Source: an optimization exercise on an open RTL-to-GDS flow (aim: small area). Production flows keep margins and buffers that such runs may drop.
RTL that was checked went through simulation tests only; none was proved equivalent to the original.
The series may have gaps, and a smaller design here may also do less where the tests do not look.
Function not checked in run 9: the RTL went through the layout flow alone.
No activity file was given, so power comes from the tool's default toggle rates.

===== design/flow/constraint.sdc =====
create_clock -name core_clock -period 12.0 [get_ports {clk}]
set_input_delay 2.4000 -clock core_clock [delete_from_list [all_inputs] [get_ports {clk}]]
set_output_delay 2.4000 -clock core_clock [all_outputs]
set_load 0.01 [all_outputs]

===== design/flow/design.v =====
module alu(
   A,    
   B,    
   op,    
   imm,    
   Out    
   );
   input [16-1:0] A,B;
   input [2:0] op;
   input [3:0] imm;
   output [16-1:0] Out;
   reg [16-1:0] Out; 
   reg [2*16 -1:0] tmp;       
always @(A or B or op or imm)
begin
   case(op)
       3'b000: Out = A + B;
       3'b001: Out = A - B;
       3'b010: Out = A & B;
       3'b011:  Out = A | B;
       3'b100: Out = A << imm;
       3'b101: Out = A >> imm;
       3'b110: Out = $signed(A) >>> imm;
       3'b111:  begin
              tmp = {A, A} << imm;
              Out = tmp[2*16 -1:16];              
             end
       default: Out = 0;              
   endcase
end
endmodule
module Reg_File (
	input Clock,
	input Reset,
	input Wen,
	input [4-1:0] RAddr1, 
	input [4-1:0] RAddr2, 
	input [4-1:0] WAddr, 
	input [16-1:0] WData, 
	output [16-1:0] RData1,
	output [16-1:0] RData2
	);
	reg [16-1:0] RegFile[0:15];
	always@(posedge Clock or negedge Reset)
		if(!Reset)
			begin
				RegFile[0]  <= 0;
				RegFile[1]  <= 0;
				RegFile[2]  <= 0;
				RegFile[3]  <= 0;
				RegFile[4]  <= 0;
				RegFile[5]  <= 0;
				RegFile[6]  <= 0;
				RegFile[7]  <= 0;
				RegFile[8]  <= 0;
				RegFile[9]  <= 0;
				RegFile[10]  <= 0;
				RegFile[11]  <= 0;
				RegFile[12]  <= 0;
				RegFile[13]  <= 0;
				RegFile[14]  <= 0;
				RegFile[15]  <= 0;
			end
		else
			RegFile[WAddr] <= ((Wen == 1) && (WAddr != 0)) ? WData : RegFile[WAddr];
	assign RData1 = RegFile[RAddr1];
	assign RData2 = RegFile[RAddr2];
endmodule  
module Control(
  control_input, 
  WriteEn,
  ALUOp
  );
  input [3:0] control_input;
  output WriteEn;
  output [2:0] ALUOp;
  reg WriteEn;
  reg [2:0] ALUOp;
  always@(control_input)
  begin
    WriteEn = control_input[3];
    ALUOp = control_input[2:0];
  end
endmodule
module datapath (
	input		  clk,
	input		  rst,
	input  [16-1:0] Instruction,
	input  [16-1:0] DataInit,
	input		  InitSel,
	output [16-1:0] ALUOut
);
wire		WriteEn;
wire [2:0]	ALUOp;
wire [16-1:0] RData1;
wire [16-1:0] RData2;
wire [16-1:0] WData;
assign WData = InitSel ? ALUOut : DataInit;
Control Control_inst (
		.control_input(Instruction[15:12]),
		.ALUOp(ALUOp),
		.WriteEn(WriteEn)
);
alu alu_inst (
		.A(RData1),
		.B(RData2),
		.op(ALUOp),
		.imm(Instruction[3:0]),
		.Out(ALUOut)
);
Reg_File Reg_File_inst (
		.Clock(clk),
		.Reset(rst),
		.Wen(WriteEn),
		.RAddr1(Instruction[7:4]),
		.RAddr2(Instruction[3:0]),
		.WAddr(Instruction[11:8]),
		.WData(WData),
		.RData1(RData1),
		.RData2(RData2)
);
endmodule  

===== design/flow/run.sh =====
#!/bin/bash
# synth_recipe.tcl (not shown) runs the flow's synth.tcl, then flattens the netlist and writes it again
# the make line also repeats each setting of config.mk as NAME=value (left out here)
make -C /OpenROAD-flow-scripts/flow DESIGN_CONFIG=/design/flow/config.mk WORK_HOME=/design/flow/orfs CLKGATE_MAP_FILE= SYNTH_SCRIPT=/design/flow/synth_recipe.tcl finish

===== design/flow/config.mk =====
export PLATFORM = sky130hd
export DESIGN_NAME = datapath
export DESIGN_NICKNAME = datapath
export VERILOG_FILES = /design/flow/design.v
export SDC_FILE = /design/flow/constraint.sdc
export NUM_CORES = 4
export LEC_CHECK = 0
export CAP_MARGIN = 20
export CORE_MARGIN = 2
export CORE_UTILIZATION = 40
export PLACE_DENSITY = 0.55
export SLEW_MARGIN = 20

Figure 1. Drive-strength map (run 1).
Scale bar: 50 um.
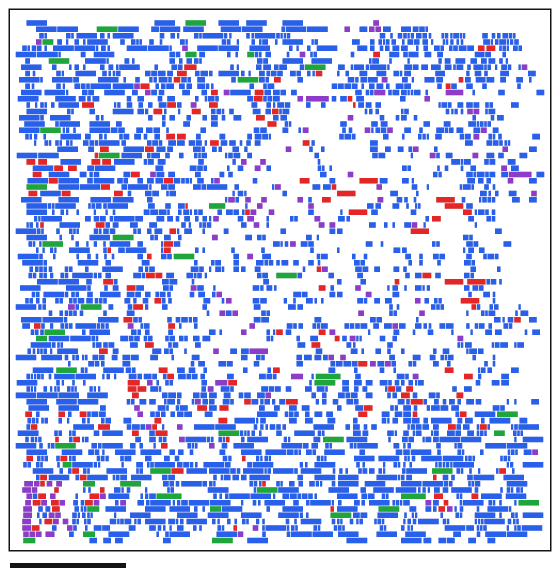
Key: blue = x1 and smaller [cells 2228, share 87%]; green = x6 and larger [cells 43, share 1.7%]; purple = x3 and x4 [cells 132, share 5.2%]; red = x2 [cells 156, share 6.1%]
Area Growth Syn to Fin: 10.3%
Post-Layout Inst Area: 23100 um2

Figure 2. Clock distribution (run 1).
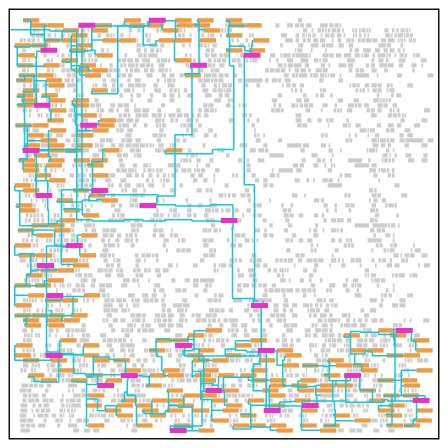
Key: magenta = clock-net drivers [count 28]; orange = flip-flops [count 256]; cyan = clock wires [length 3820 um]
There are 29 routed clock nets.
clock latency on the worst-skew pair: 0.62 ns
Clock group: 0.906 mW

==> impl_results.md, run 1 <==
- IO Count: 51
- Synth Area in Adders: 0.0136
- Synth unique cells: 102
- Status: timing/DRC/antenna clean
- TritonCTS clock tree: built
- Power Density: 169 nW/um2
- Total of max-cap violations: 0
- Net count, final: 2588
- Fin util: 0.448
- Vias in the first global route: 22500
- WL per Instance: 37.8 um
- DR WL met2: 50.6 mm
- Post-Syn Area: 20900 um2
- # clock sinks: 256
- Endpoints failing hold: 0
- Worst-Margin Slew: 1.28 ns
- Top reg by flops: Reg_File_inst.RegFile
- Simple-gate share of the synthesized area: 0.212
- Min-Delay Path Class: flip-flop to flip-flop
- Max FFs per register: 256
- Die span in x: 233 um
- Post-synth EDFFs: 0
- Initial antenna violation count: 2
- Post CTS Setup Buffer Count: 0
- Worst setup EP type: primary output
- Final min period: 11.12 ns
- P_leak: 8.91 nW
- IO buf count: 50
- Largest stage delay, worst path: 0.55 ns
- Mapped Nets: 2650
- Sequential share of the synthesized area: 0.306
- Crit Path Category: input pin to primary output
- Mean Syn Cell Area: 8.05 um2
- Synth async-reset ratio: 1.00
- CTS Hold Bufs: 0
- XOR/XNOR share of the synthesized area: 0.0100
- Root buf cell: clkbuf_16
- Synth Instances: 2600
- CTS buffer count: 28
- Row count: 83
- RSZ-0062 raised after global routing: false
- Tcrit/Tclk final: 0.927
- Top flop regs: Reg_File_inst.RegFile x256
- CTS resizes: 0
- Flops & latches, synth: 256
Figure 3. Routing view (run 1).
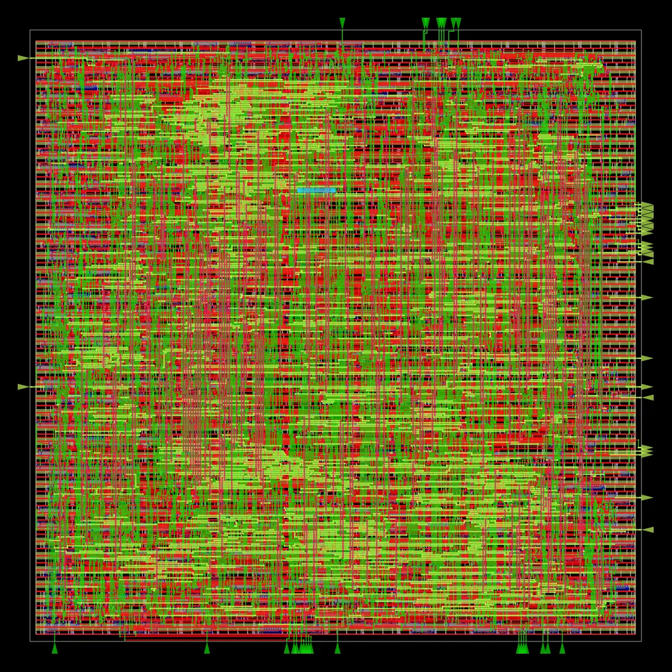
met3 routed WL: 15.1 mm
routed wire length: 123 mm
WL met1: 47.9 mm
uppermost routed layer: met5
GRT Overall Usage: 0.447

Figure 4. M3 wires (run 1).
Scale bar: 50 um.
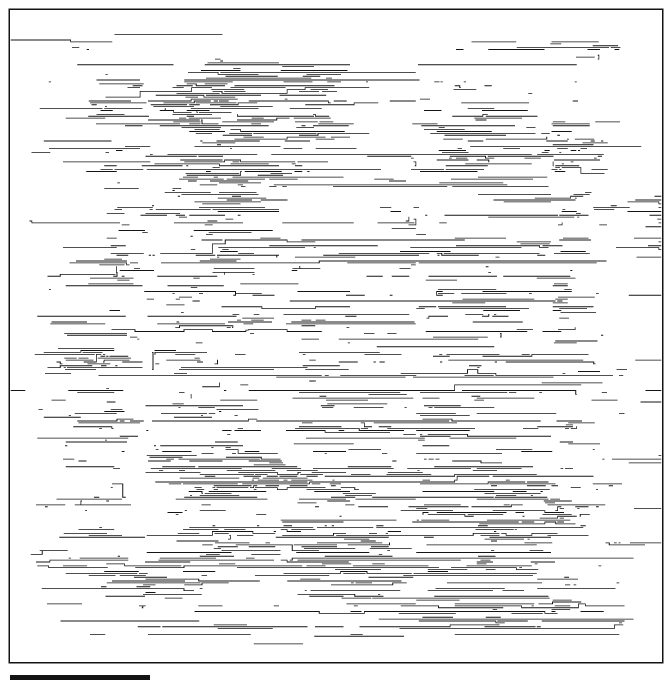
The layer holds 12% of the routed length. 499 nets have wire on it.
met3 Track Usage GR: 0.121
Vias: 24000

## run 1: path summary, 6_finish.rpt
path                                                    startpoint                                  endpoint  slack, ns  cells after the start
max                                                 Instruction[1]                                ALUOut[15]       0.88                     21
min                        Reg_File_inst.RegFile[0][5]$_DFFE_PN0P_   Reg_File_inst.RegFile[0][5]$_DFFE_PN0P_       0.48                      0
max reg2reg                Reg_File_inst.RegFile[9][0]$_DFFE_PN0N_  Reg_File_inst.RegFile[1][13]$_DFFE_PN0N_       5.51                     20
min reg2reg                Reg_File_inst.RegFile[0][5]$_DFFE_PN0P_   Reg_File_inst.RegFile[0][5]$_DFFE_PN0P_       0.48                      0
max in group asynchronous                                      rst  Reg_File_inst.RegFile[2][13]$_DFFE_PN0N_       8.02                      3
min in group asynchronous                                      rst  Reg_File_inst.RegFile[4][14]$_DFFE_PN0N_       1.84                      1
## run 1: cell usage after synthesis, types with 35 or more instances
cell type	instances	area, um2
a21oi_1	244	1220
buf_2	66	330
nand2_1	163	612
nand3b_1	41	308
nand4_1	35	219
nand3_1	99	495
dfrtp_1	256	6410
o21ai_0	129	646
nor2_1	305	1140
mux2i_1	65	651
a22oi_1	132	991
nor3_1	55	275
mux2_2	46	518
clkbuf_1	154	578
a211oi_1	55	413
a31oi_1	57	357
## run 1: cell usage in the layout, fill, tap and decap left out, types with 29 or more instances in the layout
cell type / count
a211oi_1: 55
a221oi_1: 29
nor3_1: 49
a21oi_1: 240
buf_4: 113
o22ai_1: 29
nand2_1: 162
nand3b_1: 41
o21ai_0: 129
mux2i_1: 65
a22oi_1: 132
nand3_1: 98
dfrtp_1: 256
clkdlybuf4s50_1: 41
nand4_1: 35
nor2_1: 295
a31oi_1: 57
mux2_2: 46
## run 1: power by group
part           switching, mW  internal, mW  leakage (nW)
combinational          0.963         0.560          5.33
sequential             0.391          1.07          3.11
clock                  0.401         0.505         0.464
total                   1.75          2.14          8.91
## run 1: cells by family (layout without fill, tap and decap cells)
logic type / count (synthesis) / count (layout)
xor gates and xnor gates: 24 / 24
other: 0 / 3
adders and majority gates: 24 / 24
buffers and inverters: 288 / 247
AOI/OAI and AO/OA: 992 / 992
muxes: 125 / 125
DFF: 256 / 256
and+or+nand+nor: 891 / 891
## run 1: through the flow
stage                     setup slack, ns  instances  area [um2]
after floorplan                      2.83       2600       20900
after global placement               1.17       3184       22000
after detailed placement             1.13       3185       22000
after CTS                            1.09       3236       23000
after global routing                0.797       3239       23100
final                               0.881       3242       23100
## run 1: routing by layer
| layer | up-vias | global-route usage |
|---|---|---|
| li1 | 9822 | - |
| met1 | 11700 | 0.594 |
| met2 | 1991 | 0.643 |
| met3 | 474 | 0.121 |
| met4 | 2 | 0.273 |
| met5 | - | 0 |
## run 1: layout make-up
| class | instances | area (um2) |
|---|---|---|
| Inverter | 33 | 124 |
| Clock buffer | 36 | 781 |
| Antenna cell | 3 | 7.51 |
| Timing Repair Buffer | 163 | 1360 |
| Sequential cell | 256 | 6410 |
| Clock inverter | 15 | 163 |
| Tap cell | 680 | 851 |
| Fill cell | 5203 | 28400 |
| Multi-Input combinational cell | 2056 | 13400 |
## run 1: worst max-delay path: cells and delay by family
kind,cells,cell delay [ns]
xor gates and xnor gates,2,0.57
adders and majority gates,1,0.31
AOI/OAI and AO/OA,10,2.37
buffers and inverters,4,1.54
and+or+nand+nor,4,1.47
Figure 5. Finished layout with every layer on (run 1).
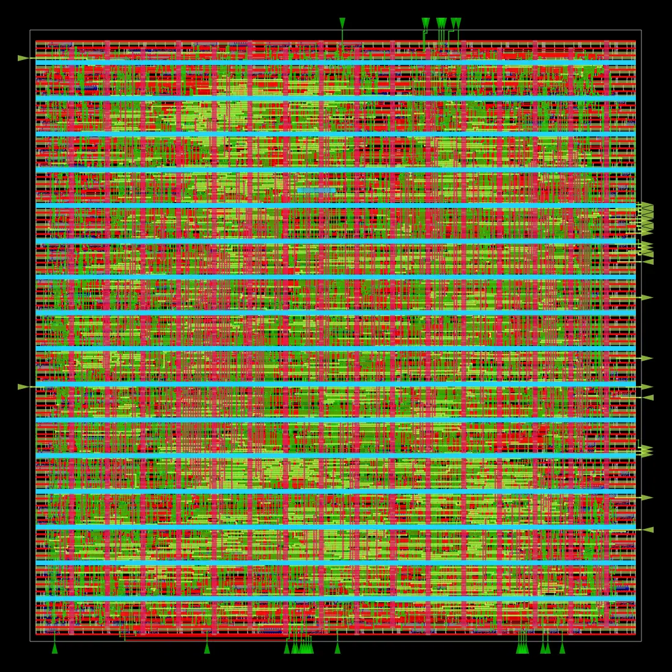

==> run 2: changes to the inputs <==
==> design/flow/design.v (replaced) <==
module alu(
   input  [15:0] A,      
   input  [15:0] B,      
   input  [2:0]  op,     
   input  [3:0]  imm,    
   output reg [15:0] Out
   );
   reg [31:0] tmp;
always @(*)
begin
   tmp = 32'd0;
   case(op)
       3'd0: Out = A + B;
       3'd1: Out = A - B;
       3'd2: Out = A & B;
       3'd3: Out = A | B;
       3'd4: Out = A << imm;
       3'd5: Out = A >> imm;
       3'd6: Out = $signed(A) >>> imm;
       default: begin
              tmp = {A, A} << imm;
              Out = tmp[31:16];
             end
   endcase
end
endmodule
module Reg_File (
	input         Clock,
	input         Reset,
	input         Wen,
	input  [3:0]  RAddr1,
	input  [3:0]  RAddr2,
	input  [3:0]  WAddr,
	input  [15:0] WData,
	output [15:0] RData1,
	output [15:0] RData2
	);
	reg  [15:0] R [1:15];
	reg  [15:1] valid;
	wire [15:1] wsel;
	wire [15:0] rd1 [0:15];
	wire [15:0] rd2 [0:15];
	assign rd1[0] = 16'd0;
	assign rd2[0] = 16'd0;
	genvar i;
	generate
		for (i = 1; i < 16; i = i + 1) begin : g_reg
			assign wsel[i] = Wen & (WAddr == i);
			always @(posedge Clock or negedge Reset)
				if (!Reset)
					valid[i] <= 1'b0;
				else if (wsel[i])
					valid[i] <= 1'b1;
			always @(posedge Clock)
				if (wsel[i])
					R[i] <= WData;
			assign rd1[i] = rd1[i-1] | ({16{valid[i] & (RAddr1 == i)}} & R[i]);
			assign rd2[i] = rd2[i-1] | ({16{valid[i] & (RAddr2 == i)}} & R[i]);
		end
	endgenerate
	assign RData1 = rd1[15];
	assign RData2 = rd2[15];
endmodule
module Control(
  input  [3:0] control_input,
  output       WriteEn,
  output [2:0] ALUOp
  );
  assign WriteEn = control_input[3];
  assign ALUOp   = control_input[2:0];
endmodule
module datapath (
	input         clk,
	input         rst,
	input  [15:0] Instruction,
	input  [15:0] DataInit,
	input         InitSel,
	output [15:0] ALUOut
);
wire        WriteEn;
wire [2:0]  ALUOp;
wire [15:0] RData1;
wire [15:0] RData2;
wire [15:0] WData;
assign WData = InitSel ? ALUOut : DataInit;
Control Control_inst (
		.control_input(Instruction[15:12]),
		.ALUOp(ALUOp),
		.WriteEn(WriteEn)
);
alu alu_inst (
		.A(RData1),
		.B(RData2),
		.op(ALUOp),
		.imm(Instruction[3:0]),
		.Out(ALUOut)
);
Reg_File Reg_File_inst (
		.Clock(clk),
		.Reset(rst),
		.Wen(WriteEn),
		.RAddr1(Instruction[7:4]),
		.RAddr2(Instruction[3:0]),
		.WAddr(Instruction[11:8]),
		.WData(WData),
		.RData1(RData1),
		.RData2(RData2)
);
endmodule
Figure 6. Finished layout with every layer on (run 2).
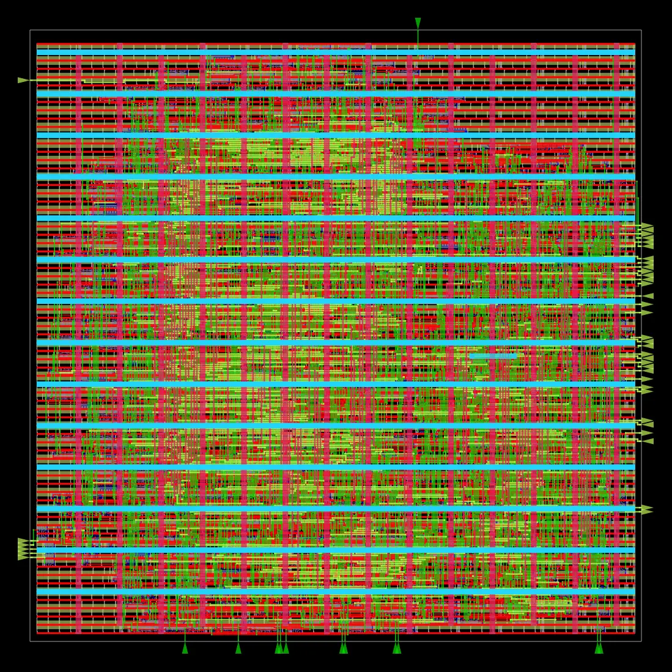
Finished Layout Cells: 1970
row count: 71
routed wire length: 69.9 mm

Figure 7. M3 wires (run 2).
Scale bar: 50 um.
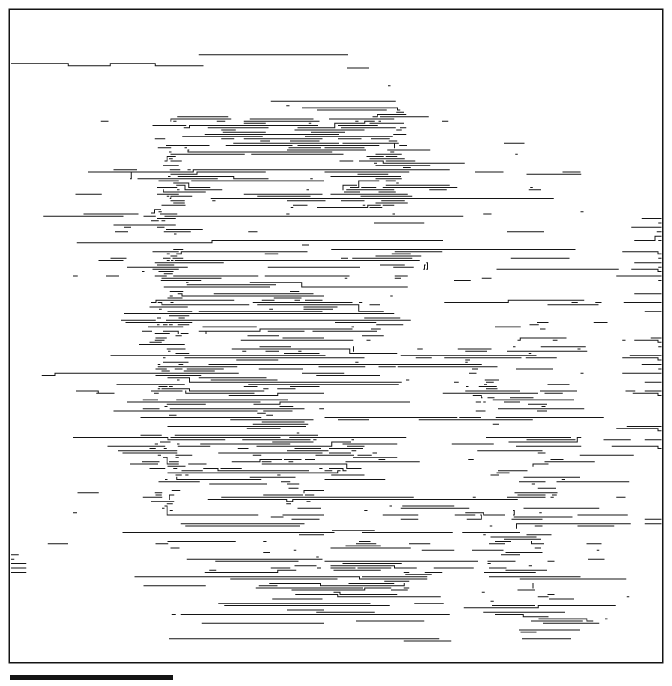
351 nets have wire on it. The wires run mostly horizontal. The layer carries 8870 um of wire.

Figure 8. Clock distribution (run 2).
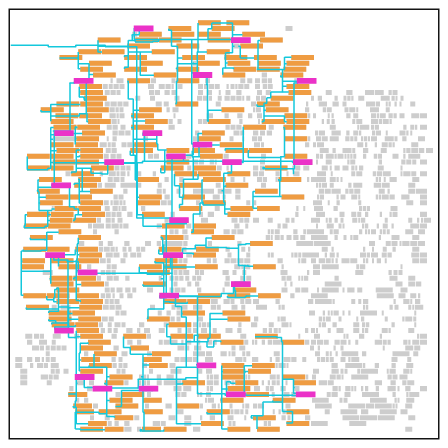
Key: magenta = clock-net drivers [count 26]; orange = flip-flops [count 255]; cyan = clock wires [length 3210 um]
There are 27 routed clock nets.

==> run 2 against run 1 <==
  * Critical endpoint unchanged
  * Sequential power is 28% lower
  * Setup slack worse by 0.14 ns
  * Largest power group is now registers
  * Clock power is 9.7% lower
  * Still clean on timing, DRC and antenna
  * Global-route usage is 11 points lower
  * Critical path depth is 3 lower
  * Die area is 26% lower
==> impl_results.md, run 2 <==
- Fill cell total of the finished layout: 3551 (was 5203)
- Final worst setup slack: 0.736 ns (was 0.881 ns)
- Post-synth EDFFs: 240 (was 0)
- Synth top area share: 0.467 (was 0.306)
- CTS resizes: 0 (unchanged)
- Flops & latches, synth: 255 (was 256)
- Reg power frac: 0.404 (was 0.376)
- Worst reg2reg startpoint: Reg_File_inst.valid[13]$_DFFE_PN0P_ (was Reg_File_inst.RegFile[9][0]$_DFFE_PN0N_)
- NetSw: 0.871 mW (was 1.75 mW)
- Critical path origin: Instruction[4] (was Instruction[1])
- Die span in x: 200 um (was 233 um)
- Mean Syn Cell Area: 11.0 um2 (was 8.05 um2)
- Switching power share of the total: 0.333 (was 0.451)
- Status: timing/DRC/antenna clean (unchanged)
- Net count, final: 1492 (was 2588)
- Most common cell after layout, fill and taps aside: edfxtp_1 (was nor2_1)
- Int Pwr: 1.74 mW (was 2.14 mW)
- Initial antenna violation count: 3 (was 2)
- GRT Overall Usage: 0.341 (was 0.447)
- Min-Delay Path Class: flip-flop to flip-flop (unchanged)
- Post CTS Setup Buffer Count: 0 (unchanged)
- IO Count: 51 (unchanged)
- Max FFs per register: 240 (was 256)
- Clock latency on the worst-skew pair: 0.55 ns (was 0.62 ns)
- Root buf cell: clkbuf_16 (unchanged)
- Synth area leader: edfxtp_1 (was dfrtp_1)
- Comb pwr share: 0.283 (was 0.391)
- Top flop regs: Reg_File_inst.R x240, Reg_File_inst.valid x15 (was Reg_File_inst.RegFile x256)
- P_leak: 6.16 nW (was 8.91 nW)
- Met3 Track Usage GR: 0.0907 (was 0.121)
- XOR/XNOR share of the synthesized area: 0.0136 (was 0.0100)
- Top reg by flops: Reg_File_inst.R (was Reg_File_inst.RegFile)
- Final min period: 11.26 ns (was 11.12 ns)
- RSZ-0062 raised after global routing: false (unchanged)
- Worst setup EP type: primary output (unchanged)
- Area contributors post-synth: edfxtp_1 (47%), a22oi_1 (6.2%), mux4_2 (4.5%) (was dfrtp_1 (31%), a21oi_1 (5.8%), nor2_1 (5.5%))
- Post-Syn Area: 15400 um2 (was 20900 um2)
- Commonest cells post-synth: edfxtp_1 (240), a22oi_1 (127), nand2_1 (109), and3_1 (87), nor2_1 (86) (was nor2_1 (305), dfrtp_1 (256), a21oi_1 (244), nand2_1 (163), clkbuf_1 (154))
- Worst slack, placed: 1.01 ns (was 1.13 ns)
- IO buf count: 50 (unchanged)
- Mapped Nets: 1459 (was 2650)
- WL per Instance: 35.5 um (was 37.8 um)
- Endpoints failing hold: 0 (unchanged)
- Largest stage delay, worst path: 1.02 ns (was 0.55 ns)
[run 2: cell count changes in the layout (fill, tap and decap cells not counted), sizes merged, moves of 59 or more]
cell	delta
o21ai	-127
buf	-59
edfxtp	+240
a21oi	-211
and3	+74
nor2	-219
dfrtp	-241
nand3	-62
[run 2: final timing paths]
check	to	cells after the start
max in group asynchronous	Reg_File_inst.valid[15]$_DFFE_PN0P_	1
max	ALUOut[15]	18
min	Reg_File_inst.valid[14]$_DFFE_PN0P_	1
min reg2reg	Reg_File_inst.valid[14]$_DFFE_PN0P_	1
max reg2reg	Reg_File_inst.R[12][7]$_DFFE_PP_	19
min in group asynchronous	Reg_File_inst.valid[8]$_DFFE_PN0P_	1
[run 2: worst max-delay path, delay by kind of cell]
family | cells | cell delay [ns]
buf+inv | 2 | 1.50
compound gates | 8 | 1.95
fa+ha+maj | 1 | 0.29
simple gates | 6 | 2.62
mux | 1 | 0.08
[run 2: metal layers]
layer / vias up / share of wire
li1: 5720 / -
met4: 2 / 0.066
met5: - / 0.00019
met2: 1192 / 0.43
met1: 6820 / 0.37
met3: 302 / 0.13
[run 2: cells by family after synthesis]
family	count (synthesis)
compound gates	382
xor+xnor	24
fa+ha+maj	23
buf+inv	130
mux	64
simple gates	527
flops	255
[run 2: per-stage QoR]
step	total power, mW	cell area, um2
after floorplan	1.50	15400
after global placement	1.79	16600
after detailed placement	1.78	16600
after CTS	2.59	17500
after global routing	2.69	17500
final	2.61	17500
[run 2: layout make-up]
class	count	area, um2	area share
clock inverters	18	149	0.00851
multi-input cells	1020	7390	0.423
repair buffers	109	923	0.0528
well taps	511	639	0.0365
clock buffers	30	707	0.0404
diodes	1	2.50	0.000143
inverters	26	97.6	0.00558
flip-flops and latches	255	7580	0.433
[run 2: power by group through the flow]
stage / clock [mW] / sequential [mW] / combinational (mW)
2_1_floorplan: 0 / 1.06 / 0.439
3_3_place_gp: 0 / 1.07 / 0.713
3_5_place_dp: 0 / 1.07 / 0.712
4_1_cts: 0.817 / 1.05 / 0.716
5_1_grt: 0.852 / 1.06 / 0.779
6_report: 0.818 / 1.05 / 0.739
Figure 9. Routing view (run 2).
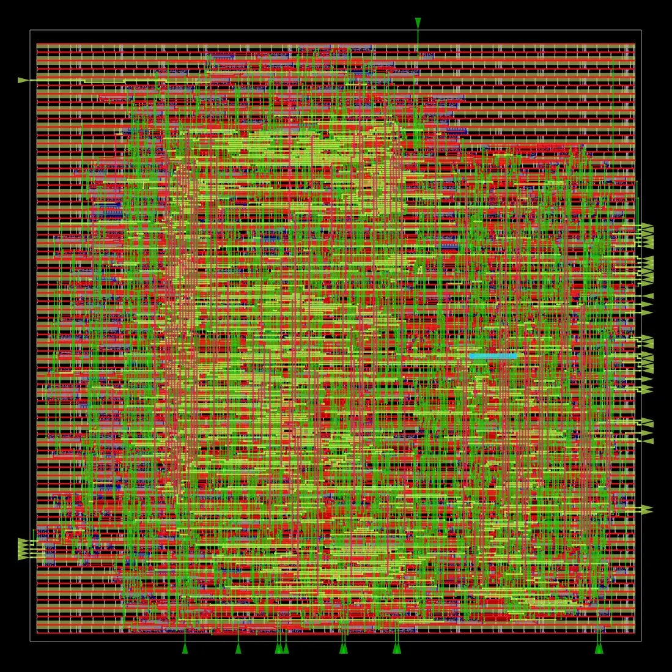

==> run 3: changes to the inputs <==
--- a/design/flow/design.v
+++ b/design/flow/design.v
@@ -4,24 +4,40 @@
    input  [2:0]  op,     
    input  [3:0]  imm,    
-   output reg [15:0] Out
+   output [15:0] Out
    );
-   reg [31:0] tmp;
-always @(*)
-begin
-   tmp = 32'd0;
-   case(op)
-       3'd0: Out = A + B;
-       3'd1: Out = A - B;
-       3'd2: Out = A & B;
-       3'd3: Out = A | B;
-       3'd4: Out = A << imm;
-       3'd5: Out = A >> imm;
-       3'd6: Out = $signed(A) >>> imm;
-       default: begin
-              tmp = {A, A} << imm;
-              Out = tmp[31:16];
-             end
-   endcase
-end
+   wire        sub = op[0];
+   wire [15:0] bx  = B ^ {16{sub}};
+   wire [15:0] sum = A + bx + {15'd0, sub};
+   wire right = op[1] ^ op[0];           
+   wire rot   = op[1] & op[0];           
+   wire fill  = op[1] & ~op[0] & A[15];  
+   wire [15:0] x0, x1, x2, x3, x4, y;
+   genvar i;
+   generate
+      for (i = 0; i < 16; i = i + 1) begin : g_rev
+         assign x0[i] = right ? A[15-i] : A[i];
+         assign y[i]  = right ? x4[15-i] : x4[i];
+      end
+   endgenerate
+   function [15:0] stage(input [15:0] x, input en, input integer s,
+                         input r, input f);
+      integer k;
+      begin
+         for (k = 0; k < 16; k = k + 1)
+            if (!en)
+               stage[k] = x[k];
+            else if (k >= s)
+               stage[k] = x[k-s];
+            else
+               stage[k] = r ? x[k-s+16] : f;
+      end
+   endfunction
+   assign x1 = stage(x0, imm[0], 1, rot, fill);
+   assign x2 = stage(x1, imm[1], 2, rot, fill);
+   assign x3 = stage(x2, imm[2], 4, rot, fill);
+   assign x4 = stage(x3, imm[3], 8, rot, fill);
+   assign Out = op[2]          ? y :
+                (op[1:0] == 2'd2) ? (A & B) :
+                (op[1:0] == 2'd3) ? (A | B) : sum;
 endmodule
 module Reg_File (
Figure 10. Routing view (run 3).
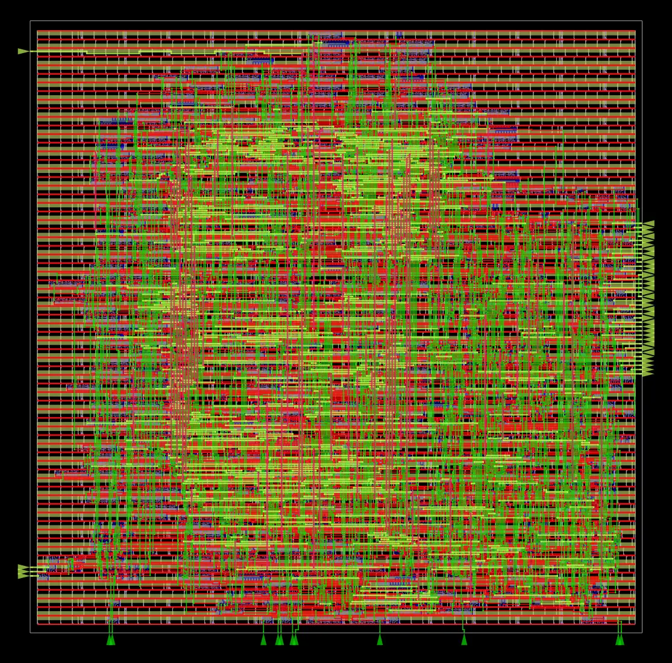
routed wire length: 56.8 mm
Vias: 12200
DR WL met2: 24.7 mm

Figure 11. Finished layout with every layer on (run 3).
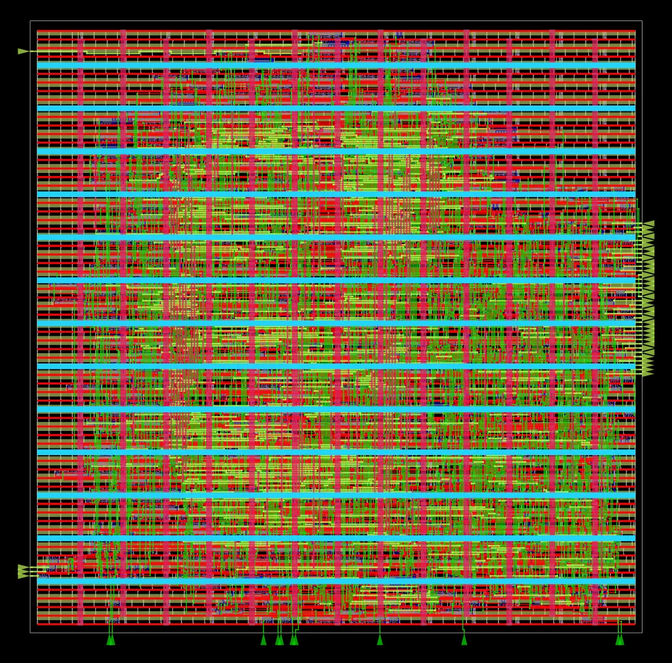
die span in x: 194 um
die height: 194 um
IO Count: 51

==> run 3 against run 2 <==
  * Combinational power down about 20%
  * Sequential power about the same
  * Non-clock buffer count down 1
  * Still clean on timing, DRC and antenna
==> impl_results.md, run 3 <==
- Status: timing/DRC/antenna clean (unchanged)
- Cell with the most instances after synthesis: edfxtp_1 (unchanged)
- Synth top area share: 0.501 (was 0.467)
- Power Density: 150 nW/um2 (was 149 nW/um2)
- Crit Path Category: input pin to primary output (unchanged)
- Most common cell after layout, fill and taps aside: edfxtp_1 (unchanged)
- Synth Instances: 1209 (was 1405)
- Worst-Margin Slew: 1.06 ns (was 1.21 ns)
- Area occupied by multi-input gates: 6310 um2 (was 7390 um2)
- Top flop regs: Reg_File_inst.R x240, Reg_File_inst.valid x15 (unchanged)
- Fin util: 0.461 (was 0.462)
- Top reg by flops: Reg_File_inst.R (unchanged)
- RSZ-0062 raised after global routing: false (unchanged)
- Synth unique cells: 88 (was 90)
- Tcrit/Tclk final: 0.926 (was 0.939)
- Max FFs per register: 240 (unchanged)
- Initial antenna violation count: 0 (was 3)
- Mean Syn Cell Area: 11.9 um2 (was 11.0 um2)
- Min-Delay Path Class: flip-flop to flip-flop (unchanged)
- IO buf count: 50 (unchanged)
- Synth async-reset ratio: 0.0588 (unchanged)
- # diodes: 0 (was 1)
- Area post-placement: 15500 um2 (was 16600 um2)
- Fill cell total of the finished layout: 3203 (was 3551)
- Area contributors post-synth: edfxtp_1 (50%), a22oi_1 (8.3%), mux4_2 (2.7%) (was edfxtp_1 (47%), a22oi_1 (6.2%), mux4_2 (4.5%))
- Total of max-cap violations: 0 (unchanged)
- Net count, final: 1304 (was 1492)
- CTS buffer count: 27 (was 26)
- Sequential share of the synthesized area: 0.527 (was 0.491)
- Mapped Nets: 1261 (was 1459)
- Post CTS Setup Buffer Count: 0 (unchanged)
- Root buf cell: clkbuf_16 (unchanged)
- Final min period: 11.11 ns (was 11.26 ns)
- CTS Hold Bufs: 0 (unchanged)
- Synth area leader: edfxtp_1 (unchanged)
- Placed Cells incl. Taps: 1684 (was 1921)
- Commonest non-fill, non-tap cells in the layout: edfxtp_1 (240), a22oi_1 (159), nand2_1 (63) (was edfxtp_1 (240), a22oi_1 (127), nand2_1 (109))
- Flops & latches, synth: 255 (unchanged)
Figure 12. Clock distribution (run 3).
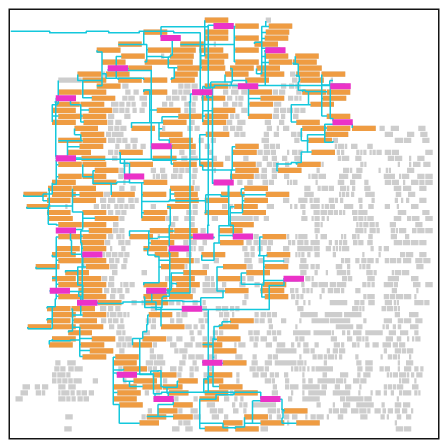
Key: magenta = clock-net drivers [count 27]; orange = flip-flops [count 255]; cyan = clock wires [length 3000 um]
There are 28 routed clock nets.
Clock group: 0.818 mW
Clock Power Share: 0.332
clock latency on the worst-skew pair: 0.56 ns
clk_skew: 0.0155 ns

-- run 3: cell count changes in the layout (fill, tap and decap cells not counted), sizes merged, moves of 14 or more --
cell and delta:
a2111oi -16, a222oi +15, a22o +15, a22oi +32, and3 -35, nand2 -46, nor2 -37, o21ai -14
o22ai -17
-- run 3: stage by stage --
step	setup slack (ns)	total power [mW]
4_1_cts	1.04	2.45
2_1_floorplan	3.01	1.42
6_report	0.886	2.46
3_3_place_gp	1.12	1.64
3_5_place_dp	1.05	1.64
5_1_grt	0.521	2.54
-- run 3: power breakdown --
| part | leakage, nW | switching (mW) | internal [mW] | total [mW] |
|---|---|---|---|---|
| combinational | 2.71 | 0.371 | 0.221 | 0.592 |
| sequential | 2.33 | 0.0258 | 1.02 | 1.05 |
| clock | 0.417 | 0.340 | 0.477 | 0.818 |
-- run 3: final cells by class --
type                            instances  share of cell area
Sequential cell                       255               0.464
Multi-Input combinational cell        837               0.386
Timing Repair Buffer                  108              0.0572
Clock buffer                           33              0.0427
Tap cell                              461              0.0353
Clock inverter                         16             0.00994
Inverter                               23             0.00528
-- run 3: cells by family after synthesis --
logic type / count (synthesis) / synth area share
simple gates: 376 / 0.148
compound gates: 363 / 0.199
flops: 255 / 0.527
buf+inv: 117 / 0.0394
mux: 55 / 0.0554
xor+xnor: 26 / 0.0158
fa+ha+maj: 17 / 0.0153
-- run 3: final timing paths --
check | slack (ns) | start | cells after the start | endpoint
max | 0.89 | Instruction[1] | 21 | ALUOut[15]
min | 0.55 | Reg_File_inst.valid[11]$_DFFE_PN0P_ | 1 | Reg_File_inst.valid[11]$_DFFE_PN0P_
max reg2reg | 6.26 | Reg_File_inst.valid[7]$_DFFE_PN0P_ | 17 | Reg_File_inst.R[6][10]$_DFFE_PP_
min reg2reg | 0.55 | Reg_File_inst.valid[11]$_DFFE_PN0P_ | 1 | Reg_File_inst.valid[11]$_DFFE_PN0P_
max in group asynchronous | 9.27 | rst | 1 | Reg_File_inst.valid[3]$_DFFE_PN0P_
min in group asynchronous | 2.28 | rst | 1 | Reg_File_inst.valid[14]$_DFFE_PN0P_
-- run 3: critical path, stage by stage --
cell and delay (ns):
clkdlybuf4s50_1 0.87, buf_4 0.33, and2_1 0.27, and3_1 0.84, buf_4 0.30, a222oi_1 0.09
nand4_1 0.24, xnor2_1 0.10, ha_1 0.39, a21o_1 0.22, o21bai_1 0.15, a21boi_0 0.21
o21ai_0 0.16, nor3_1 0.22, o311a_1 0.27, nor2_1 0.09, o311ai_1 0.36, mux2i_1 0.12
a311oi_1 0.46, nor2_1 0.11, clkdlybuf4s50_1 0.50
-- run 3: layer usage --
| metal | global-route usage | share of wire |
|---|---|---|
| met1 | 0.406 | 0.39 |
| met2 | 0.446 | 0.43 |
| met3 | 0.0687 | 0.12 |
| met4 | 0.135 | 0.051 |
| met5 | 0 | 0 |
Figure 13. M3 wires (run 3).
Scale bar: 50 um.
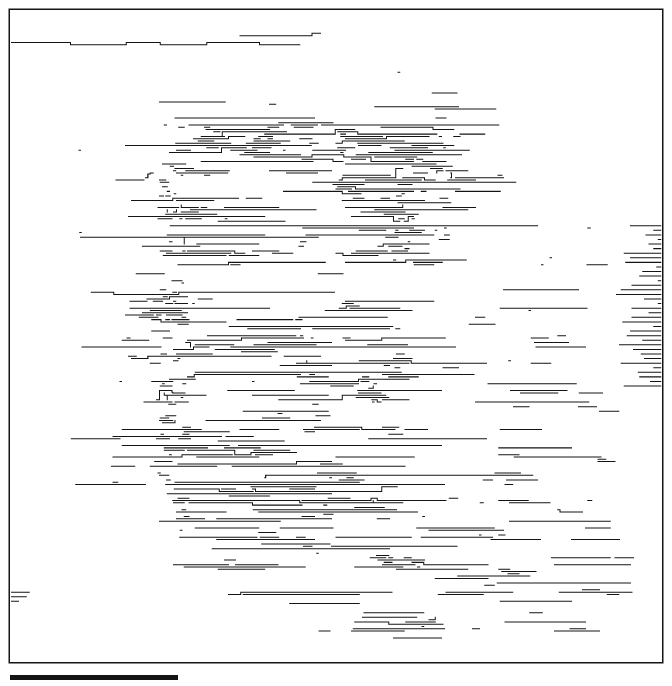

==> run 4: changes to the inputs <==
--- a/design/flow/config.mk
+++ b/design/flow/config.mk
@@ -9,4 +9,5 @@
 export CORE_MARGIN = 2
 export CORE_UTILIZATION = 40
+export CTS_BUF_LIST = sky130_fd_sc_hd__clkbuf_4
 export PLACE_DENSITY = 0.55
 export SLEW_MARGIN = 20
Figure 14. M3 wires (run 4).
Scale bar: 50 um.
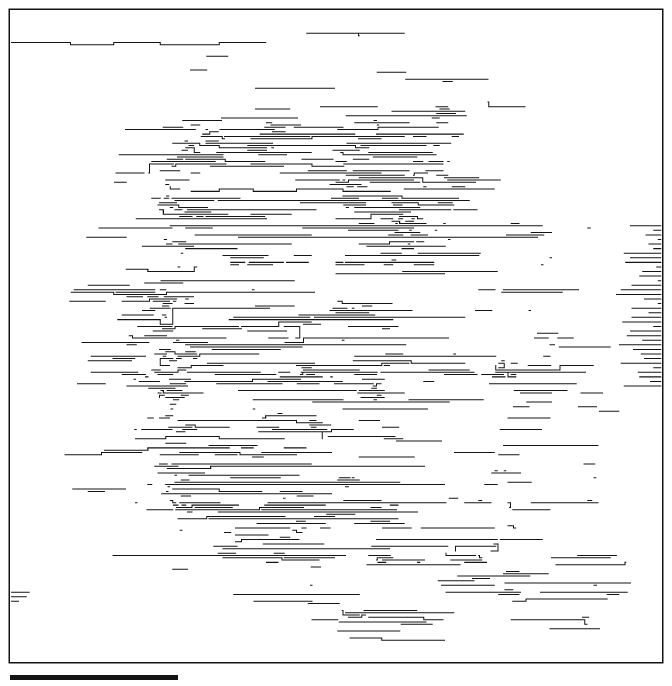
The wires run mostly horizontal. The longest straight run is 110 um. The layer holds 13% of the routed length. The layer carries 7290 um of wire. 284 nets have wire on it.

Figure 15. Clock distribution (run 4).
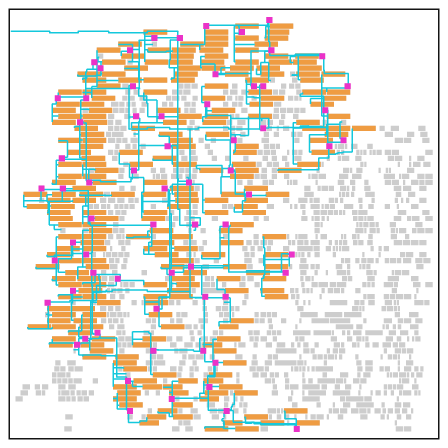
Key: orange = flip-flops [count 255]; magenta = clock-net drivers [count 66]; cyan = clock wires [length 3520 um]
There are 67 routed clock nets.
clk_skew: 0.0472 ns
Clock group: 0.711 mW
clock latency on the worst-skew pair: 0.71 ns

Figure 16. Finished layout with every layer on (run 4).
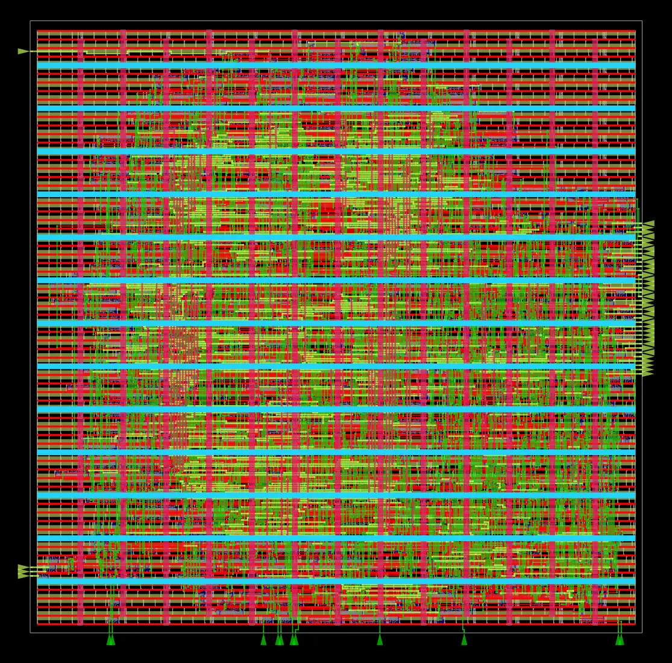
Die Footprint: 37500 um2
Post-Layout Inst Area: 16300 um2

==> run 4 against run 3 <==
  * Worst hold slack better by 0.0058 ns
  * Critical path depth is the same
  * Combinational power is essentially flat
  * Clock skew increased by 0.032 ns
  * Area after synthesis did not move
  * Clock-buffer cell count up 62
  * Critical path type unchanged
==> impl_results.md, run 4 <==
- Status: timing/DRC/antenna clean (unchanged)
- Met1 usage: 0.407 (was 0.406)
- Vias: 12400 (was 12200)
- Row count: 69 (unchanged)
- Fill cell total of the finished layout: 3246 (was 3203)
- Sequential share of the synthesized area: 0.527 (unchanged)
- Mapped Nets: 1261 (unchanged)
- Synth Instances: 1209 (unchanged)
- Most common cell after layout, fill and taps aside: edfxtp_1 (unchanged)
- Switching power share of the total: 0.318 (was 0.300)
- Top flop regs: Reg_File_inst.R x240, Reg_File_inst.valid x15 (unchanged)
- Synth top area share: 0.501 (unchanged)
- Commonest cells post-synth: edfxtp_1 (240), a22oi_1 (159), nand2_1 (63), clkbuf_1 (61), and3_1 (49) (unchanged)
- CTS Hold Bufs: 0 (unchanged)
- NetSw: 0.748 mW (was 0.737 mW)
- Worst setup EP type: primary output (unchanged)
- Commonest non-fill, non-tap cells in the layout: edfxtp_1 (240), a22oi_1 (159), clkbuf_4 (95) (was edfxtp_1 (240), a22oi_1 (159), nand2_1 (63))
- Area contributors post-synth: edfxtp_1 (50%), a22oi_1 (8.3%), mux4_2 (2.7%) (unchanged)
- Endpoints failing hold: 0 (unchanged)
- RSZ-0062 raised after global routing: false (unchanged)
- Post-Syn Area: 14400 um2 (unchanged)
- Initial antenna violation count: 2 (was 0)
- Min-Delay Path Class: flip-flop to flip-flop (unchanged)
- Finished Layout Cells: 1793 (was 1733)
- Cell with the most instances after synthesis: edfxtp_1 (unchanged)
- Root buf cell: clkbuf_4 (was clkbuf_16)
- Top Family by Delay on Critical Path: buffers and inverters (unchanged)
- Crit Path Category: input pin to primary output (unchanged)
- Slowest-stage cell, CP: clkdlybuf4s50_1 (unchanged)
- Placed Cells incl. Taps: 1684 (unchanged)
- Net count, final: 1343 (was 1304)
- Largest stage delay, worst path: 0.86 ns (was 0.87 ns)
- # clock sinks: 255 (unchanged)
- Global Route met2 Usage: 0.446 (unchanged)
- Tcrit/Tclk final: 0.926 (about the same)
- P_leak: 5.51 nW (was 5.46 nW)
- Int Pwr: 1.61 mW (was 1.72 mW)
- Mean Syn Cell Area: 11.9 um2 (unchanged)
- Synth area leader: edfxtp_1 (unchanged)
- CTS resizes: 0 (unchanged)
- Flops & latches, synth: 255 (unchanged)
- Reg power frac: 0.446 (was 0.427)
- IO buf count: 50 (unchanged)
- Final min period: 11.11 ns (about the same)
- Total of max-cap violations: 0 (unchanged)
- Post CTS Setup Buffer Count: 0 (unchanged)
-- run 4: changes by cell type in the layout (fill, tap and decap cells not counted) --
cell        delta
inv_6          -1
clkinv_1       +2
clkinvlp_4     -2
bufinv_16      -3
clkbuf_16     -27
inv_2          +2
clkinv_4       -1
clkbuf_4      +95
clkinv_2       -1
clkbuf_1       -6
diode_2        +2
-- run 4: worst paths after layout --
check | from | end | slack [ns] | depth (start not counted)
max | Instruction[1] | ALUOut[15] | 0.89 | 21
min | Reg_File_inst.valid[11]$_DFFE_PN0P_ | Reg_File_inst.valid[11]$_DFFE_PN0P_ | 0.55 | 1
max reg2reg | Reg_File_inst.valid[7]$_DFFE_PN0P_ | Reg_File_inst.R[7][10]$_DFFE_PP_ | 6.30 | 17
min reg2reg | Reg_File_inst.valid[11]$_DFFE_PN0P_ | Reg_File_inst.valid[11]$_DFFE_PN0P_ | 0.55 | 1
max in group asynchronous | rst | Reg_File_inst.valid[14]$_DFFE_PN0P_ | 9.40 | 1
min in group asynchronous | rst | Reg_File_inst.valid[3]$_DFFE_PN0P_ | 2.12 | 1
-- run 4: cell type report --
cell class / count / area [um2] / share of cell area
Antenna cell: 2 / 5.00 / 0.000308
Tap cell: 461 / 577 / 0.0355
Sequential cell: 255 / 7580 / 0.466
Clock buffer: 95 / 713 / 0.0439
Multi-Input combinational cell: 837 / 6310 / 0.388
Clock inverter: 12 / 50.0 / 0.00308
Inverter: 23 / 86.3 / 0.00531
Timing Repair Buffer: 108 / 936 / 0.0575
-- run 4: metrics by stage --
step	hold WS, ns	worst slack (ns)	utilization	power [mW]	instance area [um2]
global route	0.572	0.503	0.458	2.45	16300
global placement	0.529	1.12	0.437	1.64	15500
CTS	0.537	1.04	0.458	2.35	16300
floorplan	0.455	3.01	-	1.42	14400
finish	0.554	0.893	0.458	2.35	16300
detailed placement	0.523	1.05	0.437	1.64	15500
-- run 4: kinds of logic (layout without fill, tap and decap cells) --
| group | count (synthesis) | in the layout | synth area share |
|---|---|---|---|
| AND/OR/NAND/NOR | 376 | 376 | 0.148 |
| AO/OA/AOI/OAI | 363 | 363 | 0.199 |
| flip-flops | 255 | 255 | 0.527 |
| buffers and inverters | 117 | 238 | 0.0394 |
| multiplexers | 55 | 55 | 0.0554 |
| XOR/XNOR | 26 | 26 | 0.0158 |
| adder cells (fa/ha/maj) | 17 | 17 | 0.0153 |
| other | 0 | 2 | 0 |
-- run 4: worst register-to-register path: stages (launching register included) --
cell and delay (ns):
dfrtp_1 0.50, and3_1 0.53, a22o_1 0.33, a221oi_1 0.22
nand3_1 0.11, nor2_1 0.45, xnor2_1 0.13, ha_1 0.36
nor2b_1 0.15, o21ai_0 0.25, a21boi_0 0.17, o21ai_0 0.17
a21boi_0 0.14, o211ai_1 0.30, nand2_1 0.12, xnor2_1 0.14
a2111oi_0 0.72, a221o_1 0.65
-- run 4: per-layer routing --
| layer | vias up | part of all wire |
|---|---|---|
| met2 | 1026 | 0.43 |
| met5 | - | 0 |
| met1 | 5988 | 0.39 |
| met3 | 224 | 0.13 |
| met4 | 0 | 0.051 |
| li1 | 5146 | - |
-- run 4: power groups by stage --
stage | clock network (mW) | logic, mW | registers [mW]
5_1_grt | 0.768 | 0.631 | 1.05
3_5_place_dp | 0 | 0.576 | 1.07
3_3_place_gp | 0 | 0.574 | 1.07
4_1_cts | 0.721 | 0.578 | 1.05
2_1_floorplan | 0 | 0.370 | 1.05
6_report | 0.711 | 0.593 | 1.05
Figure 17. Drive-strength map (run 4).
Scale bar: 50 um.
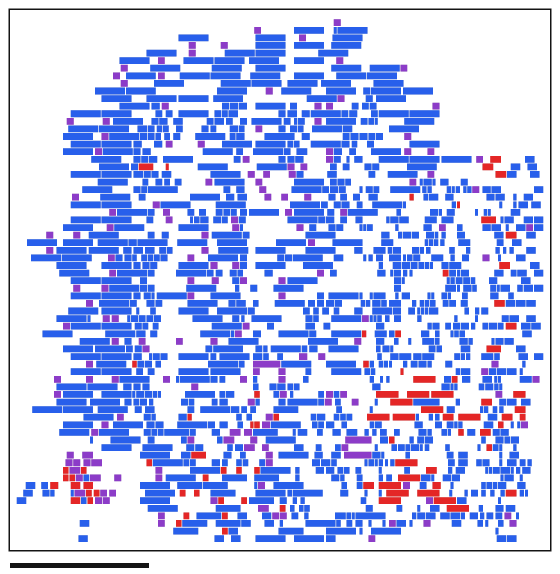

==> run 5: changes to the inputs <==
==> design/flow/flow/run.sh (new file) <==
#!/bin/bash
# Standard synthesis, then an area-oriented re-mapping of the combinational
# logic (registers untouched), then the standard layout with smaller port
# buffers and a clock tree without dummy loads.
set -euo pipefail
W=$(pwd)
R=$W/orfs/results/$FLOW_PLATFORM/datapath/base
LIB=$FLOW_HOME/platforms/$FLOW_PLATFORM/lib/sky130_fd_sc_hd__tt_025C_1v80.lib

bash standard.sh synth > $W/flow_synth.log 2>&1

cp $R/1_2_yosys.v $W/std_synth.v
DU=$(grep -o 'sky130_fd_sc_hd__lpflow[a-z0-9_]*\|sky130_fd_sc_hd__probe[a-z0-9_]*' $FLOW_HOME/platforms/$FLOW_PLATFORM/config.mk | sed 's/^/-dont_use /' | tr '\n' ' ')
sed -e "s#LIBFILE#$LIB#g" -e "s#NETIN#$W/std_synth.v#" -e "s#NETOUT#$W/remap.v#" \
    -e "s#TOPNAME#$FLOW_TOP#g" -e "s#ABCSCRIPT#$W/flow/area.abc#" -e "s#DONTUSE#$DU#" \
    flow/remap.ys > $W/remap_run.ys
yosys -s $W/remap_run.ys > $W/remap_yosys.log 2>&1

cp $W/remap.v $R/1_2_yosys.v
rm -f $R/1_synth.odb $R/1_synth.sdc
touch $R/1_2_yosys.sdc

bash standard.sh finish \
  "BUFFER_PORTS_ARGS=-buffer_cell sky130_fd_sc_hd__buf_2" \
  "CTS_ARGS=-sink_clustering_enable -repair_clock_nets -dont_use_dummy_load" \
  > $W/flow_finish.log 2>&1
==> design/flow/flow/area.abc (new file) <==
&get -n; &st; &synch2; &nf -a -R 1000; &put
==> design/flow/flow/remap.ys (new file) <==
# Re-map the combinational logic of the standard synthesis netlist for area.
# Registers are left untouched (same instances, names and cell types).
read_liberty -ignore_miss_func LIBFILE
read_verilog NETIN
hierarchy -top TOPNAME
setattr -mod -set keep_hierarchy 1 sky130_fd_sc_hd__df* sky130_fd_sc_hd__edf* sky130_fd_sc_hd__sdf* sky130_fd_sc_hd__sedf* sky130_fd_sc_hd__dl*
flatten
opt_clean
abc -liberty LIBFILE DONTUSE -script ABCSCRIPT
opt_clean -purge
setundef -zero
splitnets
hilomap -singleton -hicell sky130_fd_sc_hd__conb_1 HI -locell sky130_fd_sc_hd__conb_1 LO
opt_clean -purge
select TOPNAME
stat -liberty LIBFILE
write_verilog -selected -noattr -noexpr -nohex -nodec NETOUT
==> design/flow/standard.sh (new file) <==
#!/bin/bash
# synth_recipe.tcl (not shown) runs the flow's synth.tcl, then flattens the netlist and writes it again
# the make line also repeats each setting of config.mk as NAME=value (left out here)
make -C /OpenROAD-flow-scripts/flow DESIGN_CONFIG=/design/flow/config.mk WORK_HOME=/design/flow/orfs CLKGATE_MAP_FILE= SYNTH_SCRIPT=/design/flow/synth_recipe.tcl "${@:-finish}"
--- a/design/flow/config.mk
+++ b/design/flow/config.mk
@@ -9,5 +9,4 @@
 export CORE_MARGIN = 2
 export CORE_UTILIZATION = 40
-export CTS_BUF_LIST = sky130_fd_sc_hd__clkbuf_4
 export PLACE_DENSITY = 0.55
 export SLEW_MARGIN = 20
removed: design/flow/run.sh
Figure 18. Drive-strength map (run 5).
Scale bar: 50 um.
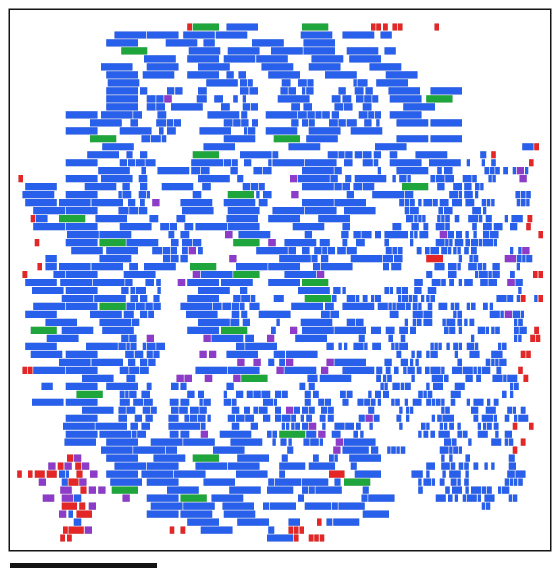
Key: red = x2 [cells 64, share 5.3%]; purple = x3 and x4 [cells 57, share 4.7%]; blue = x1 and smaller [cells 1067, share 88%]; green = x6 and larger [cells 26, share 2.1%]
final worst setup slack: 0.748 ns
Area Growth Syn to Fin: 14.6%
Signal buffers: 103
Post-Layout Inst Area: 14800 um2

Figure 19. Finished layout with every layer on (run 5).
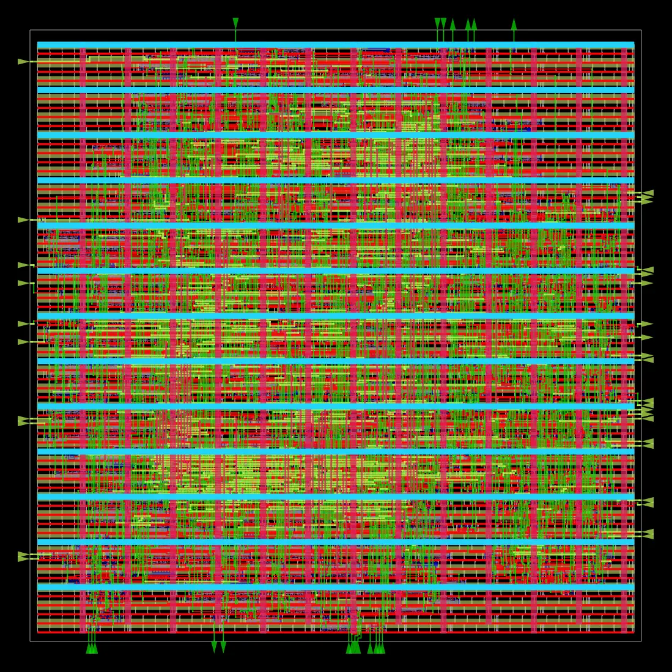
Die Footprint: 33800 um2
fin util: 0.468
die span in x: 184 um

Figure 20. M3 wires (run 5).
Scale bar: 50 um.
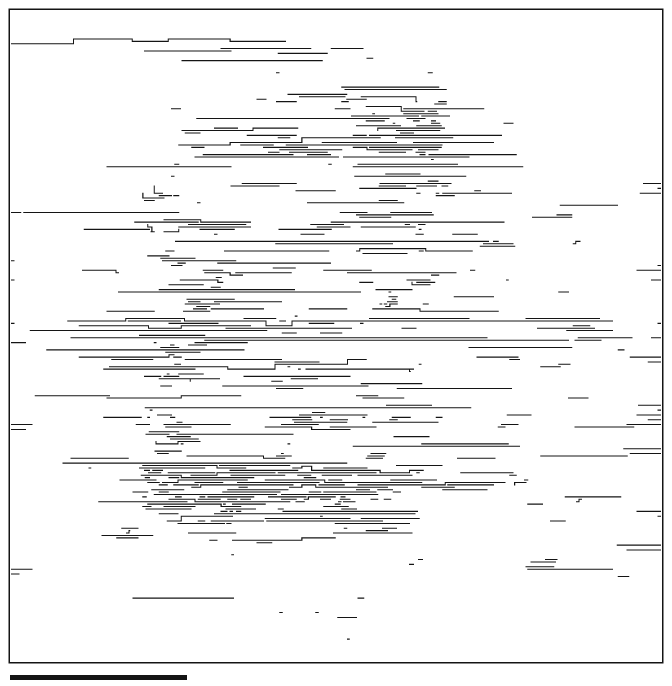
The longest straight run is 117 um. The layer holds 12% of the routed length.

==> run 5 against run 4 <==
  * Critical path depth rose by 5
  * Wire length fell by 9.8%
  * Clock skew fell by 0.013 ns
  * Power fell by 7.2%
  * Area after synthesis fell by 9.9%
  * Largest power group unchanged
==> impl_results.md, run 5 <==
- # diodes: 0 (was 2)
- Mean Syn Cell Area: 11.9 um2 (about the same)
- CTS buffer count: 26 (was 66)
- Uppermost routed layer: met4 (unchanged)
- RSZ-0062 raised after global routing: false (unchanged)
- IO buf count: 50 (unchanged)
- Hold path cells: 1 (unchanged)
- WL met1: 20.2 mm (was 22.4 mm)
- Root buf cell: clkbuf_16 (was clkbuf_4)
- Worst R2R Setup Slack: 5.67 ns (was 6.30 ns)
- Vias in the first global route: 10600 (was 12000)
- TritonCTS clock tree: built (unchanged)
- Worst reg2reg startpoint: Reg_File_inst.valid[10]$_DFFE_PN0P_ (was Reg_File_inst.valid[7]$_DFFE_PN0P_)
- Crit Path Category: input pin to primary output (unchanged)
- Top flop regs: Reg_File_inst.R x240, Reg_File_inst.valid x15 (unchanged)
- Reg2Reg Depth: 23 (was 17)
- Min-Delay Path Class: flip-flop to flip-flop (unchanged)
- WHS Endpoint: Reg_File_inst.valid[10]$_DFFE_PN0P_ (was Reg_File_inst.valid[11]$_DFFE_PN0P_)
- CTS Hold Bufs: 0 (unchanged)
- Tcrit/Tclk final: 0.938 (was 0.926)
- Status: timing/DRC/antenna clean (unchanged)
- Post CTS Setup Buffer Count: 0 (unchanged)
- IO Count: 51 (unchanged)
- Row count: 65 (was 69)
- Final min period: 11.25 ns (was 11.11 ns)
- Vias: 11200 (was 12400)
- Clk_skew: 0.0343 ns (was 0.0472 ns)
- Worst slack, placed: 0.940 ns (was 1.05 ns)
- DR WL met2: 23.2 mm (was 24.7 mm)
- Most common cell after layout, fill and taps aside: edfxtp_1 (unchanged)
- Total of max-cap violations: 0 (unchanged)
- Met3 routed WL: 5.99 mm (was 7.29 mm)
- Commonest non-fill, non-tap cells in the layout: edfxtp_1 (240), a22oi_1 (111), nor2_1 (102) (was edfxtp_1 (240), a22oi_1 (159), clkbuf_4 (95))
- Top reg by flops: Reg_File_inst.R (unchanged)
- Total power draw: 2.18 mW (was 2.35 mW)
- Routed wire length: 51.8 mm (was 57.4 mm)
- Worst setup EP type: primary output (unchanged)
run 5: cell type report:
cell class / count / area, um2
Sequential cell: 255 / 7580
Multi-Input combinational cell: 818 / 5420
Clock buffer: 26 / 651
Inverter: 12 / 45.0
Timing Repair Buffer: 103 / 648
Fill cell: 2883 / 16900
Tap cell: 402 / 503
run 5: through the flow:
step                cells  area, um2
floorplan            1085      13000
global placement     1590      14200
detailed placement   1590      14200
CTS                  1616      14800
global route         1616      14800
finish               1616      14800
run 5: metal layers:
layer  up-vias  track usage
met4         0        0.136
li1       4752            -
met1      5432        0.410
met2       860        0.474
met3       175       0.0644
met5         -            0
run 5: power breakdown:
part	switching [mW]	internal, mW
logic	0.315	0.150
registers	0.0188	1.02
clock network	0.300	0.377
run 5: how the worst max path moves through the flow:
stage,end,slack (ns),startpoint
2_1_floorplan,ALUOut[14],2.38,Instruction[6]
3_3_place_gp,ALUOut[14],1.05,Instruction[1]
5_1_grt,ALUOut[14],0.38,Instruction[1]
4_1_cts,ALUOut[14],0.93,Instruction[1]
6_report,ALUOut[14],0.75,Instruction[0]
3_5_place_dp,ALUOut[14],0.94,Instruction[1]
run 5: worst max-delay path, stage by stage:
cell and delay (ns):
buf_2 0.33, clkinv_1 0.48, nor2_1 0.40, and3_1 0.77, buf_4 0.29, a221oi_1 0.09
nand3_1 0.24, xnor2_1 0.17, and2_0 0.23, nor2_1 0.11, and2_0 0.19, nor2b_1 0.16
a21oi_1 0.20, nand2_1 0.08, a31oi_1 0.21, nor2_1 0.08, nor2_1 0.17, o32a_1 0.23
clkinv_1 0.10, maj3_1 0.42, nand2_1 0.12, nand2_1 0.07, a2111oi_0 0.43, a21oi_1 0.08
a21boi_0 0.53, buf_2 0.24
Figure 21. Clock distribution (run 5).
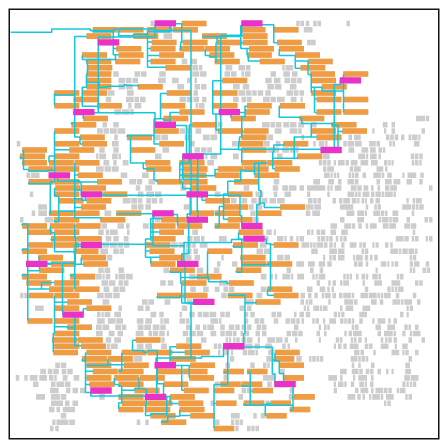

==> run 6: changes to the inputs <==
--- a/design/flow/design.v
+++ b/design/flow/design.v
@@ -54,13 +54,11 @@
 	reg  [15:0] R [1:15];
 	reg  [15:1] valid;
-	wire [15:1] wsel;
-	wire [15:0] rd1 [0:15];
-	wire [15:0] rd2 [0:15];
-	assign rd1[0] = 16'd0;
-	assign rd2[0] = 16'd0;
+	wire [15:1] wsel, s1, s2;
 	genvar i;
 	generate
 		for (i = 1; i < 16; i = i + 1) begin : g_reg
 			assign wsel[i] = Wen & (WAddr == i);
+			assign s1[i]   = valid[i] & (RAddr1 == i);
+			assign s2[i]   = valid[i] & (RAddr2 == i);
 			always @(posedge Clock or negedge Reset)
 				if (!Reset)
@@ -71,10 +69,21 @@
 				if (wsel[i])
 					R[i] <= WData;
-			assign rd1[i] = rd1[i-1] | ({16{valid[i] & (RAddr1 == i)}} & R[i]);
-			assign rd2[i] = rd2[i-1] | ({16{valid[i] & (RAddr2 == i)}} & R[i]);
 		end
 	endgenerate
-	assign RData1 = rd1[15];
-	assign RData2 = rd2[15];
+	function [15:0] rd(input [15:1] s);
+		integer g;
+		reg [15:0] grp;
+		begin
+			rd = 16'd0;
+			for (g = 0; g < 5; g = g + 1) begin
+				grp = ({16{s[3*g+1]}} & R[3*g+1]) |
+				      ({16{s[3*g+2]}} & R[3*g+2]) |
+				      ({16{s[3*g+3]}} & R[3*g+3]);
+				rd = rd | grp;
+			end
+		end
+	endfunction
+	assign RData1 = rd(s1);
+	assign RData2 = rd(s2);
 endmodule
 module Control(
==> design/flow/flow/run.sh (replaced) <==
#!/bin/bash
# ORFS synthesis with an area-oriented abc script (registers as in the
# standard synthesis), then the standard layout with smaller port buffers
# and a clock tree without dummy loads. Each tool's output goes to its own
# log in this folder (and ORFS's per-step logs under orfs/logs).
set -euo pipefail
W=$(pwd)

bash standard.sh synth \
  SYNTH_SCRIPT=$W/flow/synth.tcl MY_ABC_SCRIPT=$W/flow/area.abc \
  > $W/flow_synth.log 2>&1

bash standard.sh finish \
  "BUFFER_PORTS_ARGS=-buffer_cell sky130_fd_sc_hd__buf_2" \
  "CTS_ARGS=-sink_clustering_enable -repair_clock_nets -dont_use_dummy_load" \
  > $W/flow_finish.log 2>&1
==> design/flow/flow/synth.tcl (new file) <==
proc synth {args} { yosys synth -nofsm -noshare {*}$args }
proc abc {args} {
  set i [lsearch -exact $args -script]
  if { $i >= 0 && [info exists ::env(MY_ABC_SCRIPT)] } { lset args [expr {$i + 1}] $::env(MY_ABC_SCRIPT) }
  yosys abc {*}$args
}
source $::env(SCRIPTS_DIR)/synth.tcl
# left out here: clear keep_hierarchy, flatten, clean up, hide names made inside functions, write 1_2_yosys.v
removed: design/flow/flow/remap.ys
Figure 22. Clock distribution (run 6).
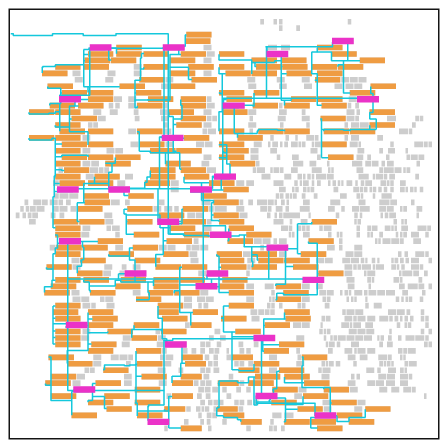
Clock group: 0.692 mW
clock latency on the worst-skew pair: 0.54 ns

Figure 23. M3 wires (run 6).
Scale bar: 50 um.
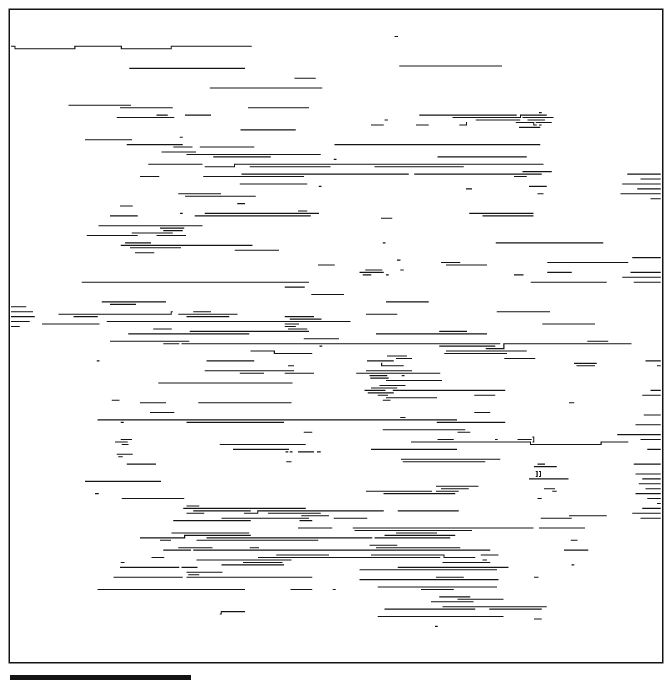
The longest straight run is 99.1 um. The wires run mostly horizontal. The layer carries 4210 um of wire. The layer holds 10% of the routed length.

==> run 6 against run 5 <==
  * Largest power group unchanged
  * Final cell count is 12% lower
  * Power grew 0.20%
  * Via count is 13% lower
  * Clock power is 2% higher
  * Setup slack better by 1.1 ns
  * Sequential share of layout area up 2.7 points
  * Worst hold slack worse by 0.038 ns
  * Non-clock buffer count down 32
  * Clock-buffer cell count grew 1
  * Critical path depth down 5
  * Highest routed layer unchanged
  * Clock skew fell by 0.0052 ns
==> impl_results.md, run 6 <==
- Die Footprint: 32500 um2 (was 33800 um2)
- Post CTS Setup Buffer Count: 0 (unchanged)
- IO Count: 51 (unchanged)
- NetSw: 0.620 mW (was 0.634 mW)
- CTS buffer count: 27 (was 26)
- Min-Delay Path Class: flip-flop to flip-flop (unchanged)
- Top flop regs: Reg_File_inst.R x240, Reg_File_inst.valid x15 (unchanged)
- Largest stage delay, worst path: 0.79 ns (was 0.77 ns)
- Area contributors post-synth: edfxtp_1 (58%), a222oi_1 (13%), mux2i_1 (4.5%)
- Fin util: 0.461 (was 0.468)
- Synth Instances: 922 (was 1085)
- TritonCTS clock tree: built (unchanged)
- Reg power frac: 0.474 (was 0.477)
- IO buf count: 50 (unchanged)
- Die span in x: 180 um (was 184 um)
- Row count: 64 (was 65)
- Status: timing/DRC/antenna clean (unchanged)
- Max FFs per register: 240 (unchanged)
- Fill cell total of the finished layout: 2732 (was 2883)
- Total power draw: 2.19 mW (was 2.18 mW)
- Post-Syn Area: 12400 um2 (was 13000 um2)
- P_leak: 4.72 nW (was 4.96 nW)
- Crit Path Category: input pin to primary output (unchanged)
- Die height: 180 um (was 184 um)
- Slowest-stage cell, CP: and3_1 (unchanged)
- Clock Power Share: 0.316 (was 0.310)
- Synth area leader: edfxtp_1
Figure 24. Wire density map (run 6).
The die is cut into 36 by 36 equal tiles; black is low, pale yellow is high, scaled to the fullest tile. Values are wire area over tile area, all layers added.
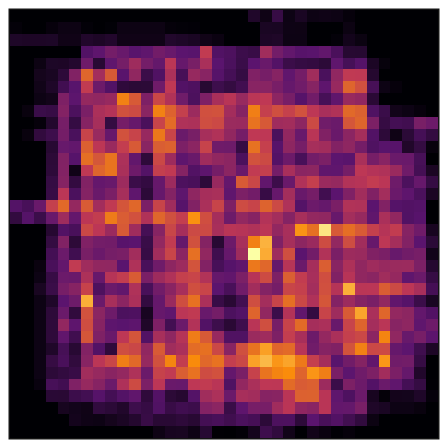
17% of the tiles are over half the peak. 16% of the tiles are nearly empty. The densest ninth of the die: centre. The mean over all tiles is 0.22. The fullest tile reaches 0.75.
GRT Overall Usage: 0.249
routed wire length: 42.0 mm
WL per Instance: 29.6 um
Vias: 9792

[run 6: power by group through the flow]
| stage | logic [mW] | registers (mW) | clock network, mW |
|---|---|---|---|
| global route | 0.498 | 1.04 | 0.738 |
| finish | 0.459 | 1.04 | 0.692 |
| global placement | 0.449 | 1.06 | 0 |
| floorplan | 0.292 | 1.05 | 0 |
| CTS | 0.452 | 1.04 | 0.702 |
| detailed placement | 0.451 | 1.06 | 0 |
[run 6: through the flow]
step / instance area [um2] / hold WS, ns / worst slack, ns / std cells
floorplan: 12400 / 0.449 / 3.43 / 922
global placement: 13400 / 0.466 / 2.03 / 1387
detailed placement: 13400 / 0.472 / 1.90 / 1388
CTS: 14100 / 0.487 / 1.90 / 1415
global route: 14100 / 0.511 / 1.37 / 1416
finish: 14100 / 0.482 / 1.84 / 1418
[run 6: logic make-up (layout without fill, tap and decap cells)]
group                    count (synthesis)  count (layout)  synth area share
XOR/XNOR                                30              30            0.0211
flip-flops                             255             255             0.609
other                                    0               2                 0
multiplexers                            75              75            0.0622
adder cells (fa/ha/maj)                 17              17            0.0177
AO/OA/AOI/OAI                          276             276             0.182
buffers and inverters                    7             105           0.00211
AND/OR/NAND/NOR                        262             262             0.106
[run 6: layer usage]
layer	wire length [um]	part of all wire	up-vias	GRT usage
met2	19100	0.45	599	0.391
met4	1170	0.028	0	0.0784
li1	-	-	4244	-
met3	4210	0.10	80	0.0465
met5	0	0	-	0
met1	17600	0.42	4869	0.351
[run 6: worst paths after layout]
check / startpoint / to / slack (ns) / cells after the start
hold reg to reg: Reg_File_inst.valid[12]$_DFFE_PN0P_ / Reg_File_inst.valid[12]$_DFFE_PN0P_ / 0.48 / 1
setup / recovery: Instruction[0] / ALUOut[14] / 1.84 / 21
max in group asynchronous: rst / Reg_File_inst.valid[9]$_DFFE_PN0P_ / 9.96 / 1
min in group asynchronous: rst / Reg_File_inst.valid[12]$_DFFE_PN0P_ / 1.77 / 1
setup reg to reg: Reg_File_inst.valid[9]$_DFFE_PN0P_ / Reg_File_inst.R[9][14]$_DFFE_PP_ / 6.62 / 19
hold / removal: Reg_File_inst.valid[12]$_DFFE_PN0P_ / Reg_File_inst.valid[12]$_DFFE_PN0P_ / 0.48 / 1
[run 6: critical path: cells and delay by family]
family	cells	cell delay, ns
compound gates	10	2.45
simple gates	6	1.72
buf+inv	3	0.79
fa+ha+maj	1	0.29
xor+xnor	1	0.14
[run 6: cell type report]
class	count	area (um2)	share of cell area
antenna	2	5.00	0.000355
clock buffer	27	676	0.0479
inverter	7	26.3	0.00186
multi-input combinational	660	4900	0.348
sequential	255	7580	0.537
tap	396	495	0.0351
timing repair buffer	71	419	0.0297
Figure 25. Finished layout with every layer on (run 6).
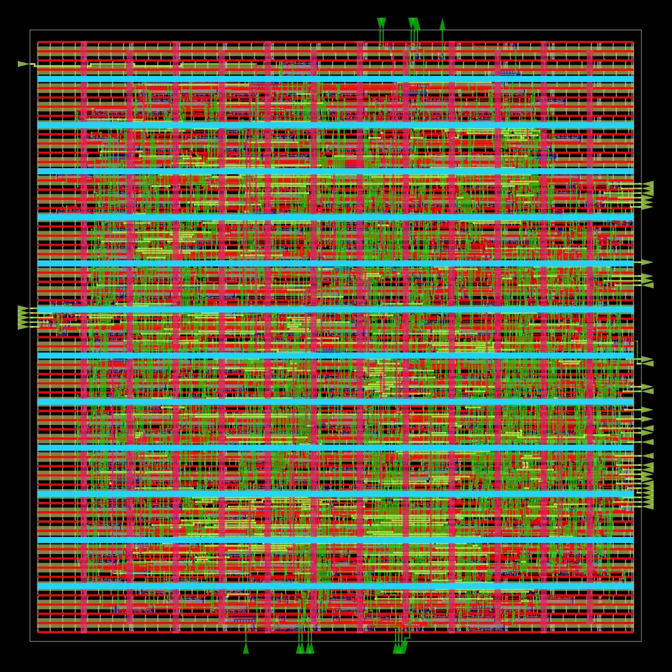

==> run 7: changes to the inputs <==
--- a/design/flow/flow/run.sh
+++ b/design/flow/flow/run.sh
@@ -12,5 +12,5 @@
 
 bash standard.sh finish \
-  "BUFFER_PORTS_ARGS=-buffer_cell sky130_fd_sc_hd__buf_2" \
-  "CTS_ARGS=-sink_clustering_enable -repair_clock_nets -dont_use_dummy_load" \
+  "BUFFER_PORTS_ARGS=-buffer_cell sky130_fd_sc_hd__buf_1" \
+  "CTS_ARGS=-sink_clustering_enable -repair_clock_nets -dont_use_dummy_load -buf_list sky130_fd_sc_hd__clkbuf_8 -sink_clustering_size 16 -sink_clustering_max_diameter 60" \
   > $W/flow_finish.log 2>&1
--- a/design/flow/config.mk
+++ b/design/flow/config.mk
@@ -6,7 +6,7 @@
 export NUM_CORES = 4
 export LEC_CHECK = 0
-export CAP_MARGIN = 20
+export CAP_MARGIN = 10
 export CORE_MARGIN = 2
 export CORE_UTILIZATION = 40
 export PLACE_DENSITY = 0.55
-export SLEW_MARGIN = 20
+export SLEW_MARGIN = 10
Figure 26. Finished layout with every layer on (run 7).
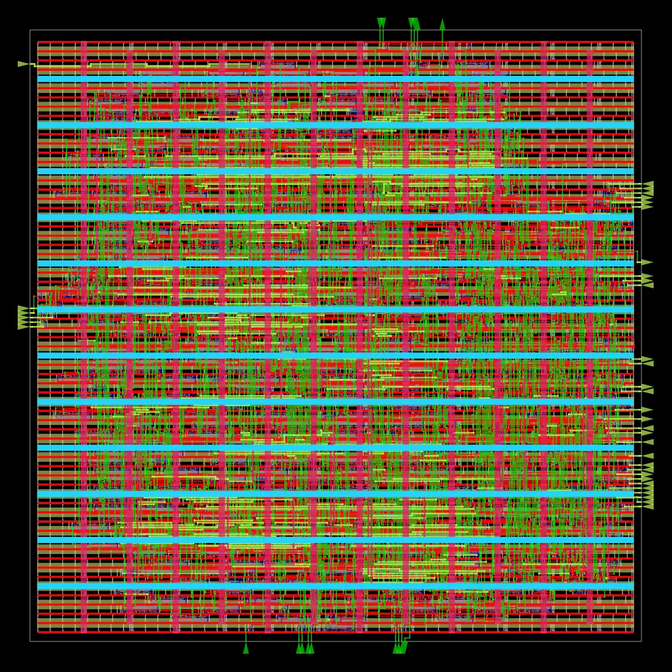
routed wire length: 41.4 mm
fin util: 0.446
Die Footprint: 32500 um2
Post-Layout Inst Area: 13600 um2

Figure 27. Wire density map (run 7).
The die is cut into 36 by 36 equal tiles; black is low, pale yellow is high, scaled to the fullest tile. Values are wire area over tile area, all layers added.
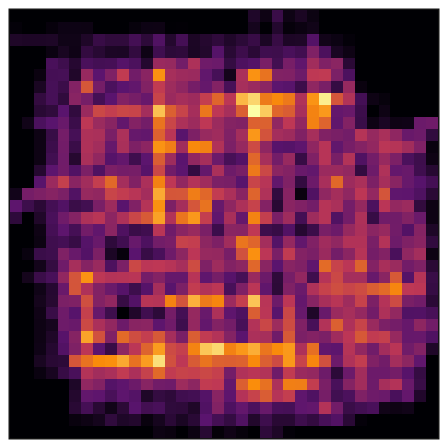
15% of the tiles are over half the peak. 17% of the tiles are nearly empty. The fullest tile reaches 0.74. The mean over all tiles is 0.21.
Vias: 9638
WL per Instance: 29.3 um

Figure 28. Clock distribution (run 7).
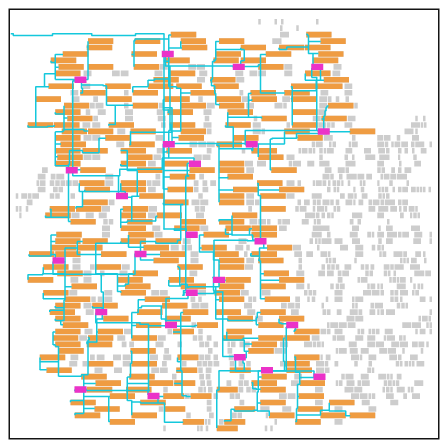
Clock group: 0.448 mW
clock latency on the worst-skew pair: 0.58 ns
Clock Power Share: 0.231
clk_skew: 0.0806 ns

==> run 7 against run 6 <==
  * Clock-buffer cell count fell by 3
  * Utilization fell by 1.5 points
  * Cell area fell by 3.3%
  * Register-to-register slack got worse by 0.11 ns
  * Setup slack got worse by 0.41 ns
  * First-iteration DRC count fell by 9.2%
  * Via count fell by 1.6%
  * Global-route usage fell by 0.23 points
  * Clock power fell by 35%
  * Non-clock buffer count fell by 2
  * Combinational power barely moved
==> impl_results.md, run 7 <==
- Status: timing/DRC/antenna clean (unchanged)
- CTS resizes: 0 (unchanged)
- Reg power frac: 0.534 (was 0.474)
- Vias in the first global route: 9259 (was 9381)
- Area contributors post-synth: edfxtp_1 (58%), a222oi_1 (13%), mux2i_1 (4.5%) (unchanged)
- TritonCTS clock tree: built (unchanged)
- Top flop regs: Reg_File_inst.R x240, Reg_File_inst.valid x15 (unchanged)
- Endpoints failing hold: 0 (unchanged)
- RSZ-0062 raised after global routing: false (unchanged)
- Synth Instances: 922 (unchanged)
- # clock sinks: 255 (unchanged)
- Power Density: 142 nW/um2 (was 155 nW/um2)
- Post-synth EDFFs: 240 (unchanged)
- Slowest-stage cell, CP: and3_1 (unchanged)
- Root buf cell: clkbuf_8 (was clkbuf_16)
- CTS Hold Bufs: 0 (unchanged)
- Die height: 180 um (unchanged)
- Post-Syn Area: 12400 um2 (unchanged)
- Met3 Track Usage GR: 0.0424 (was 0.0465)
- Die span in x: 180 um (unchanged)
- Area Growth Syn to Fin: 9.67% (was 13.4%)
- Worst reg2reg startpoint: Reg_File_inst.valid[9]$_DFFE_PN0P_ (unchanged)
- P_leak: 4.40 nW (was 4.72 nW)
- Total of max-cap violations: 0 (unchanged)
- Initial antenna violation count: 0 (unchanged)
- Largest stage delay, worst path: 0.83 ns (was 0.79 ns)
- Crit Path Category: input pin to primary output (unchanged)
- Final min period: 10.56 ns (was 10.16 ns)
- Synth area leader: edfxtp_1 (unchanged)
- Mapped Nets: 974 (unchanged)
- Global routing's busiest layer: met2 (unchanged)
- Worst-Margin Slew: 1.24 ns (was 1.10 ns)
[run 7: cell counts after synthesis]
No cell type changed its count.
[run 7: area by class of cell]
cell class	instances	area (um2)
Sequential cell	255	7580
Tap cell	396	495
Clock buffer	24	330
Fill cell	2829	16900
Multi-Input combinational cell	660	4880
Antenna cell	1	2.50
Timing Repair Buffer	69	330
Inverter	7	26.3
[run 7: per-layer routing]
layer / part of all wire / vias up
met1: 0.41 / 4822
met5: 0 / -
li1: - / 4220
met3: 0.10 / 65
met4: 0.028 / 0
met2: 0.46 / 531
[run 7: worst max-delay path by stage]
| stage | end | slack [ns] | depth (start not counted) |
|---|---|---|---|
| global route | ALUOut[14] | 0.93 | 21 |
| finish | ALUOut[14] | 1.44 | 21 |
| global placement | ALUOut[14] | 1.80 | 21 |
| detailed placement | ALUOut[14] | 1.60 | 21 |
| CTS | ALUOut[14] | 1.57 | 21 |
| floorplan | ALUOut[14] | 3.43 | 19 |
[run 7: critical path, delay by kind of cell]
| kind | cells | cell delay [ns] |
|---|---|---|
| fa+ha+maj | 1 | 0.29 |
| simple gates | 6 | 1.83 |
| buf+inv | 3 | 1.11 |
| compound gates | 10 | 2.40 |
| xor+xnor | 1 | 0.14 |
[run 7: logic make-up after synthesis]
| group | Yosys count | share of synthesized area |
|---|---|---|
| adders and majority gates | 17 | 0.0177 |
| buffers and inverters | 7 | 0.00211 |
| AOI/OAI and AO/OA | 276 | 0.182 |
| and+or+nand+nor | 262 | 0.106 |
| xor gates and xnor gates | 30 | 0.0211 |
| muxes | 75 | 0.0622 |
| DFF | 255 | 0.609 |
[run 7: metrics by stage]
stage | instance area (um2) | hold WS, ns | util | cells | setup WS [ns]
after floorplan | 12400 | 0.449 | - | 922 | 3.43
after global placement | 13300 | 0.467 | 0.435 | 1387 | 1.80
after detailed placement | 13300 | 0.473 | 0.435 | 1387 | 1.60
after CTS | 13600 | 0.487 | 0.446 | 1411 | 1.57
after global routing | 13600 | 0.501 | 0.446 | 1411 | 0.932
final | 13600 | 0.487 | 0.446 | 1412 | 1.44
[run 7: power by group through the flow]
stage	Clock [mW]	Combinational (mW)	Sequential, mW
after floorplan	0	0.292	1.05
after global placement	0	0.445	1.06
after detailed placement	0	0.448	1.06
after CTS	0.455	0.449	1.04
after global routing	0.485	0.494	1.04
final	0.448	0.456	1.04
Figure 29. Drive-strength map (run 7).
Scale bar: 50 um.
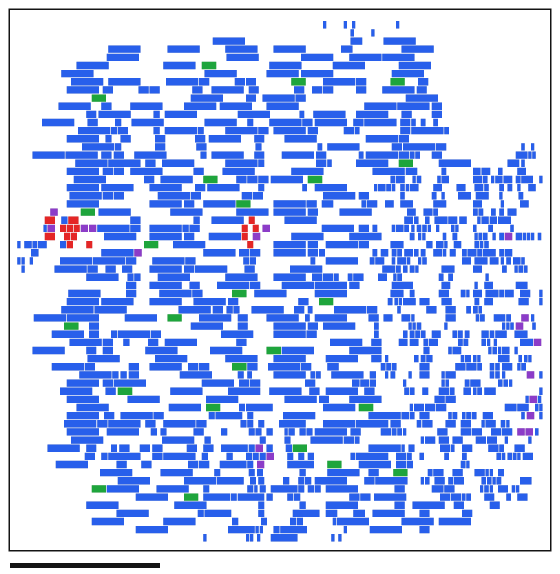

==> run 8: changes to the inputs <==
--- a/design/flow/design.v
+++ b/design/flow/design.v
@@ -6,38 +6,45 @@
    output [15:0] Out
    );
-   wire        sub = op[0];
+   wire        sub = ~op[1] & op[0];
    wire [15:0] bx  = B ^ {16{sub}};
    wire [15:0] sum = A + bx + {15'd0, sub};
-   wire right = op[1] ^ op[0];           
-   wire rot   = op[1] & op[0];           
-   wire fill  = op[1] & ~op[0] & A[15];  
-   wire [15:0] x0, x1, x2, x3, x4, y;
-   genvar i;
+   wire [15:0] lg  = op[0] ? (A | B) : (A & B);
+   wire right = op[1] ^ op[0];
+   wire left  = ~right;
+   wire rl    = op[1] & op[0];
+   wire fill  = op[1] & ~op[0] & A[15];
+   wire [15:0] d [0:4];
+   assign d[0] = A;
+   genvar s, i;
    generate
-      for (i = 0; i < 16; i = i + 1) begin : g_rev
-         assign x0[i] = right ? A[15-i] : A[i];
-         assign y[i]  = right ? x4[15-i] : x4[i];
+      for (s = 0; s < 4; s = s + 1) begin : g_st
+         localparam integer SH = 1 << s;
+         localparam Q = s & 1;                  
+         wire n  = ~imm[s];
+         wire l  = left  & imm[s];
+         wire r  = right & imm[s];
+         wire lr = rl    & imm[s];
+         for (i = 0; i < 16; i = i + 1) begin : g_bit
+            wire dl, dr, sl;
+            if (i >= SH) begin
+               assign dl = d[s][i-SH];
+               assign sl = l;
+            end else if (Q == 0) begin
+               assign dl = d[s][i-SH+16];       
+               assign sl = lr;
+            end else begin
+               assign dl = d[s][i-SH+16] | ~rl;  
+               assign sl = l;
+            end
+            if (i + SH <= 15)
+               assign dr = d[s][i+SH];
+            else
+               assign dr = fill ^ Q;            
+            assign d[s+1][i] = ~((n & d[s][i]) | (sl & dl) | (r & dr));
+         end
       end
    endgenerate
-   function [15:0] stage(input [15:0] x, input en, input integer s,
-                         input r, input f);
-      integer k;
-      begin
-         for (k = 0; k < 16; k = k + 1)
-            if (!en)
-               stage[k] = x[k];
-            else if (k >= s)
-               stage[k] = x[k-s];
-            else
-               stage[k] = r ? x[k-s+16] : f;
-      end
-   endfunction
-   assign x1 = stage(x0, imm[0], 1, rot, fill);
-   assign x2 = stage(x1, imm[1], 2, rot, fill);
-   assign x3 = stage(x2, imm[2], 4, rot, fill);
-   assign x4 = stage(x3, imm[3], 8, rot, fill);
-   assign Out = op[2]          ? y :
-                (op[1:0] == 2'd2) ? (A & B) :
-                (op[1:0] == 2'd3) ? (A | B) : sum;
+   wire s_sh = op[2], s_lg = ~op[2] & op[1], s_sum = ~op[2] & ~op[1];
+   assign Out = ~(({16{s_sh}} & ~d[4]) | ({16{s_lg}} & ~lg) | ({16{s_sum}} & ~sum));
 endmodule
 module Reg_File (
--- a/design/flow/flow/run.sh
+++ b/design/flow/flow/run.sh
@@ -13,4 +13,4 @@
 bash standard.sh finish \
   "BUFFER_PORTS_ARGS=-buffer_cell sky130_fd_sc_hd__buf_1" \
-  "CTS_ARGS=-sink_clustering_enable -repair_clock_nets -dont_use_dummy_load -buf_list sky130_fd_sc_hd__clkbuf_8 -sink_clustering_size 16 -sink_clustering_max_diameter 60" \
+  "CTS_ARGS=-sink_clustering_enable -repair_clock_nets -dont_use_dummy_load -buf_list sky130_fd_sc_hd__clkbuf_4 -sink_clustering_size 10 -sink_clustering_max_diameter 40" \
   > $W/flow_finish.log 2>&1
==> design/flow/flow/area.abc (replaced) <==
&get -n; &st; &nf -a -R 1000; &put
Figure 30. Drive-strength map (run 8).
Scale bar: 50 um.
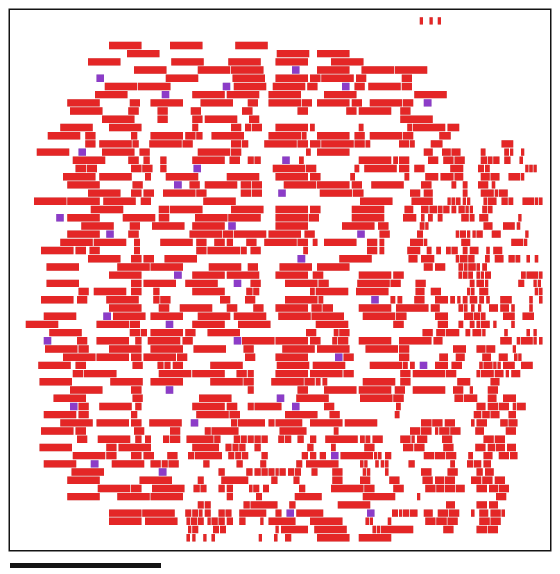
Key: purple = x3 and x4 [cells 35, share 3.8%]; red = x1 and smaller [cells 898, share 96%]
Signal buffers: 50
Area Growth Syn to Fin: 7.74%
Post-Layout Inst Area: 13200 um2
final worst setup slack: 1.98 ns

Figure 31. M3 wires (run 8).
Scale bar: 50 um.
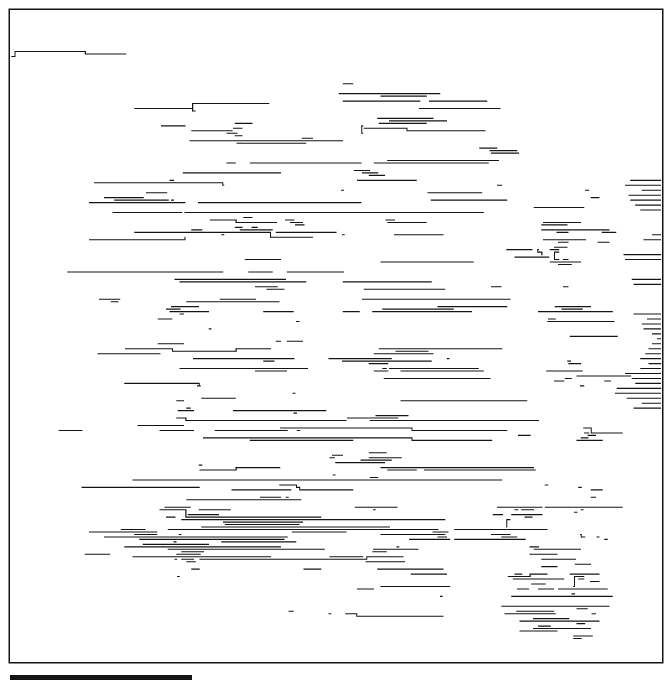
The longest straight run is 101 um. 223 nets have wire on it. The layer carries 4180 um of wire.
Vias: 9670
routed wire length: 41.2 mm
met3 Track Usage GR: 0.0517

Figure 32. Clock distribution (run 8).
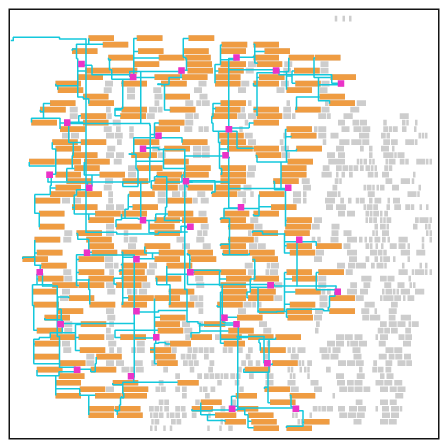
clock latency on the worst-skew pair: 0.64 ns
Clock Power Share: 0.215
clk_skew: 0.0584 ns

==> run 8 against run 7 <==
  * First-iteration DRC count rose by 28%
  * Combinational power shrank 4.6%
  * Final cell count shrank 5.8%
  * Wire length decreased by 0.39%
  * Register-to-register slack improved by 0.27 ns
  * Worst hold slack better by 0.0014 ns
  * Fmax rose by 5.4%
==> impl_results.md, run 8 <==
- Flops & latches, synth: 255 (unchanged)
- Crit Path Category: input pin to primary output (unchanged)
- Initial antenna violation count: 1 (was 0)
- Int Pwr: 1.29 mW (was 1.35 mW)
- CTS resizes: 0 (unchanged)
- Post-synth EDFFs: 240 (unchanged)
- Final min period: 10.02 ns (was 10.56 ns)
- Row count: 64 (unchanged)
- Vias in the first global route: 9005 (was 9259)
- Critical path origin: Instruction[1] (was Instruction[0])
- Tcrit/Tclk final: 0.835 (was 0.880)
- Net count, final: 988 (was 1069)
- Root buf cell: clkbuf_4 (was clkbuf_8)
- Post CTS Setup Buffer Count: 0 (unchanged)
- IO buf count: 50 (unchanged)
- Max FFs per register: 240 (unchanged)
- Switching power share of the total: 0.309 (was 0.305)
- WL per Instance: 31.0 um (was 29.3 um)
- Synth top area share: 0.588 (was 0.579)
- NetSw: 0.578 mW (was 0.591 mW)
- Mean Syn Cell Area: 14.5 um2 (was 13.5 um2)
- Worst slack, placed: 2.18 ns (was 1.60 ns)
- Die span in x: 179 um (was 180 um)
- Buf/Inv on CP: 3 (unchanged)
- TritonCTS clock tree: built (unchanged)
- Largest stage delay, worst path: 0.80 ns (was 0.83 ns)
- Synth Instances: 848 (was 922)
- Slowest-stage cell, CP: and3_1 (unchanged)
- Area post-placement: 12900 um2 (was 13300 um2)
- Commonest cells post-synth: edfxtp_1 (240), a222oi_1 (200), and3_1 (78), nor2_1 (36), nand3_1 (32) (was edfxtp_1 (240), a222oi_1 (159), and3_1 (62), mux2i_1 (56), nand2_1 (54))
- Total power draw: 1.87 mW (was 1.94 mW)
- Die height: 179 um (was 180 um)
- CTS buffer count: 35 (was 24)
- Commonest non-fill, non-tap cells in the layout: edfxtp_1 (240), a222oi_1 (200), and3_1 (78) (was edfxtp_1 (240), a222oi_1 (159), and3_1 (62))
- Placed Cells incl. Taps: 1294 (was 1387)
- RSZ-0062 raised after global routing: false (unchanged)
- Hold path start: Reg_File_inst.valid[7]$_DFFE_PN0P_ (was Reg_File_inst.valid[10]$_DFFE_PN0P_)
- Comb pwr share: 0.233 (was 0.235)
- Min-Delay Path Class: flip-flop to flip-flop (unchanged)
- Status: timing/DRC/antenna clean (unchanged)
- Synth area leader: edfxtp_1 (unchanged)
- Worst-Margin Slew: 1.19 ns (was 1.24 ns)
- P_leak: 4.09 nW (was 4.40 nW)
- Synth unique cells: 32 (was 38)
run 8: area by class of cell:
| cell class | count | area [um2] |
|---|---|---|
| inverters | 10 | 37.5 |
| diodes | 1 | 2.50 |
| repair buffers | 50 | 188 |
| flip-flops and latches | 255 | 7580 |
| multi-input cells | 583 | 4630 |
| well taps | 396 | 495 |
| clock buffers | 35 | 263 |
| fillers | 2796 | 17100 |
run 8: final timing paths:
| check | to | slack, ns | cells past startpoint |
|---|---|---|---|
| min | Reg_File_inst.valid[7]$_DFFE_PN0P_ | 0.49 | 1 |
| min reg2reg | Reg_File_inst.valid[7]$_DFFE_PN0P_ | 0.49 | 1 |
| max | ALUOut[15] | 1.98 | 16 |
| min in group asynchronous | Reg_File_inst.valid[6]$_DFFE_PN0P_ | 1.83 | 1 |
| max reg2reg | Reg_File_inst.R[15][5]$_DFFE_PP_ | 6.78 | 13 |
| max in group asynchronous | Reg_File_inst.valid[7]$_DFFE_PN0P_ | 9.60 | 1 |
run 8: metrics by stage:
stage               hold WS [ns]   util
finish                     0.488  0.435
floorplan                  0.449      -
CTS                        0.496  0.435
global route               0.517  0.435
global placement           0.469  0.426
detailed placement         0.476  0.426
run 8: kinds of logic after synthesis:
logic type                 share of synthesized area
AOI/OAI and AO/OA                              0.219
DFF                                            0.619
and+or+nand+nor                               0.0896
adders and majority gates                     0.0321
xor gates and xnor gates                      0.0222
muxes                                         0.0155
buffers and inverters                        0.00306
run 8: metal layers:
metal	up-vias	global-route usage	part of all wire
li1	4141	-	-
met1	4827	0.337	0.39
met2	603	0.423	0.47
met3	99	0.0517	0.10
met4	0	0.0938	0.036
met5	-	0	0
run 8: power groups by stage:
stage          Clock, mW  Sequential [mW]  Combinational (mW)
2_1_floorplan          0             1.05               0.274
3_3_place_gp           0             1.05               0.424
3_5_place_dp           0             1.05               0.423
4_1_cts            0.412             1.03               0.424
5_1_grt            0.445             1.04               0.469
6_report           0.402             1.03               0.435
Figure 33. Routing view (run 8).
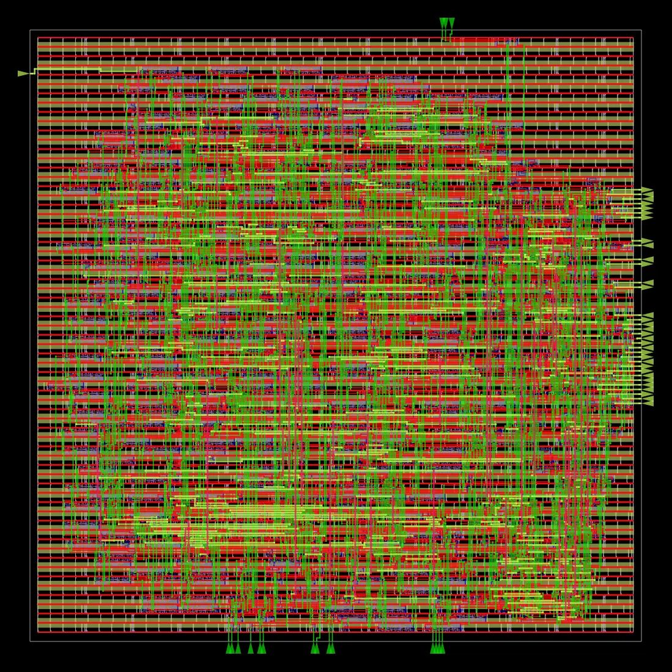

==> run 9: changes to the inputs <==
--- a/design/flow/design.v
+++ b/design/flow/design.v
@@ -8,5 +8,23 @@
    wire        sub = ~op[1] & op[0];
    wire [15:0] bx  = B ^ {16{sub}};
-   wire [15:0] sum = A + bx + {15'd0, sub};
+   wire [15:0] g = A & bx, p = A ^ bx;
+   wire [3:0]  bg, bp;
+   wire [4:0]  bc;
+   wire [15:0] c;
+   assign bc[0] = sub;
+   genvar j, m;
+   generate
+      for (j = 0; j < 4; j = j + 1) begin : g_blk
+         assign bg[j] = g[4*j+3] | (p[4*j+3] & (g[4*j+2] | (p[4*j+2] &
+                        (g[4*j+1] | (p[4*j+1] & g[4*j])))));
+         assign bp[j] = p[4*j+3] & p[4*j+2] & p[4*j+1] & p[4*j];
+         assign bc[j+1] = bg[j] | (bp[j] & bc[j]);
+         assign c[4*j] = bc[j];
+         for (m = 1; m < 4; m = m + 1) begin : g_in
+            assign c[4*j+m] = g[4*j+m-1] | (p[4*j+m-1] & c[4*j+m-1]);
+         end
+      end
+   endgenerate
+   wire [15:0] sum = p ^ c;
    wire [15:0] lg  = op[0] ? (A | B) : (A & B);
    wire right = op[1] ^ op[0];
Figure 34. Routing view (run 9).
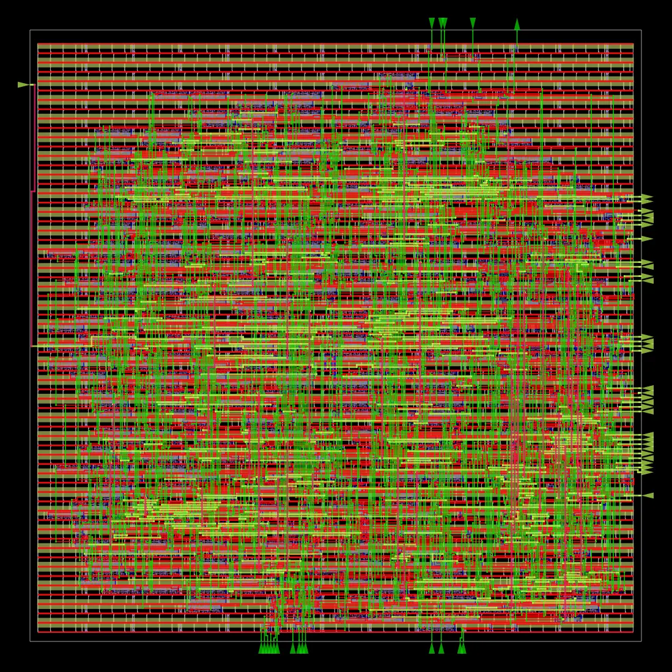
WL met1: 16.3 mm
GRT Overall Usage: 0.260
uppermost routed layer: met4
met3 routed WL: 4.61 mm
Vias: 9492

Figure 35. Finished layout with every layer on (run 9).
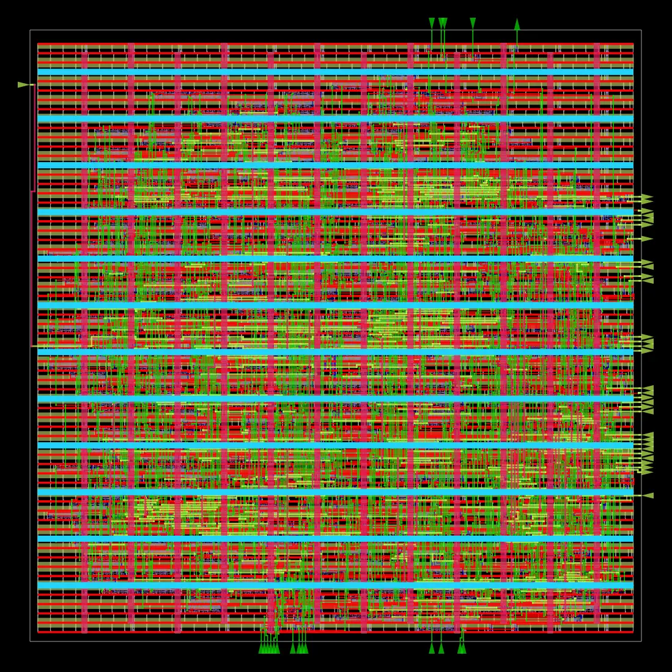
Die Footprint: 31700 um2
routed wire length: 41.1 mm
Finished Layout Cells: 1308

Figure 36. M3 wires (run 9).
Scale bar: 50 um.
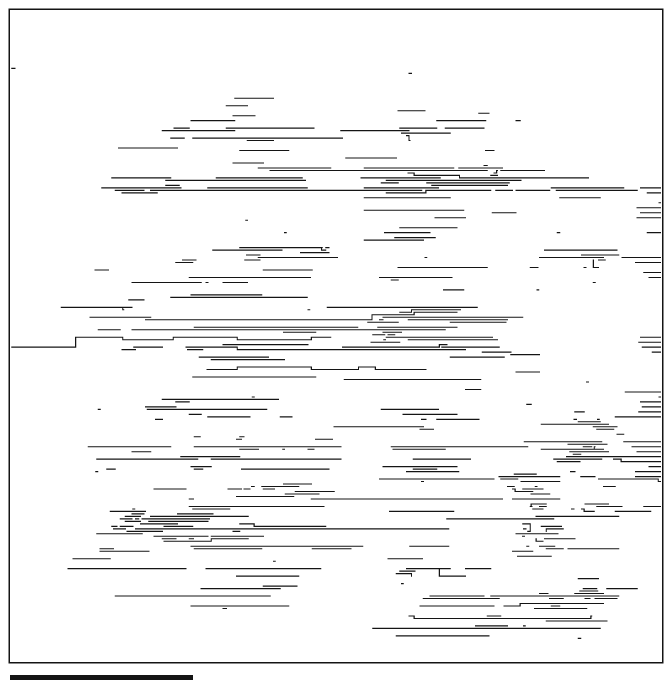
The layer holds 11% of the routed length. 232 nets have wire on it. The layer carries 4610 um of wire.
met3 Track Usage GR: 0.0529

==> run 9 against run 8 <==
  * Global-route usage up 0.24 points
  * Clock power is 6.2% higher
  * First-iteration DRC count fell by 2.7%
  * Critical endpoint is now ALUOut[14]
  * Worst hold slack better by 0.019 ns
  * Highest routed layer unchanged
==> impl_results.md, run 9 <==
- Net count, final: 976 (was 988)
- Flops & latches, synth: 255 (unchanged)
- Row count: 63 (was 64)
- Global-route wire length before repair: 59.8 mm (was 59.1 mm)
- Die height: 178 um (was 179 um)
- Clock latency on the worst-skew pair: 0.66 ns (was 0.64 ns)
- Post-Syn Area: 12100 um2 (was 12300 um2)
- Synth Instances: 803 (was 848)
- Endpoints failing hold: 0 (unchanged)
- IO buf count: 50 (unchanged)
- CTS buffer count: 39 (was 35)
- WL per Instance: 31.4 um (was 31.0 um)
- Worst setup EP type: primary output (unchanged)
- Area contributors post-synth: edfxtp_1 (59%), a222oi_1 (17%), and3_1 (4.1%) (was edfxtp_1 (59%), a222oi_1 (16%), and3_1 (4.0%))
- Worst-Margin Slew: 1.21 ns (was 1.19 ns)
- TritonCTS clock tree: built (unchanged)
- Sequential share of the synthesized area: 0.625 (was 0.619)
- Top flop regs: Reg_File_inst.R x240, Reg_File_inst.valid x15 (unchanged)
- Top reg by flops: Reg_File_inst.R (unchanged)
- Max FFs per register: 240 (unchanged)
- Post-synth EDFFs: 240 (unchanged)
- Crit Path Category: input pin to primary output (unchanged)
- Synth unique cells: 27 (was 32)
- Maximum VDD drop: 63.7 uV (was 53.9 uV)
- Area Growth Syn to Fin: 9.39% (was 7.74%)
- RSZ-0062 raised after global routing: false (unchanged)
- Die span in x: 178 um (was 179 um)
- Commonest non-fill, non-tap cells in the layout: edfxtp_1 (240), a222oi_1 (209), and3_1 (79) (was edfxtp_1 (240), a222oi_1 (200), and3_1 (78))
- Initial antenna violation count: 1 (unchanged)
- Total of max-cap violations: 0 (unchanged)
- Total power draw: 1.85 mW (was 1.87 mW)
- # clock sinks: 255 (unchanged)
- CTS Hold Bufs: 0 (unchanged)
- CTS resizes: 0 (unchanged)
- Clk_skew: 0.0909 ns (was 0.0584 ns)
- Mapped Nets: 864 (was 901)
- Tcrit/Tclk final: 0.921 (was 0.835)
- Most common cell after layout, fill and taps aside: edfxtp_1 (unchanged)
- IO Count: 51 (unchanged)
- Cell with the most instances after synthesis: edfxtp_1 (unchanged)
- Root buf cell: clkbuf_4 (unchanged)
- Power Density: 140 nW/um2 (was 142 nW/um2)
- Fill cell total of the finished layout: 2690 (was 2796)
- Post CTS Setup Buffer Count: 0 (unchanged)
- Status: timing/DRC/antenna clean (unchanged)
- P_leak: 4.29 nW (was 4.09 nW)
- Initial core utilization: 0.408 (was 0.404)
- Mean Syn Cell Area: 15.1 um2 (was 14.5 um2)
- Final min period: 11.05 ns (was 10.02 ns)
- Min-Delay Path Class: flip-flop to flip-flop (unchanged)
- Synth top area share: 0.594 (was 0.588)
- Commonest cells post-synth: edfxtp_1 (240), a222oi_1 (209), and3_1 (79), nand3_1 (32), nor2_1 (30) (was edfxtp_1 (240), a222oi_1 (200), and3_1 (78), nor2_1 (36), nand3_1 (32))
- Synth area leader: edfxtp_1 (unchanged)
- Synth async-reset ratio: 0.0588 (unchanged)
- Vias in the first global route: 9077 (was 9005)
==> run 9: metal layers <==
layer | share of wire | vias up | track usage
met1 | 0.40 | 4747 | 0.355
met3 | 0.11 | 79 | 0.0529
met4 | 0.029 | 0 | 0.0984
met2 | 0.46 | 674 | 0.408
li1 | - | 3992 | -
met5 | 0 | - | 0
==> run 9: metrics by stage <==
stage	hold slack, ns	util	instance area (um2)	setup WS (ns)	instances
finish	0.507	0.446	13300	0.949	1308
global route	0.543	0.446	13300	0.526	1308
CTS	0.502	0.446	13300	1.03	1303
detailed placement	0.477	0.436	13000	1.04	1264
global placement	0.472	0.436	13000	1.17	1264
floorplan	0.449	-	12100	2.20	803
==> run 9: critical path: stages <==
cell and delay [ns]:
buf_1 0.18, clkinv_1 0.44, nor2_1 0.43, and3_1 0.76
a222oi_1 0.24, and3_1 0.21, nand3_1 0.17, xor2_1 0.27
ha_1 0.30, a21o_1 0.18, a21o_1 0.17, a221o_1 0.37
a221o_1 0.37, a221o_1 0.35, fa_1 0.43, fa_1 0.40
clkinv_1 0.07, fa_1 0.40, a221oi_1 0.32, buf_1 0.19
==> run 9: cells by family after synthesis <==
kind of cell / share of synthesized area
AOI/OAI and AO/OA: 0.202
xor gates and xnor gates: 0.0159
adders and majority gates: 0.0468
buffers and inverters: 0.00433
DFF: 0.625
muxes: 0.0158
and+or+nand+nor: 0.0895
==> run 9: final timing paths <==
kind | startpoint | to | slack [ns] | cells after the start
max | Instruction[0] | ALUOut[14] | 0.95 | 20
min | Reg_File_inst.valid[7]$_DFFE_PN0P_ | Reg_File_inst.valid[7]$_DFFE_PN0P_ | 0.51 | 1
max reg2reg | Reg_File_inst.valid[5]$_DFFE_PN0P_ | Reg_File_inst.R[14][14]$_DFFE_PP_ | 5.75 | 16
min reg2reg | Reg_File_inst.valid[7]$_DFFE_PN0P_ | Reg_File_inst.valid[7]$_DFFE_PN0P_ | 0.51 | 1
max in group asynchronous | rst | Reg_File_inst.valid[8]$_DFFE_PN0P_ | 9.54 | 1
min in group asynchronous | rst | Reg_File_inst.valid[9]$_DFFE_PN0P_ | 1.85 | 1
==> run 9: power breakdown <==
group	internal (mW)	switching (mW)
clock network	0.149	0.278
registers	1.02	0.0132
logic	0.126	0.263
==> run 9: area by class of cell <==
cell class	count	area, um2	area share
timing repair buffer	71	345	0.0260
clock buffer	39	293	0.0221
multi-input combinational	534	4490	0.339
inverter	14	52.6	0.00396
sequential	255	7580	0.571
antenna	5	12.5	0.000943
tap	390	488	0.0368
Figure 37. Clock distribution (run 9).
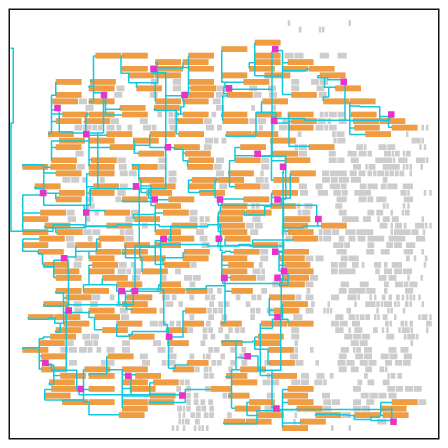

==> run 10: changes to the inputs <==
--- a/design/flow/design.v
+++ b/design/flow/design.v
@@ -27,5 +27,5 @@
    endgenerate
    wire [15:0] sum = p ^ c;
-   wire [15:0] lg  = op[0] ? (A | B) : (A & B);
+   wire [15:0] lg  = g | ({16{op[0]}} & p);    
    wire right = op[1] ^ op[0];
    wire left  = ~right;
--- a/design/flow/config.mk
+++ b/design/flow/config.mk
@@ -9,4 +9,5 @@
 export CORE_MARGIN = 2
 export CORE_UTILIZATION = 40
+export GPL_TIMING_DRIVEN = 0
 export PLACE_DENSITY = 0.55
 export SLEW_MARGIN = 10
Figure 38. Clock distribution (run 10).
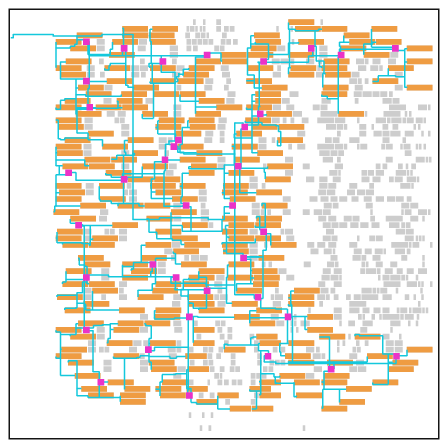
Key: magenta = clock-net drivers [count 37]; cyan = clock wires [length 3130 um]; orange = flip-flops [count 255]
There are 38 routed clock nets.

Figure 39. Wire density map (run 10).
The die is cut into 36 by 36 equal tiles; black is low, pale yellow is high, scaled to the fullest tile. Values are wire area over tile area, all layers added.
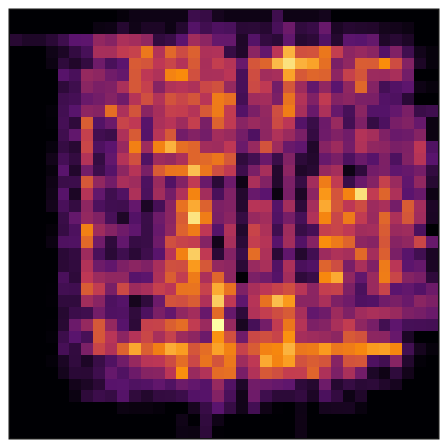
20% of the tiles are over half the peak. 20% of the tiles are nearly empty. The mean over all tiles is 0.21. The emptiest ninth of the die: lower left. The fullest tile reaches 0.72.

==> run 10 against run 9 <==
  * Non-clock buffer count down 21
  * Synthesized cell count shrank 1.4%
  * Area after synthesis decreased by 0.39%
  * Register-to-register slack got worse by 0.50 ns
  * Sequential share of layout area rose by 1.0 points
  * Highest routed layer unchanged
  * Wire length shrank 4.9%
  * Setup slack got worse by 0.76 ns
  * Clock skew increased by 0.024 ns
  * Sequential cell count unchanged
  * Still clean
  * Sequential power hardly changed
==> impl_results.md, run 10 <==
- Area Growth Syn to Fin: 7.91% (was 9.39%)
- Switching power share of the total: 0.297 (was 0.299)
- # clock sinks: 255 (unchanged)
- Finished Layout Cells: 1270 (was 1308)
- Max FFs per register: 240 (unchanged)
- Clock latency on the worst-skew pair: 0.67 ns (was 0.66 ns)
- Total of max-cap violations: 0 (unchanged)
- Area contributors post-synth: edfxtp_1 (60%), a222oi_1 (17%), and3_1 (4.0%) (was edfxtp_1 (59%), a222oi_1 (17%), and3_1 (4.1%))
- Comb pwr share: 0.207 (was 0.210)
- Synth top area share: 0.597 (was 0.594)
- Min-Delay Path Class: flip-flop to flip-flop (unchanged)
- RSZ-0062 raised after global routing: false (unchanged)
- Mapped Nets: 857 (was 864)
- Post-Syn Area: 12100 um2 (about the same)
- Initial antenna violation count: 1 (unchanged)
- P_leak: 4.19 nW (was 4.29 nW)
- IO buf count: 50 (unchanged)
- Worst slack, placed: 0.310 ns (was 1.04 ns)
- Worst-Margin Slew: 1.18 ns (was 1.21 ns)
- Sequential share of the synthesized area: 0.628 (was 0.625)
- Vias in the first global route: 8867 (was 9077)
- Cell with the most instances after synthesis: edfxtp_1 (unchanged)
- CTS Hold Bufs: 0 (unchanged)
- Cell Chain, Critical Path: buf_1 -> clkinv_1 -> nor2_1 -> and3_1 -> a222oi_1 -> and3_1 -> nand3_1 -> xor2_1 -> ha_1 -> a21o_1 -> a21o_1 -> a221o_1 -> a221o_1 -> a221o_1 -> fa_1 -> fa_1 -> fa_1 -> xor2_1 -> nor2_1 -> a221oi_1 -> buf_1 (was buf_1 -> clkinv_1 -> nor2_1 -> and3_1 -> a222oi_1 -> and3_1 -> nand3_1 -> xor2_1 -> ha_1 -> a21o_1 -> a21o_1 -> a221o_1 -> a221o_1 -> a221o_1 -> fa_1 -> fa_1 -> clkinv_1 -> fa_1 -> a221oi_1 -> buf_1)
- Die height: 178 um (about the same)
- Routed wire length: 39.1 mm (was 41.1 mm)
- NetSw: 0.547 mW (was 0.554 mW)
- Status: timing/DRC/antenna clean (unchanged)
- Int Pwr: 1.29 mW (was 1.30 mW)
- Final min period: 11.81 ns (was 11.05 ns)
- Global-route wire length before repair: 56.5 mm (was 59.8 mm)
- Tcrit/Tclk final: 0.984 (was 0.921)
- Crit Path Category: input pin to primary output (unchanged)
Figure 40. M3 wires (run 10).
Scale bar: 50 um.
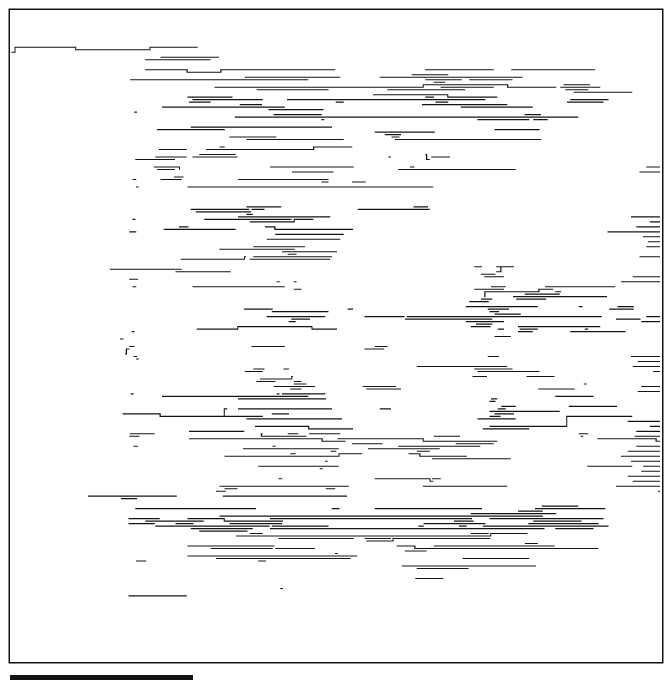
200 nets have wire on it. The wires run mostly horizontal.

run 10: power groups by stage:
stage	combinational (mW)	sequential (mW)	clock, mW
after floorplan	0.245	1.05	0
after global placement	0.371	1.06	0
after detailed placement	0.372	1.06	0
after CTS	0.374	1.04	0.426
after global routing	0.413	1.04	0.461
final	0.381	1.04	0.423
run 10: cells by family after synthesis:
kind of cell | synth area share
AOI/OAI and AO/OA | 0.212
buffers and inverters | 0.00311
muxes | 0.0158
adders and majority gates | 0.0379
xor gates and xnor gates | 0.0152
DFF | 0.628
and+or+nand+nor | 0.0881
run 10: path summary, 6_finish.rpt:
path / from / end / slack (ns) / cells after the start
worst max-delay path: Instruction[3] / ALUOut[15] / 0.19 / 21
worst min-delay path: Reg_File_inst.valid[5]$_DFFE_PN0P_ / Reg_File_inst.valid[5]$_DFFE_PN0P_ / 0.49 / 1
worst max register to register: Reg_File_inst.valid[9]$_DFFE_PN0P_ / Reg_File_inst.R[10][15]$_DFFE_PP_ / 5.25 / 18
worst min register to register: Reg_File_inst.valid[5]$_DFFE_PN0P_ / Reg_File_inst.valid[5]$_DFFE_PN0P_ / 0.49 / 1
max in group asynchronous: rst / Reg_File_inst.valid[5]$_DFFE_PN0P_ / 9.63 / 1
min in group asynchronous: rst / Reg_File_inst.valid[7]$_DFFE_PN0P_ / 1.83 / 1
run 10: per-stage QoR:
step | area (um2) | total power [mW]
floorplan | 12100 | 1.30
global placement | 12800 | 1.43
global route | 13000 | 1.91
finish | 13000 | 1.84
CTS | 13000 | 1.84
detailed placement | 12800 | 1.43
run 10: worst reg2reg max path, stage by stage, from the launching register on:
cell and delay, ns:
dfrtp_1 0.37, and3_1 0.83, a222oi_1 0.29, and3_1 0.34
nand3_1 0.12, xor2_1 0.26, ha_1 0.32, a21o_1 0.16
a21o_1 0.16, a221o_1 0.39, a221o_1 0.43, a221o_1 0.39
fa_1 0.42, fa_1 0.44, fa_1 0.42, xor2_1 0.16
nor2_1 0.05, a221oi_1 0.31, mux2_1 0.54
run 10: routing by layer:
layer / share of wire / global-route usage / vias up
li1: - / - / 3933
met1: 0.40 / 0.332 / 4697
met2: 0.46 / 0.388 / 621
met3: 0.11 / 0.0587 / 76
met4: 0.022 / 0.0772 / 0
met5: 0 / 0 / -
run 10: final cells by class:
class,instances,area (um2)
Antenna cell,1,2.50
Clock buffer,37,278
Fill cell,2699,16700
Inverter,10,37.5
Multi-Input combinational cell,527,4460
Sequential cell,255,7580
Tap cell,390,488
Timing Repair Buffer,50,188
Figure 41. Routing view (run 10).
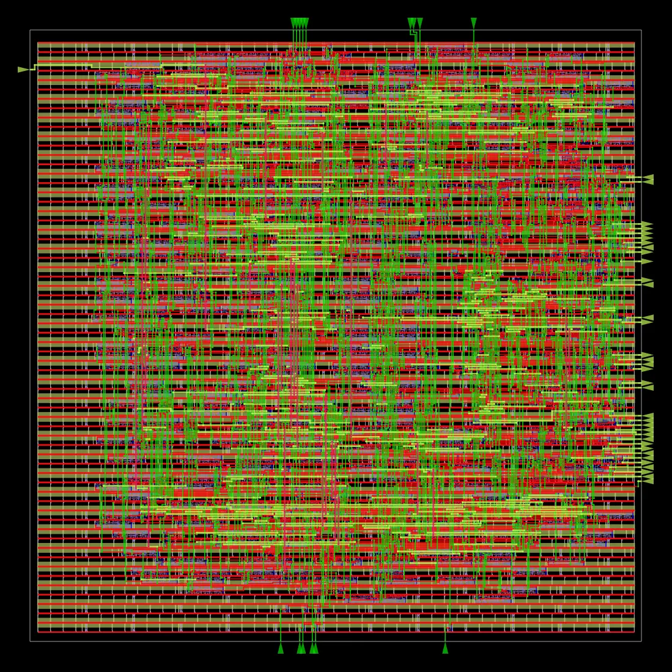

==> run 11: changes to the inputs <==
--- a/design/flow/config.mk
+++ b/design/flow/config.mk
@@ -8,6 +8,6 @@
 export CAP_MARGIN = 10
 export CORE_MARGIN = 2
-export CORE_UTILIZATION = 40
+export CORE_UTILIZATION = 55
 export GPL_TIMING_DRIVEN = 0
-export PLACE_DENSITY = 0.55
+export PLACE_DENSITY = 0.65
 export SLEW_MARGIN = 10
Figure 42. Routing view (run 11).
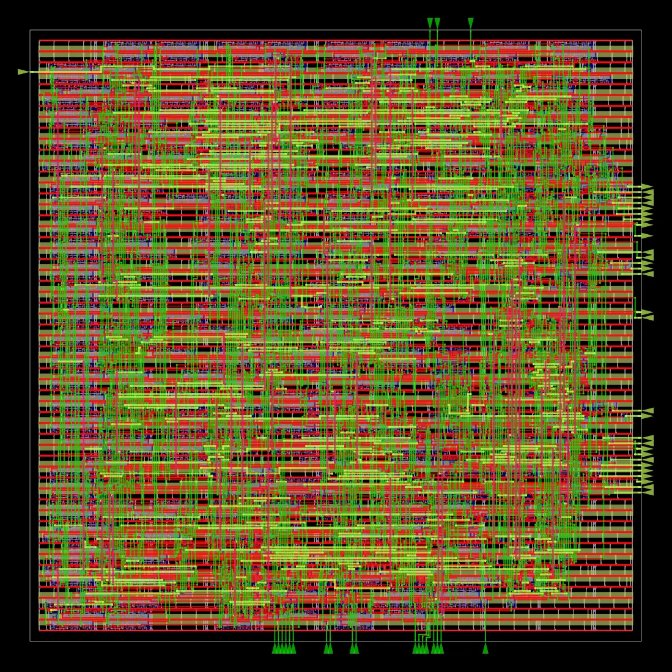
DR WL met2: 18.1 mm
WL per Instance: 33.3 um
routed wire length: 38.6 mm
WL met1: 14.2 mm

Figure 43. Finished layout with every layer on (run 11).
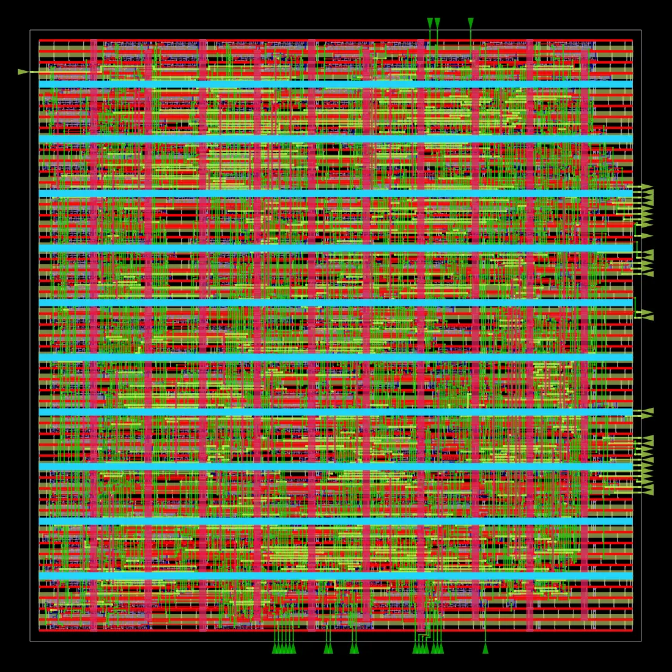
die height: 152 um
Die Footprint: 23200 um2
row count: 54

==> run 11 against run 10 <==
  * Area after synthesis is the same
  * Register-to-register slack gained 0.09 ns
  * Via count is 1.9% higher
  * Clock-buffer cell count is 1 lower
  * Critical endpoint unchanged
==> impl_results.md, run 11 <==
- Sequential share of the synthesized area: 0.628 (unchanged)
- Finished Layout Cells: 1159 (was 1270)
- Vias in the first global route: 9400 (was 8867)
- Area contributors post-synth: edfxtp_1 (60%), a222oi_1 (17%), and3_1 (4.0%) (unchanged)
- Largest power group: registers (unchanged)
- Max FFs per register: 240 (unchanged)
- Hold Slack: 0.486 ns (was 0.488 ns)
- Switching power share of the total: 0.295 (was 0.297)
- Sequential cell power: 1.04 mW (about the same)
- Worst-Margin Slew: 1.20 ns (was 1.18 ns)
- Clock latency on the worst-skew pair: 0.67 ns (about the same)
- Crit Path Category: input pin to primary output (unchanged)
- Mean Syn Cell Area: 15.3 um2 (unchanged)
- RSZ-0062 raised after global routing: false (unchanged)
- Slowest-stage cell, CP: and3_1 (unchanged)
- CTS Hold Bufs: 0 (unchanged)
- Synth unique cells: 23 (unchanged)
- Initial antenna violation count: 1 (unchanged)
- CTS resizes: 0 (unchanged)
- Hold path cells: 1 (unchanged)
- Clk_skew: 0.126 ns (was 0.114 ns)
- Top Family by Delay on Critical Path: compound AO/OA/AOI/OAI gates (unchanged)
- Post CTS Setup Buffer Count: 0 (unchanged)
- Tcrit/Tclk final: 0.977 (was 0.984)
- Net count, final: 945 (was 946)
- Root buf cell: clkbuf_4 (unchanged)
- IO buf count: 50 (unchanged)
- Status: timing/DRC/antenna clean (unchanged)
- Mapped Nets: 857 (unchanged)
- CTS buffer count: 36 (was 37)
- Comb. pwr: 0.389 mW (was 0.381 mW)
- Clock group: 0.404 mW (was 0.423 mW)
Figure 44. Wire density map (run 11).
The die is cut into 30 by 30 equal tiles; black is low, pale yellow is high, scaled to the fullest tile. Values are wire area over tile area, all layers added.
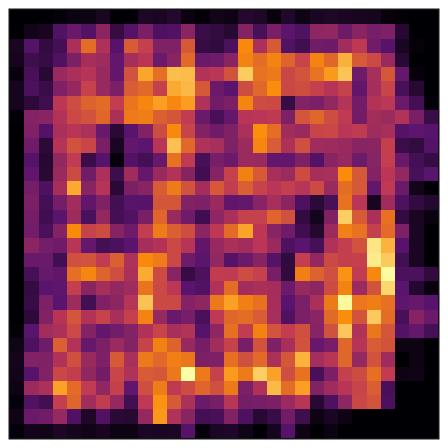
8.0% of the tiles are nearly empty. The fullest tile reaches 0.77. 32% of the tiles are over half the peak.
GRT Overall Usage: 0.325
Vias: 9502

-- run 11: final cells by class --
class | count | area (um2) | area share
Sequential cell | 255 | 7580 | 0.588
Timing Repair Buffer | 50 | 188 | 0.0146
Inverter | 10 | 37.5 | 0.00291
Multi-Input combinational cell | 527 | 4470 | 0.346
Clock buffer | 36 | 270 | 0.0210
Tap cell | 280 | 350 | 0.0272
Antenna cell | 1 | 2.50 | 0.000194
-- run 11: final timing paths --
path	start	to	slack, ns
max in group asynchronous	rst	Reg_File_inst.valid[10]$_DFFE_PN0P_	9.57
worst min-delay path	Reg_File_inst.valid[13]$_DFFE_PN0P_	Reg_File_inst.valid[13]$_DFFE_PN0P_	0.49
worst max register to register	Reg_File_inst.valid[1]$_DFFE_PN0P_	Reg_File_inst.R[11][15]$_DFFE_PP_	5.34
min in group asynchronous	rst	Reg_File_inst.valid[4]$_DFFE_PN0P_	1.86
worst min register to register	Reg_File_inst.valid[13]$_DFFE_PN0P_	Reg_File_inst.valid[13]$_DFFE_PN0P_	0.49
worst max-delay path	Instruction[0]	ALUOut[15]	0.28
-- run 11: routing by layer --
layer	track usage	wire length, um	vias up
met5	0	0	-
met1	0.424	14200	4673
met4	0.150	1730	0
li1	-	-	3925
met2	0.531	18100	774
met3	0.0623	4580	130
-- run 11: cells by family (layout without fill, tap and decap cells) --
logic type	Yosys count	after routing	synth area share
AO/OA/AOI/OAI	270	270	0.212
flip-flops	255	255	0.628
AND/OR/NAND/NOR	189	189	0.0881
adder cells (fa/ha/maj)	30	30	0.0379
XOR/XNOR	21	21	0.0152
multiplexers	17	17	0.0158
buffers and inverters	10	96	0.00311
other	0	1	0

==> layout pictures side by side <==
Wire density map.
shot_01.png
The die is cut into 36 by 36 equal tiles; black is low, pale yellow is high, scaled to the fullest tile. Values are wire area over tile area, all layers added.
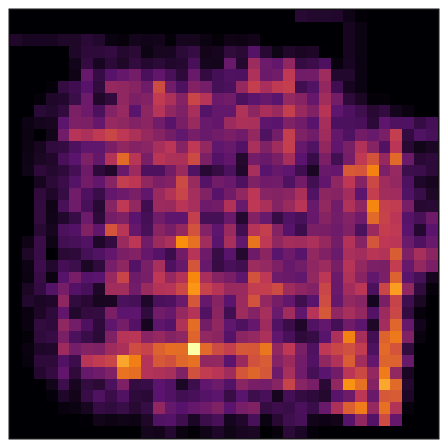
shot_02.png
The die is cut into 36 by 36 equal tiles; black is low, pale yellow is high, scaled to the fullest tile. Values are wire area over tile area, all layers added.
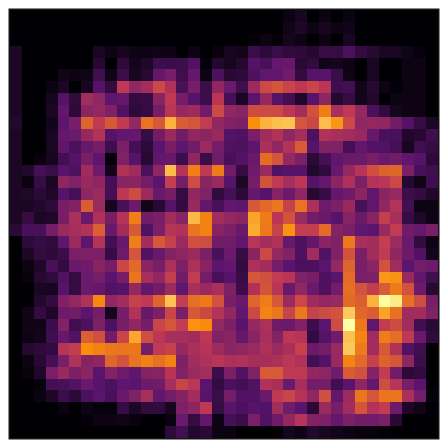
shot_03.png
The die is cut into 39 by 39 equal tiles; black is low, pale yellow is high, scaled to the fullest tile. Values are wire area over tile area, all layers added.
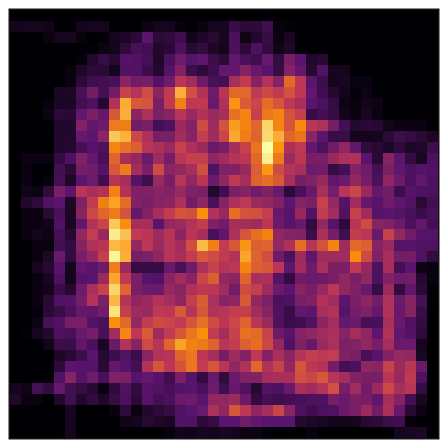
shot_04.png
The die is cut into 37 by 37 equal tiles; black is low, pale yellow is high, scaled to the fullest tile. Values are wire area over tile area, all layers added.
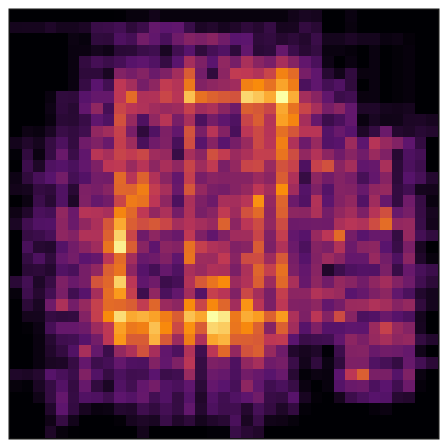
shot_05.png
The die is cut into 20 by 20 equal tiles; black is low, pale yellow is high, scaled to the fullest tile. Values are wire area over tile area, all layers added.
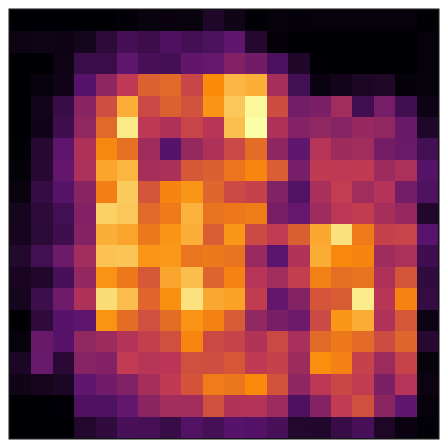
shot_06.png
The die is cut into 23 by 23 equal tiles; black is low, pale yellow is high, scaled to the fullest tile. Values are wire area over tile area, all layers added.
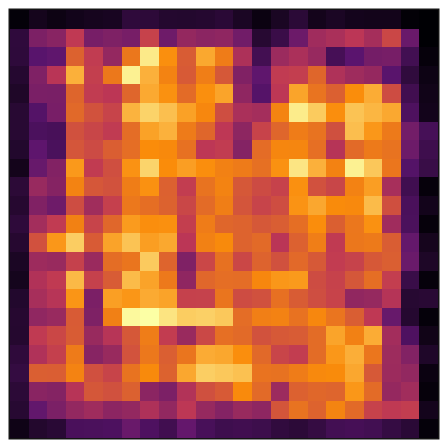
shot_05.png is run 2.
shot_04.png is run 5.
shot_01.png is run 8.
shot_06.png is run 1.
shot_02.png is run 9.
shot_03.png is run 4.


## Gallery

Drive-strength map.
Scale bar: 50 um.
Plate I
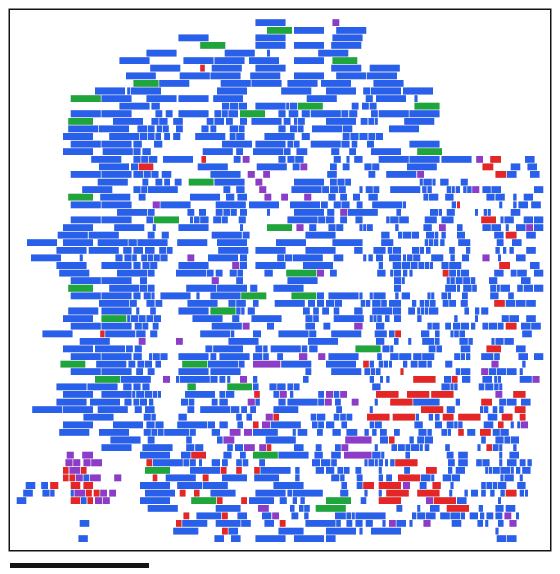
Plate II
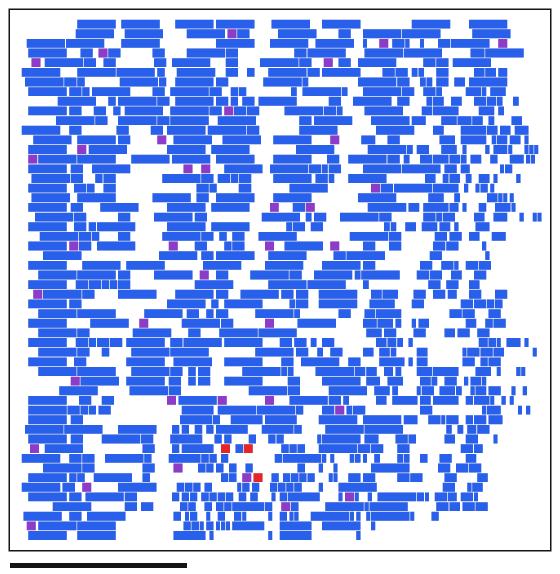
Plate III
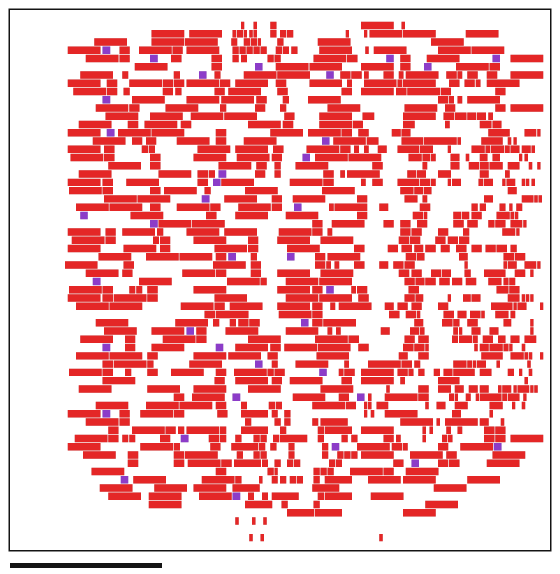
Plate IV
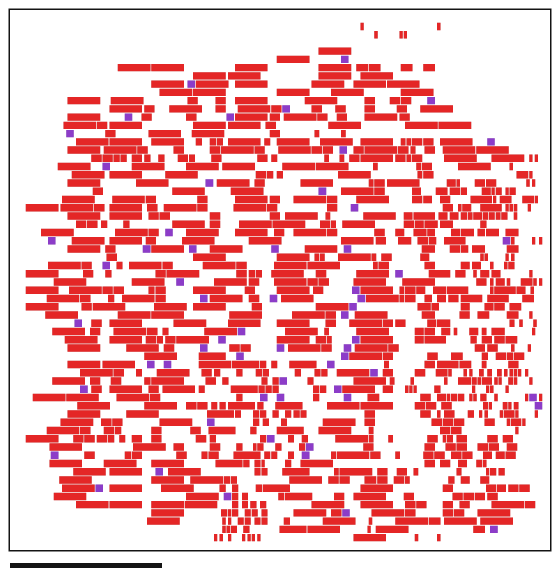
- run 10 = Plate III
- run 9 = Plate IV
- run 11 = Plate II
- run 3 = Plate I
Of these, largest die: Plate I
Of these, smallest die: Plate II

Check on run 11: ideal ports give 0.279 ns setup slack; a clkbuf_16 on the clock port and buf_2 on the inputs give 0.245 ns; moving port delays by the midpoint clock arrival (0.652 ns) as well gives 0.245 ns.
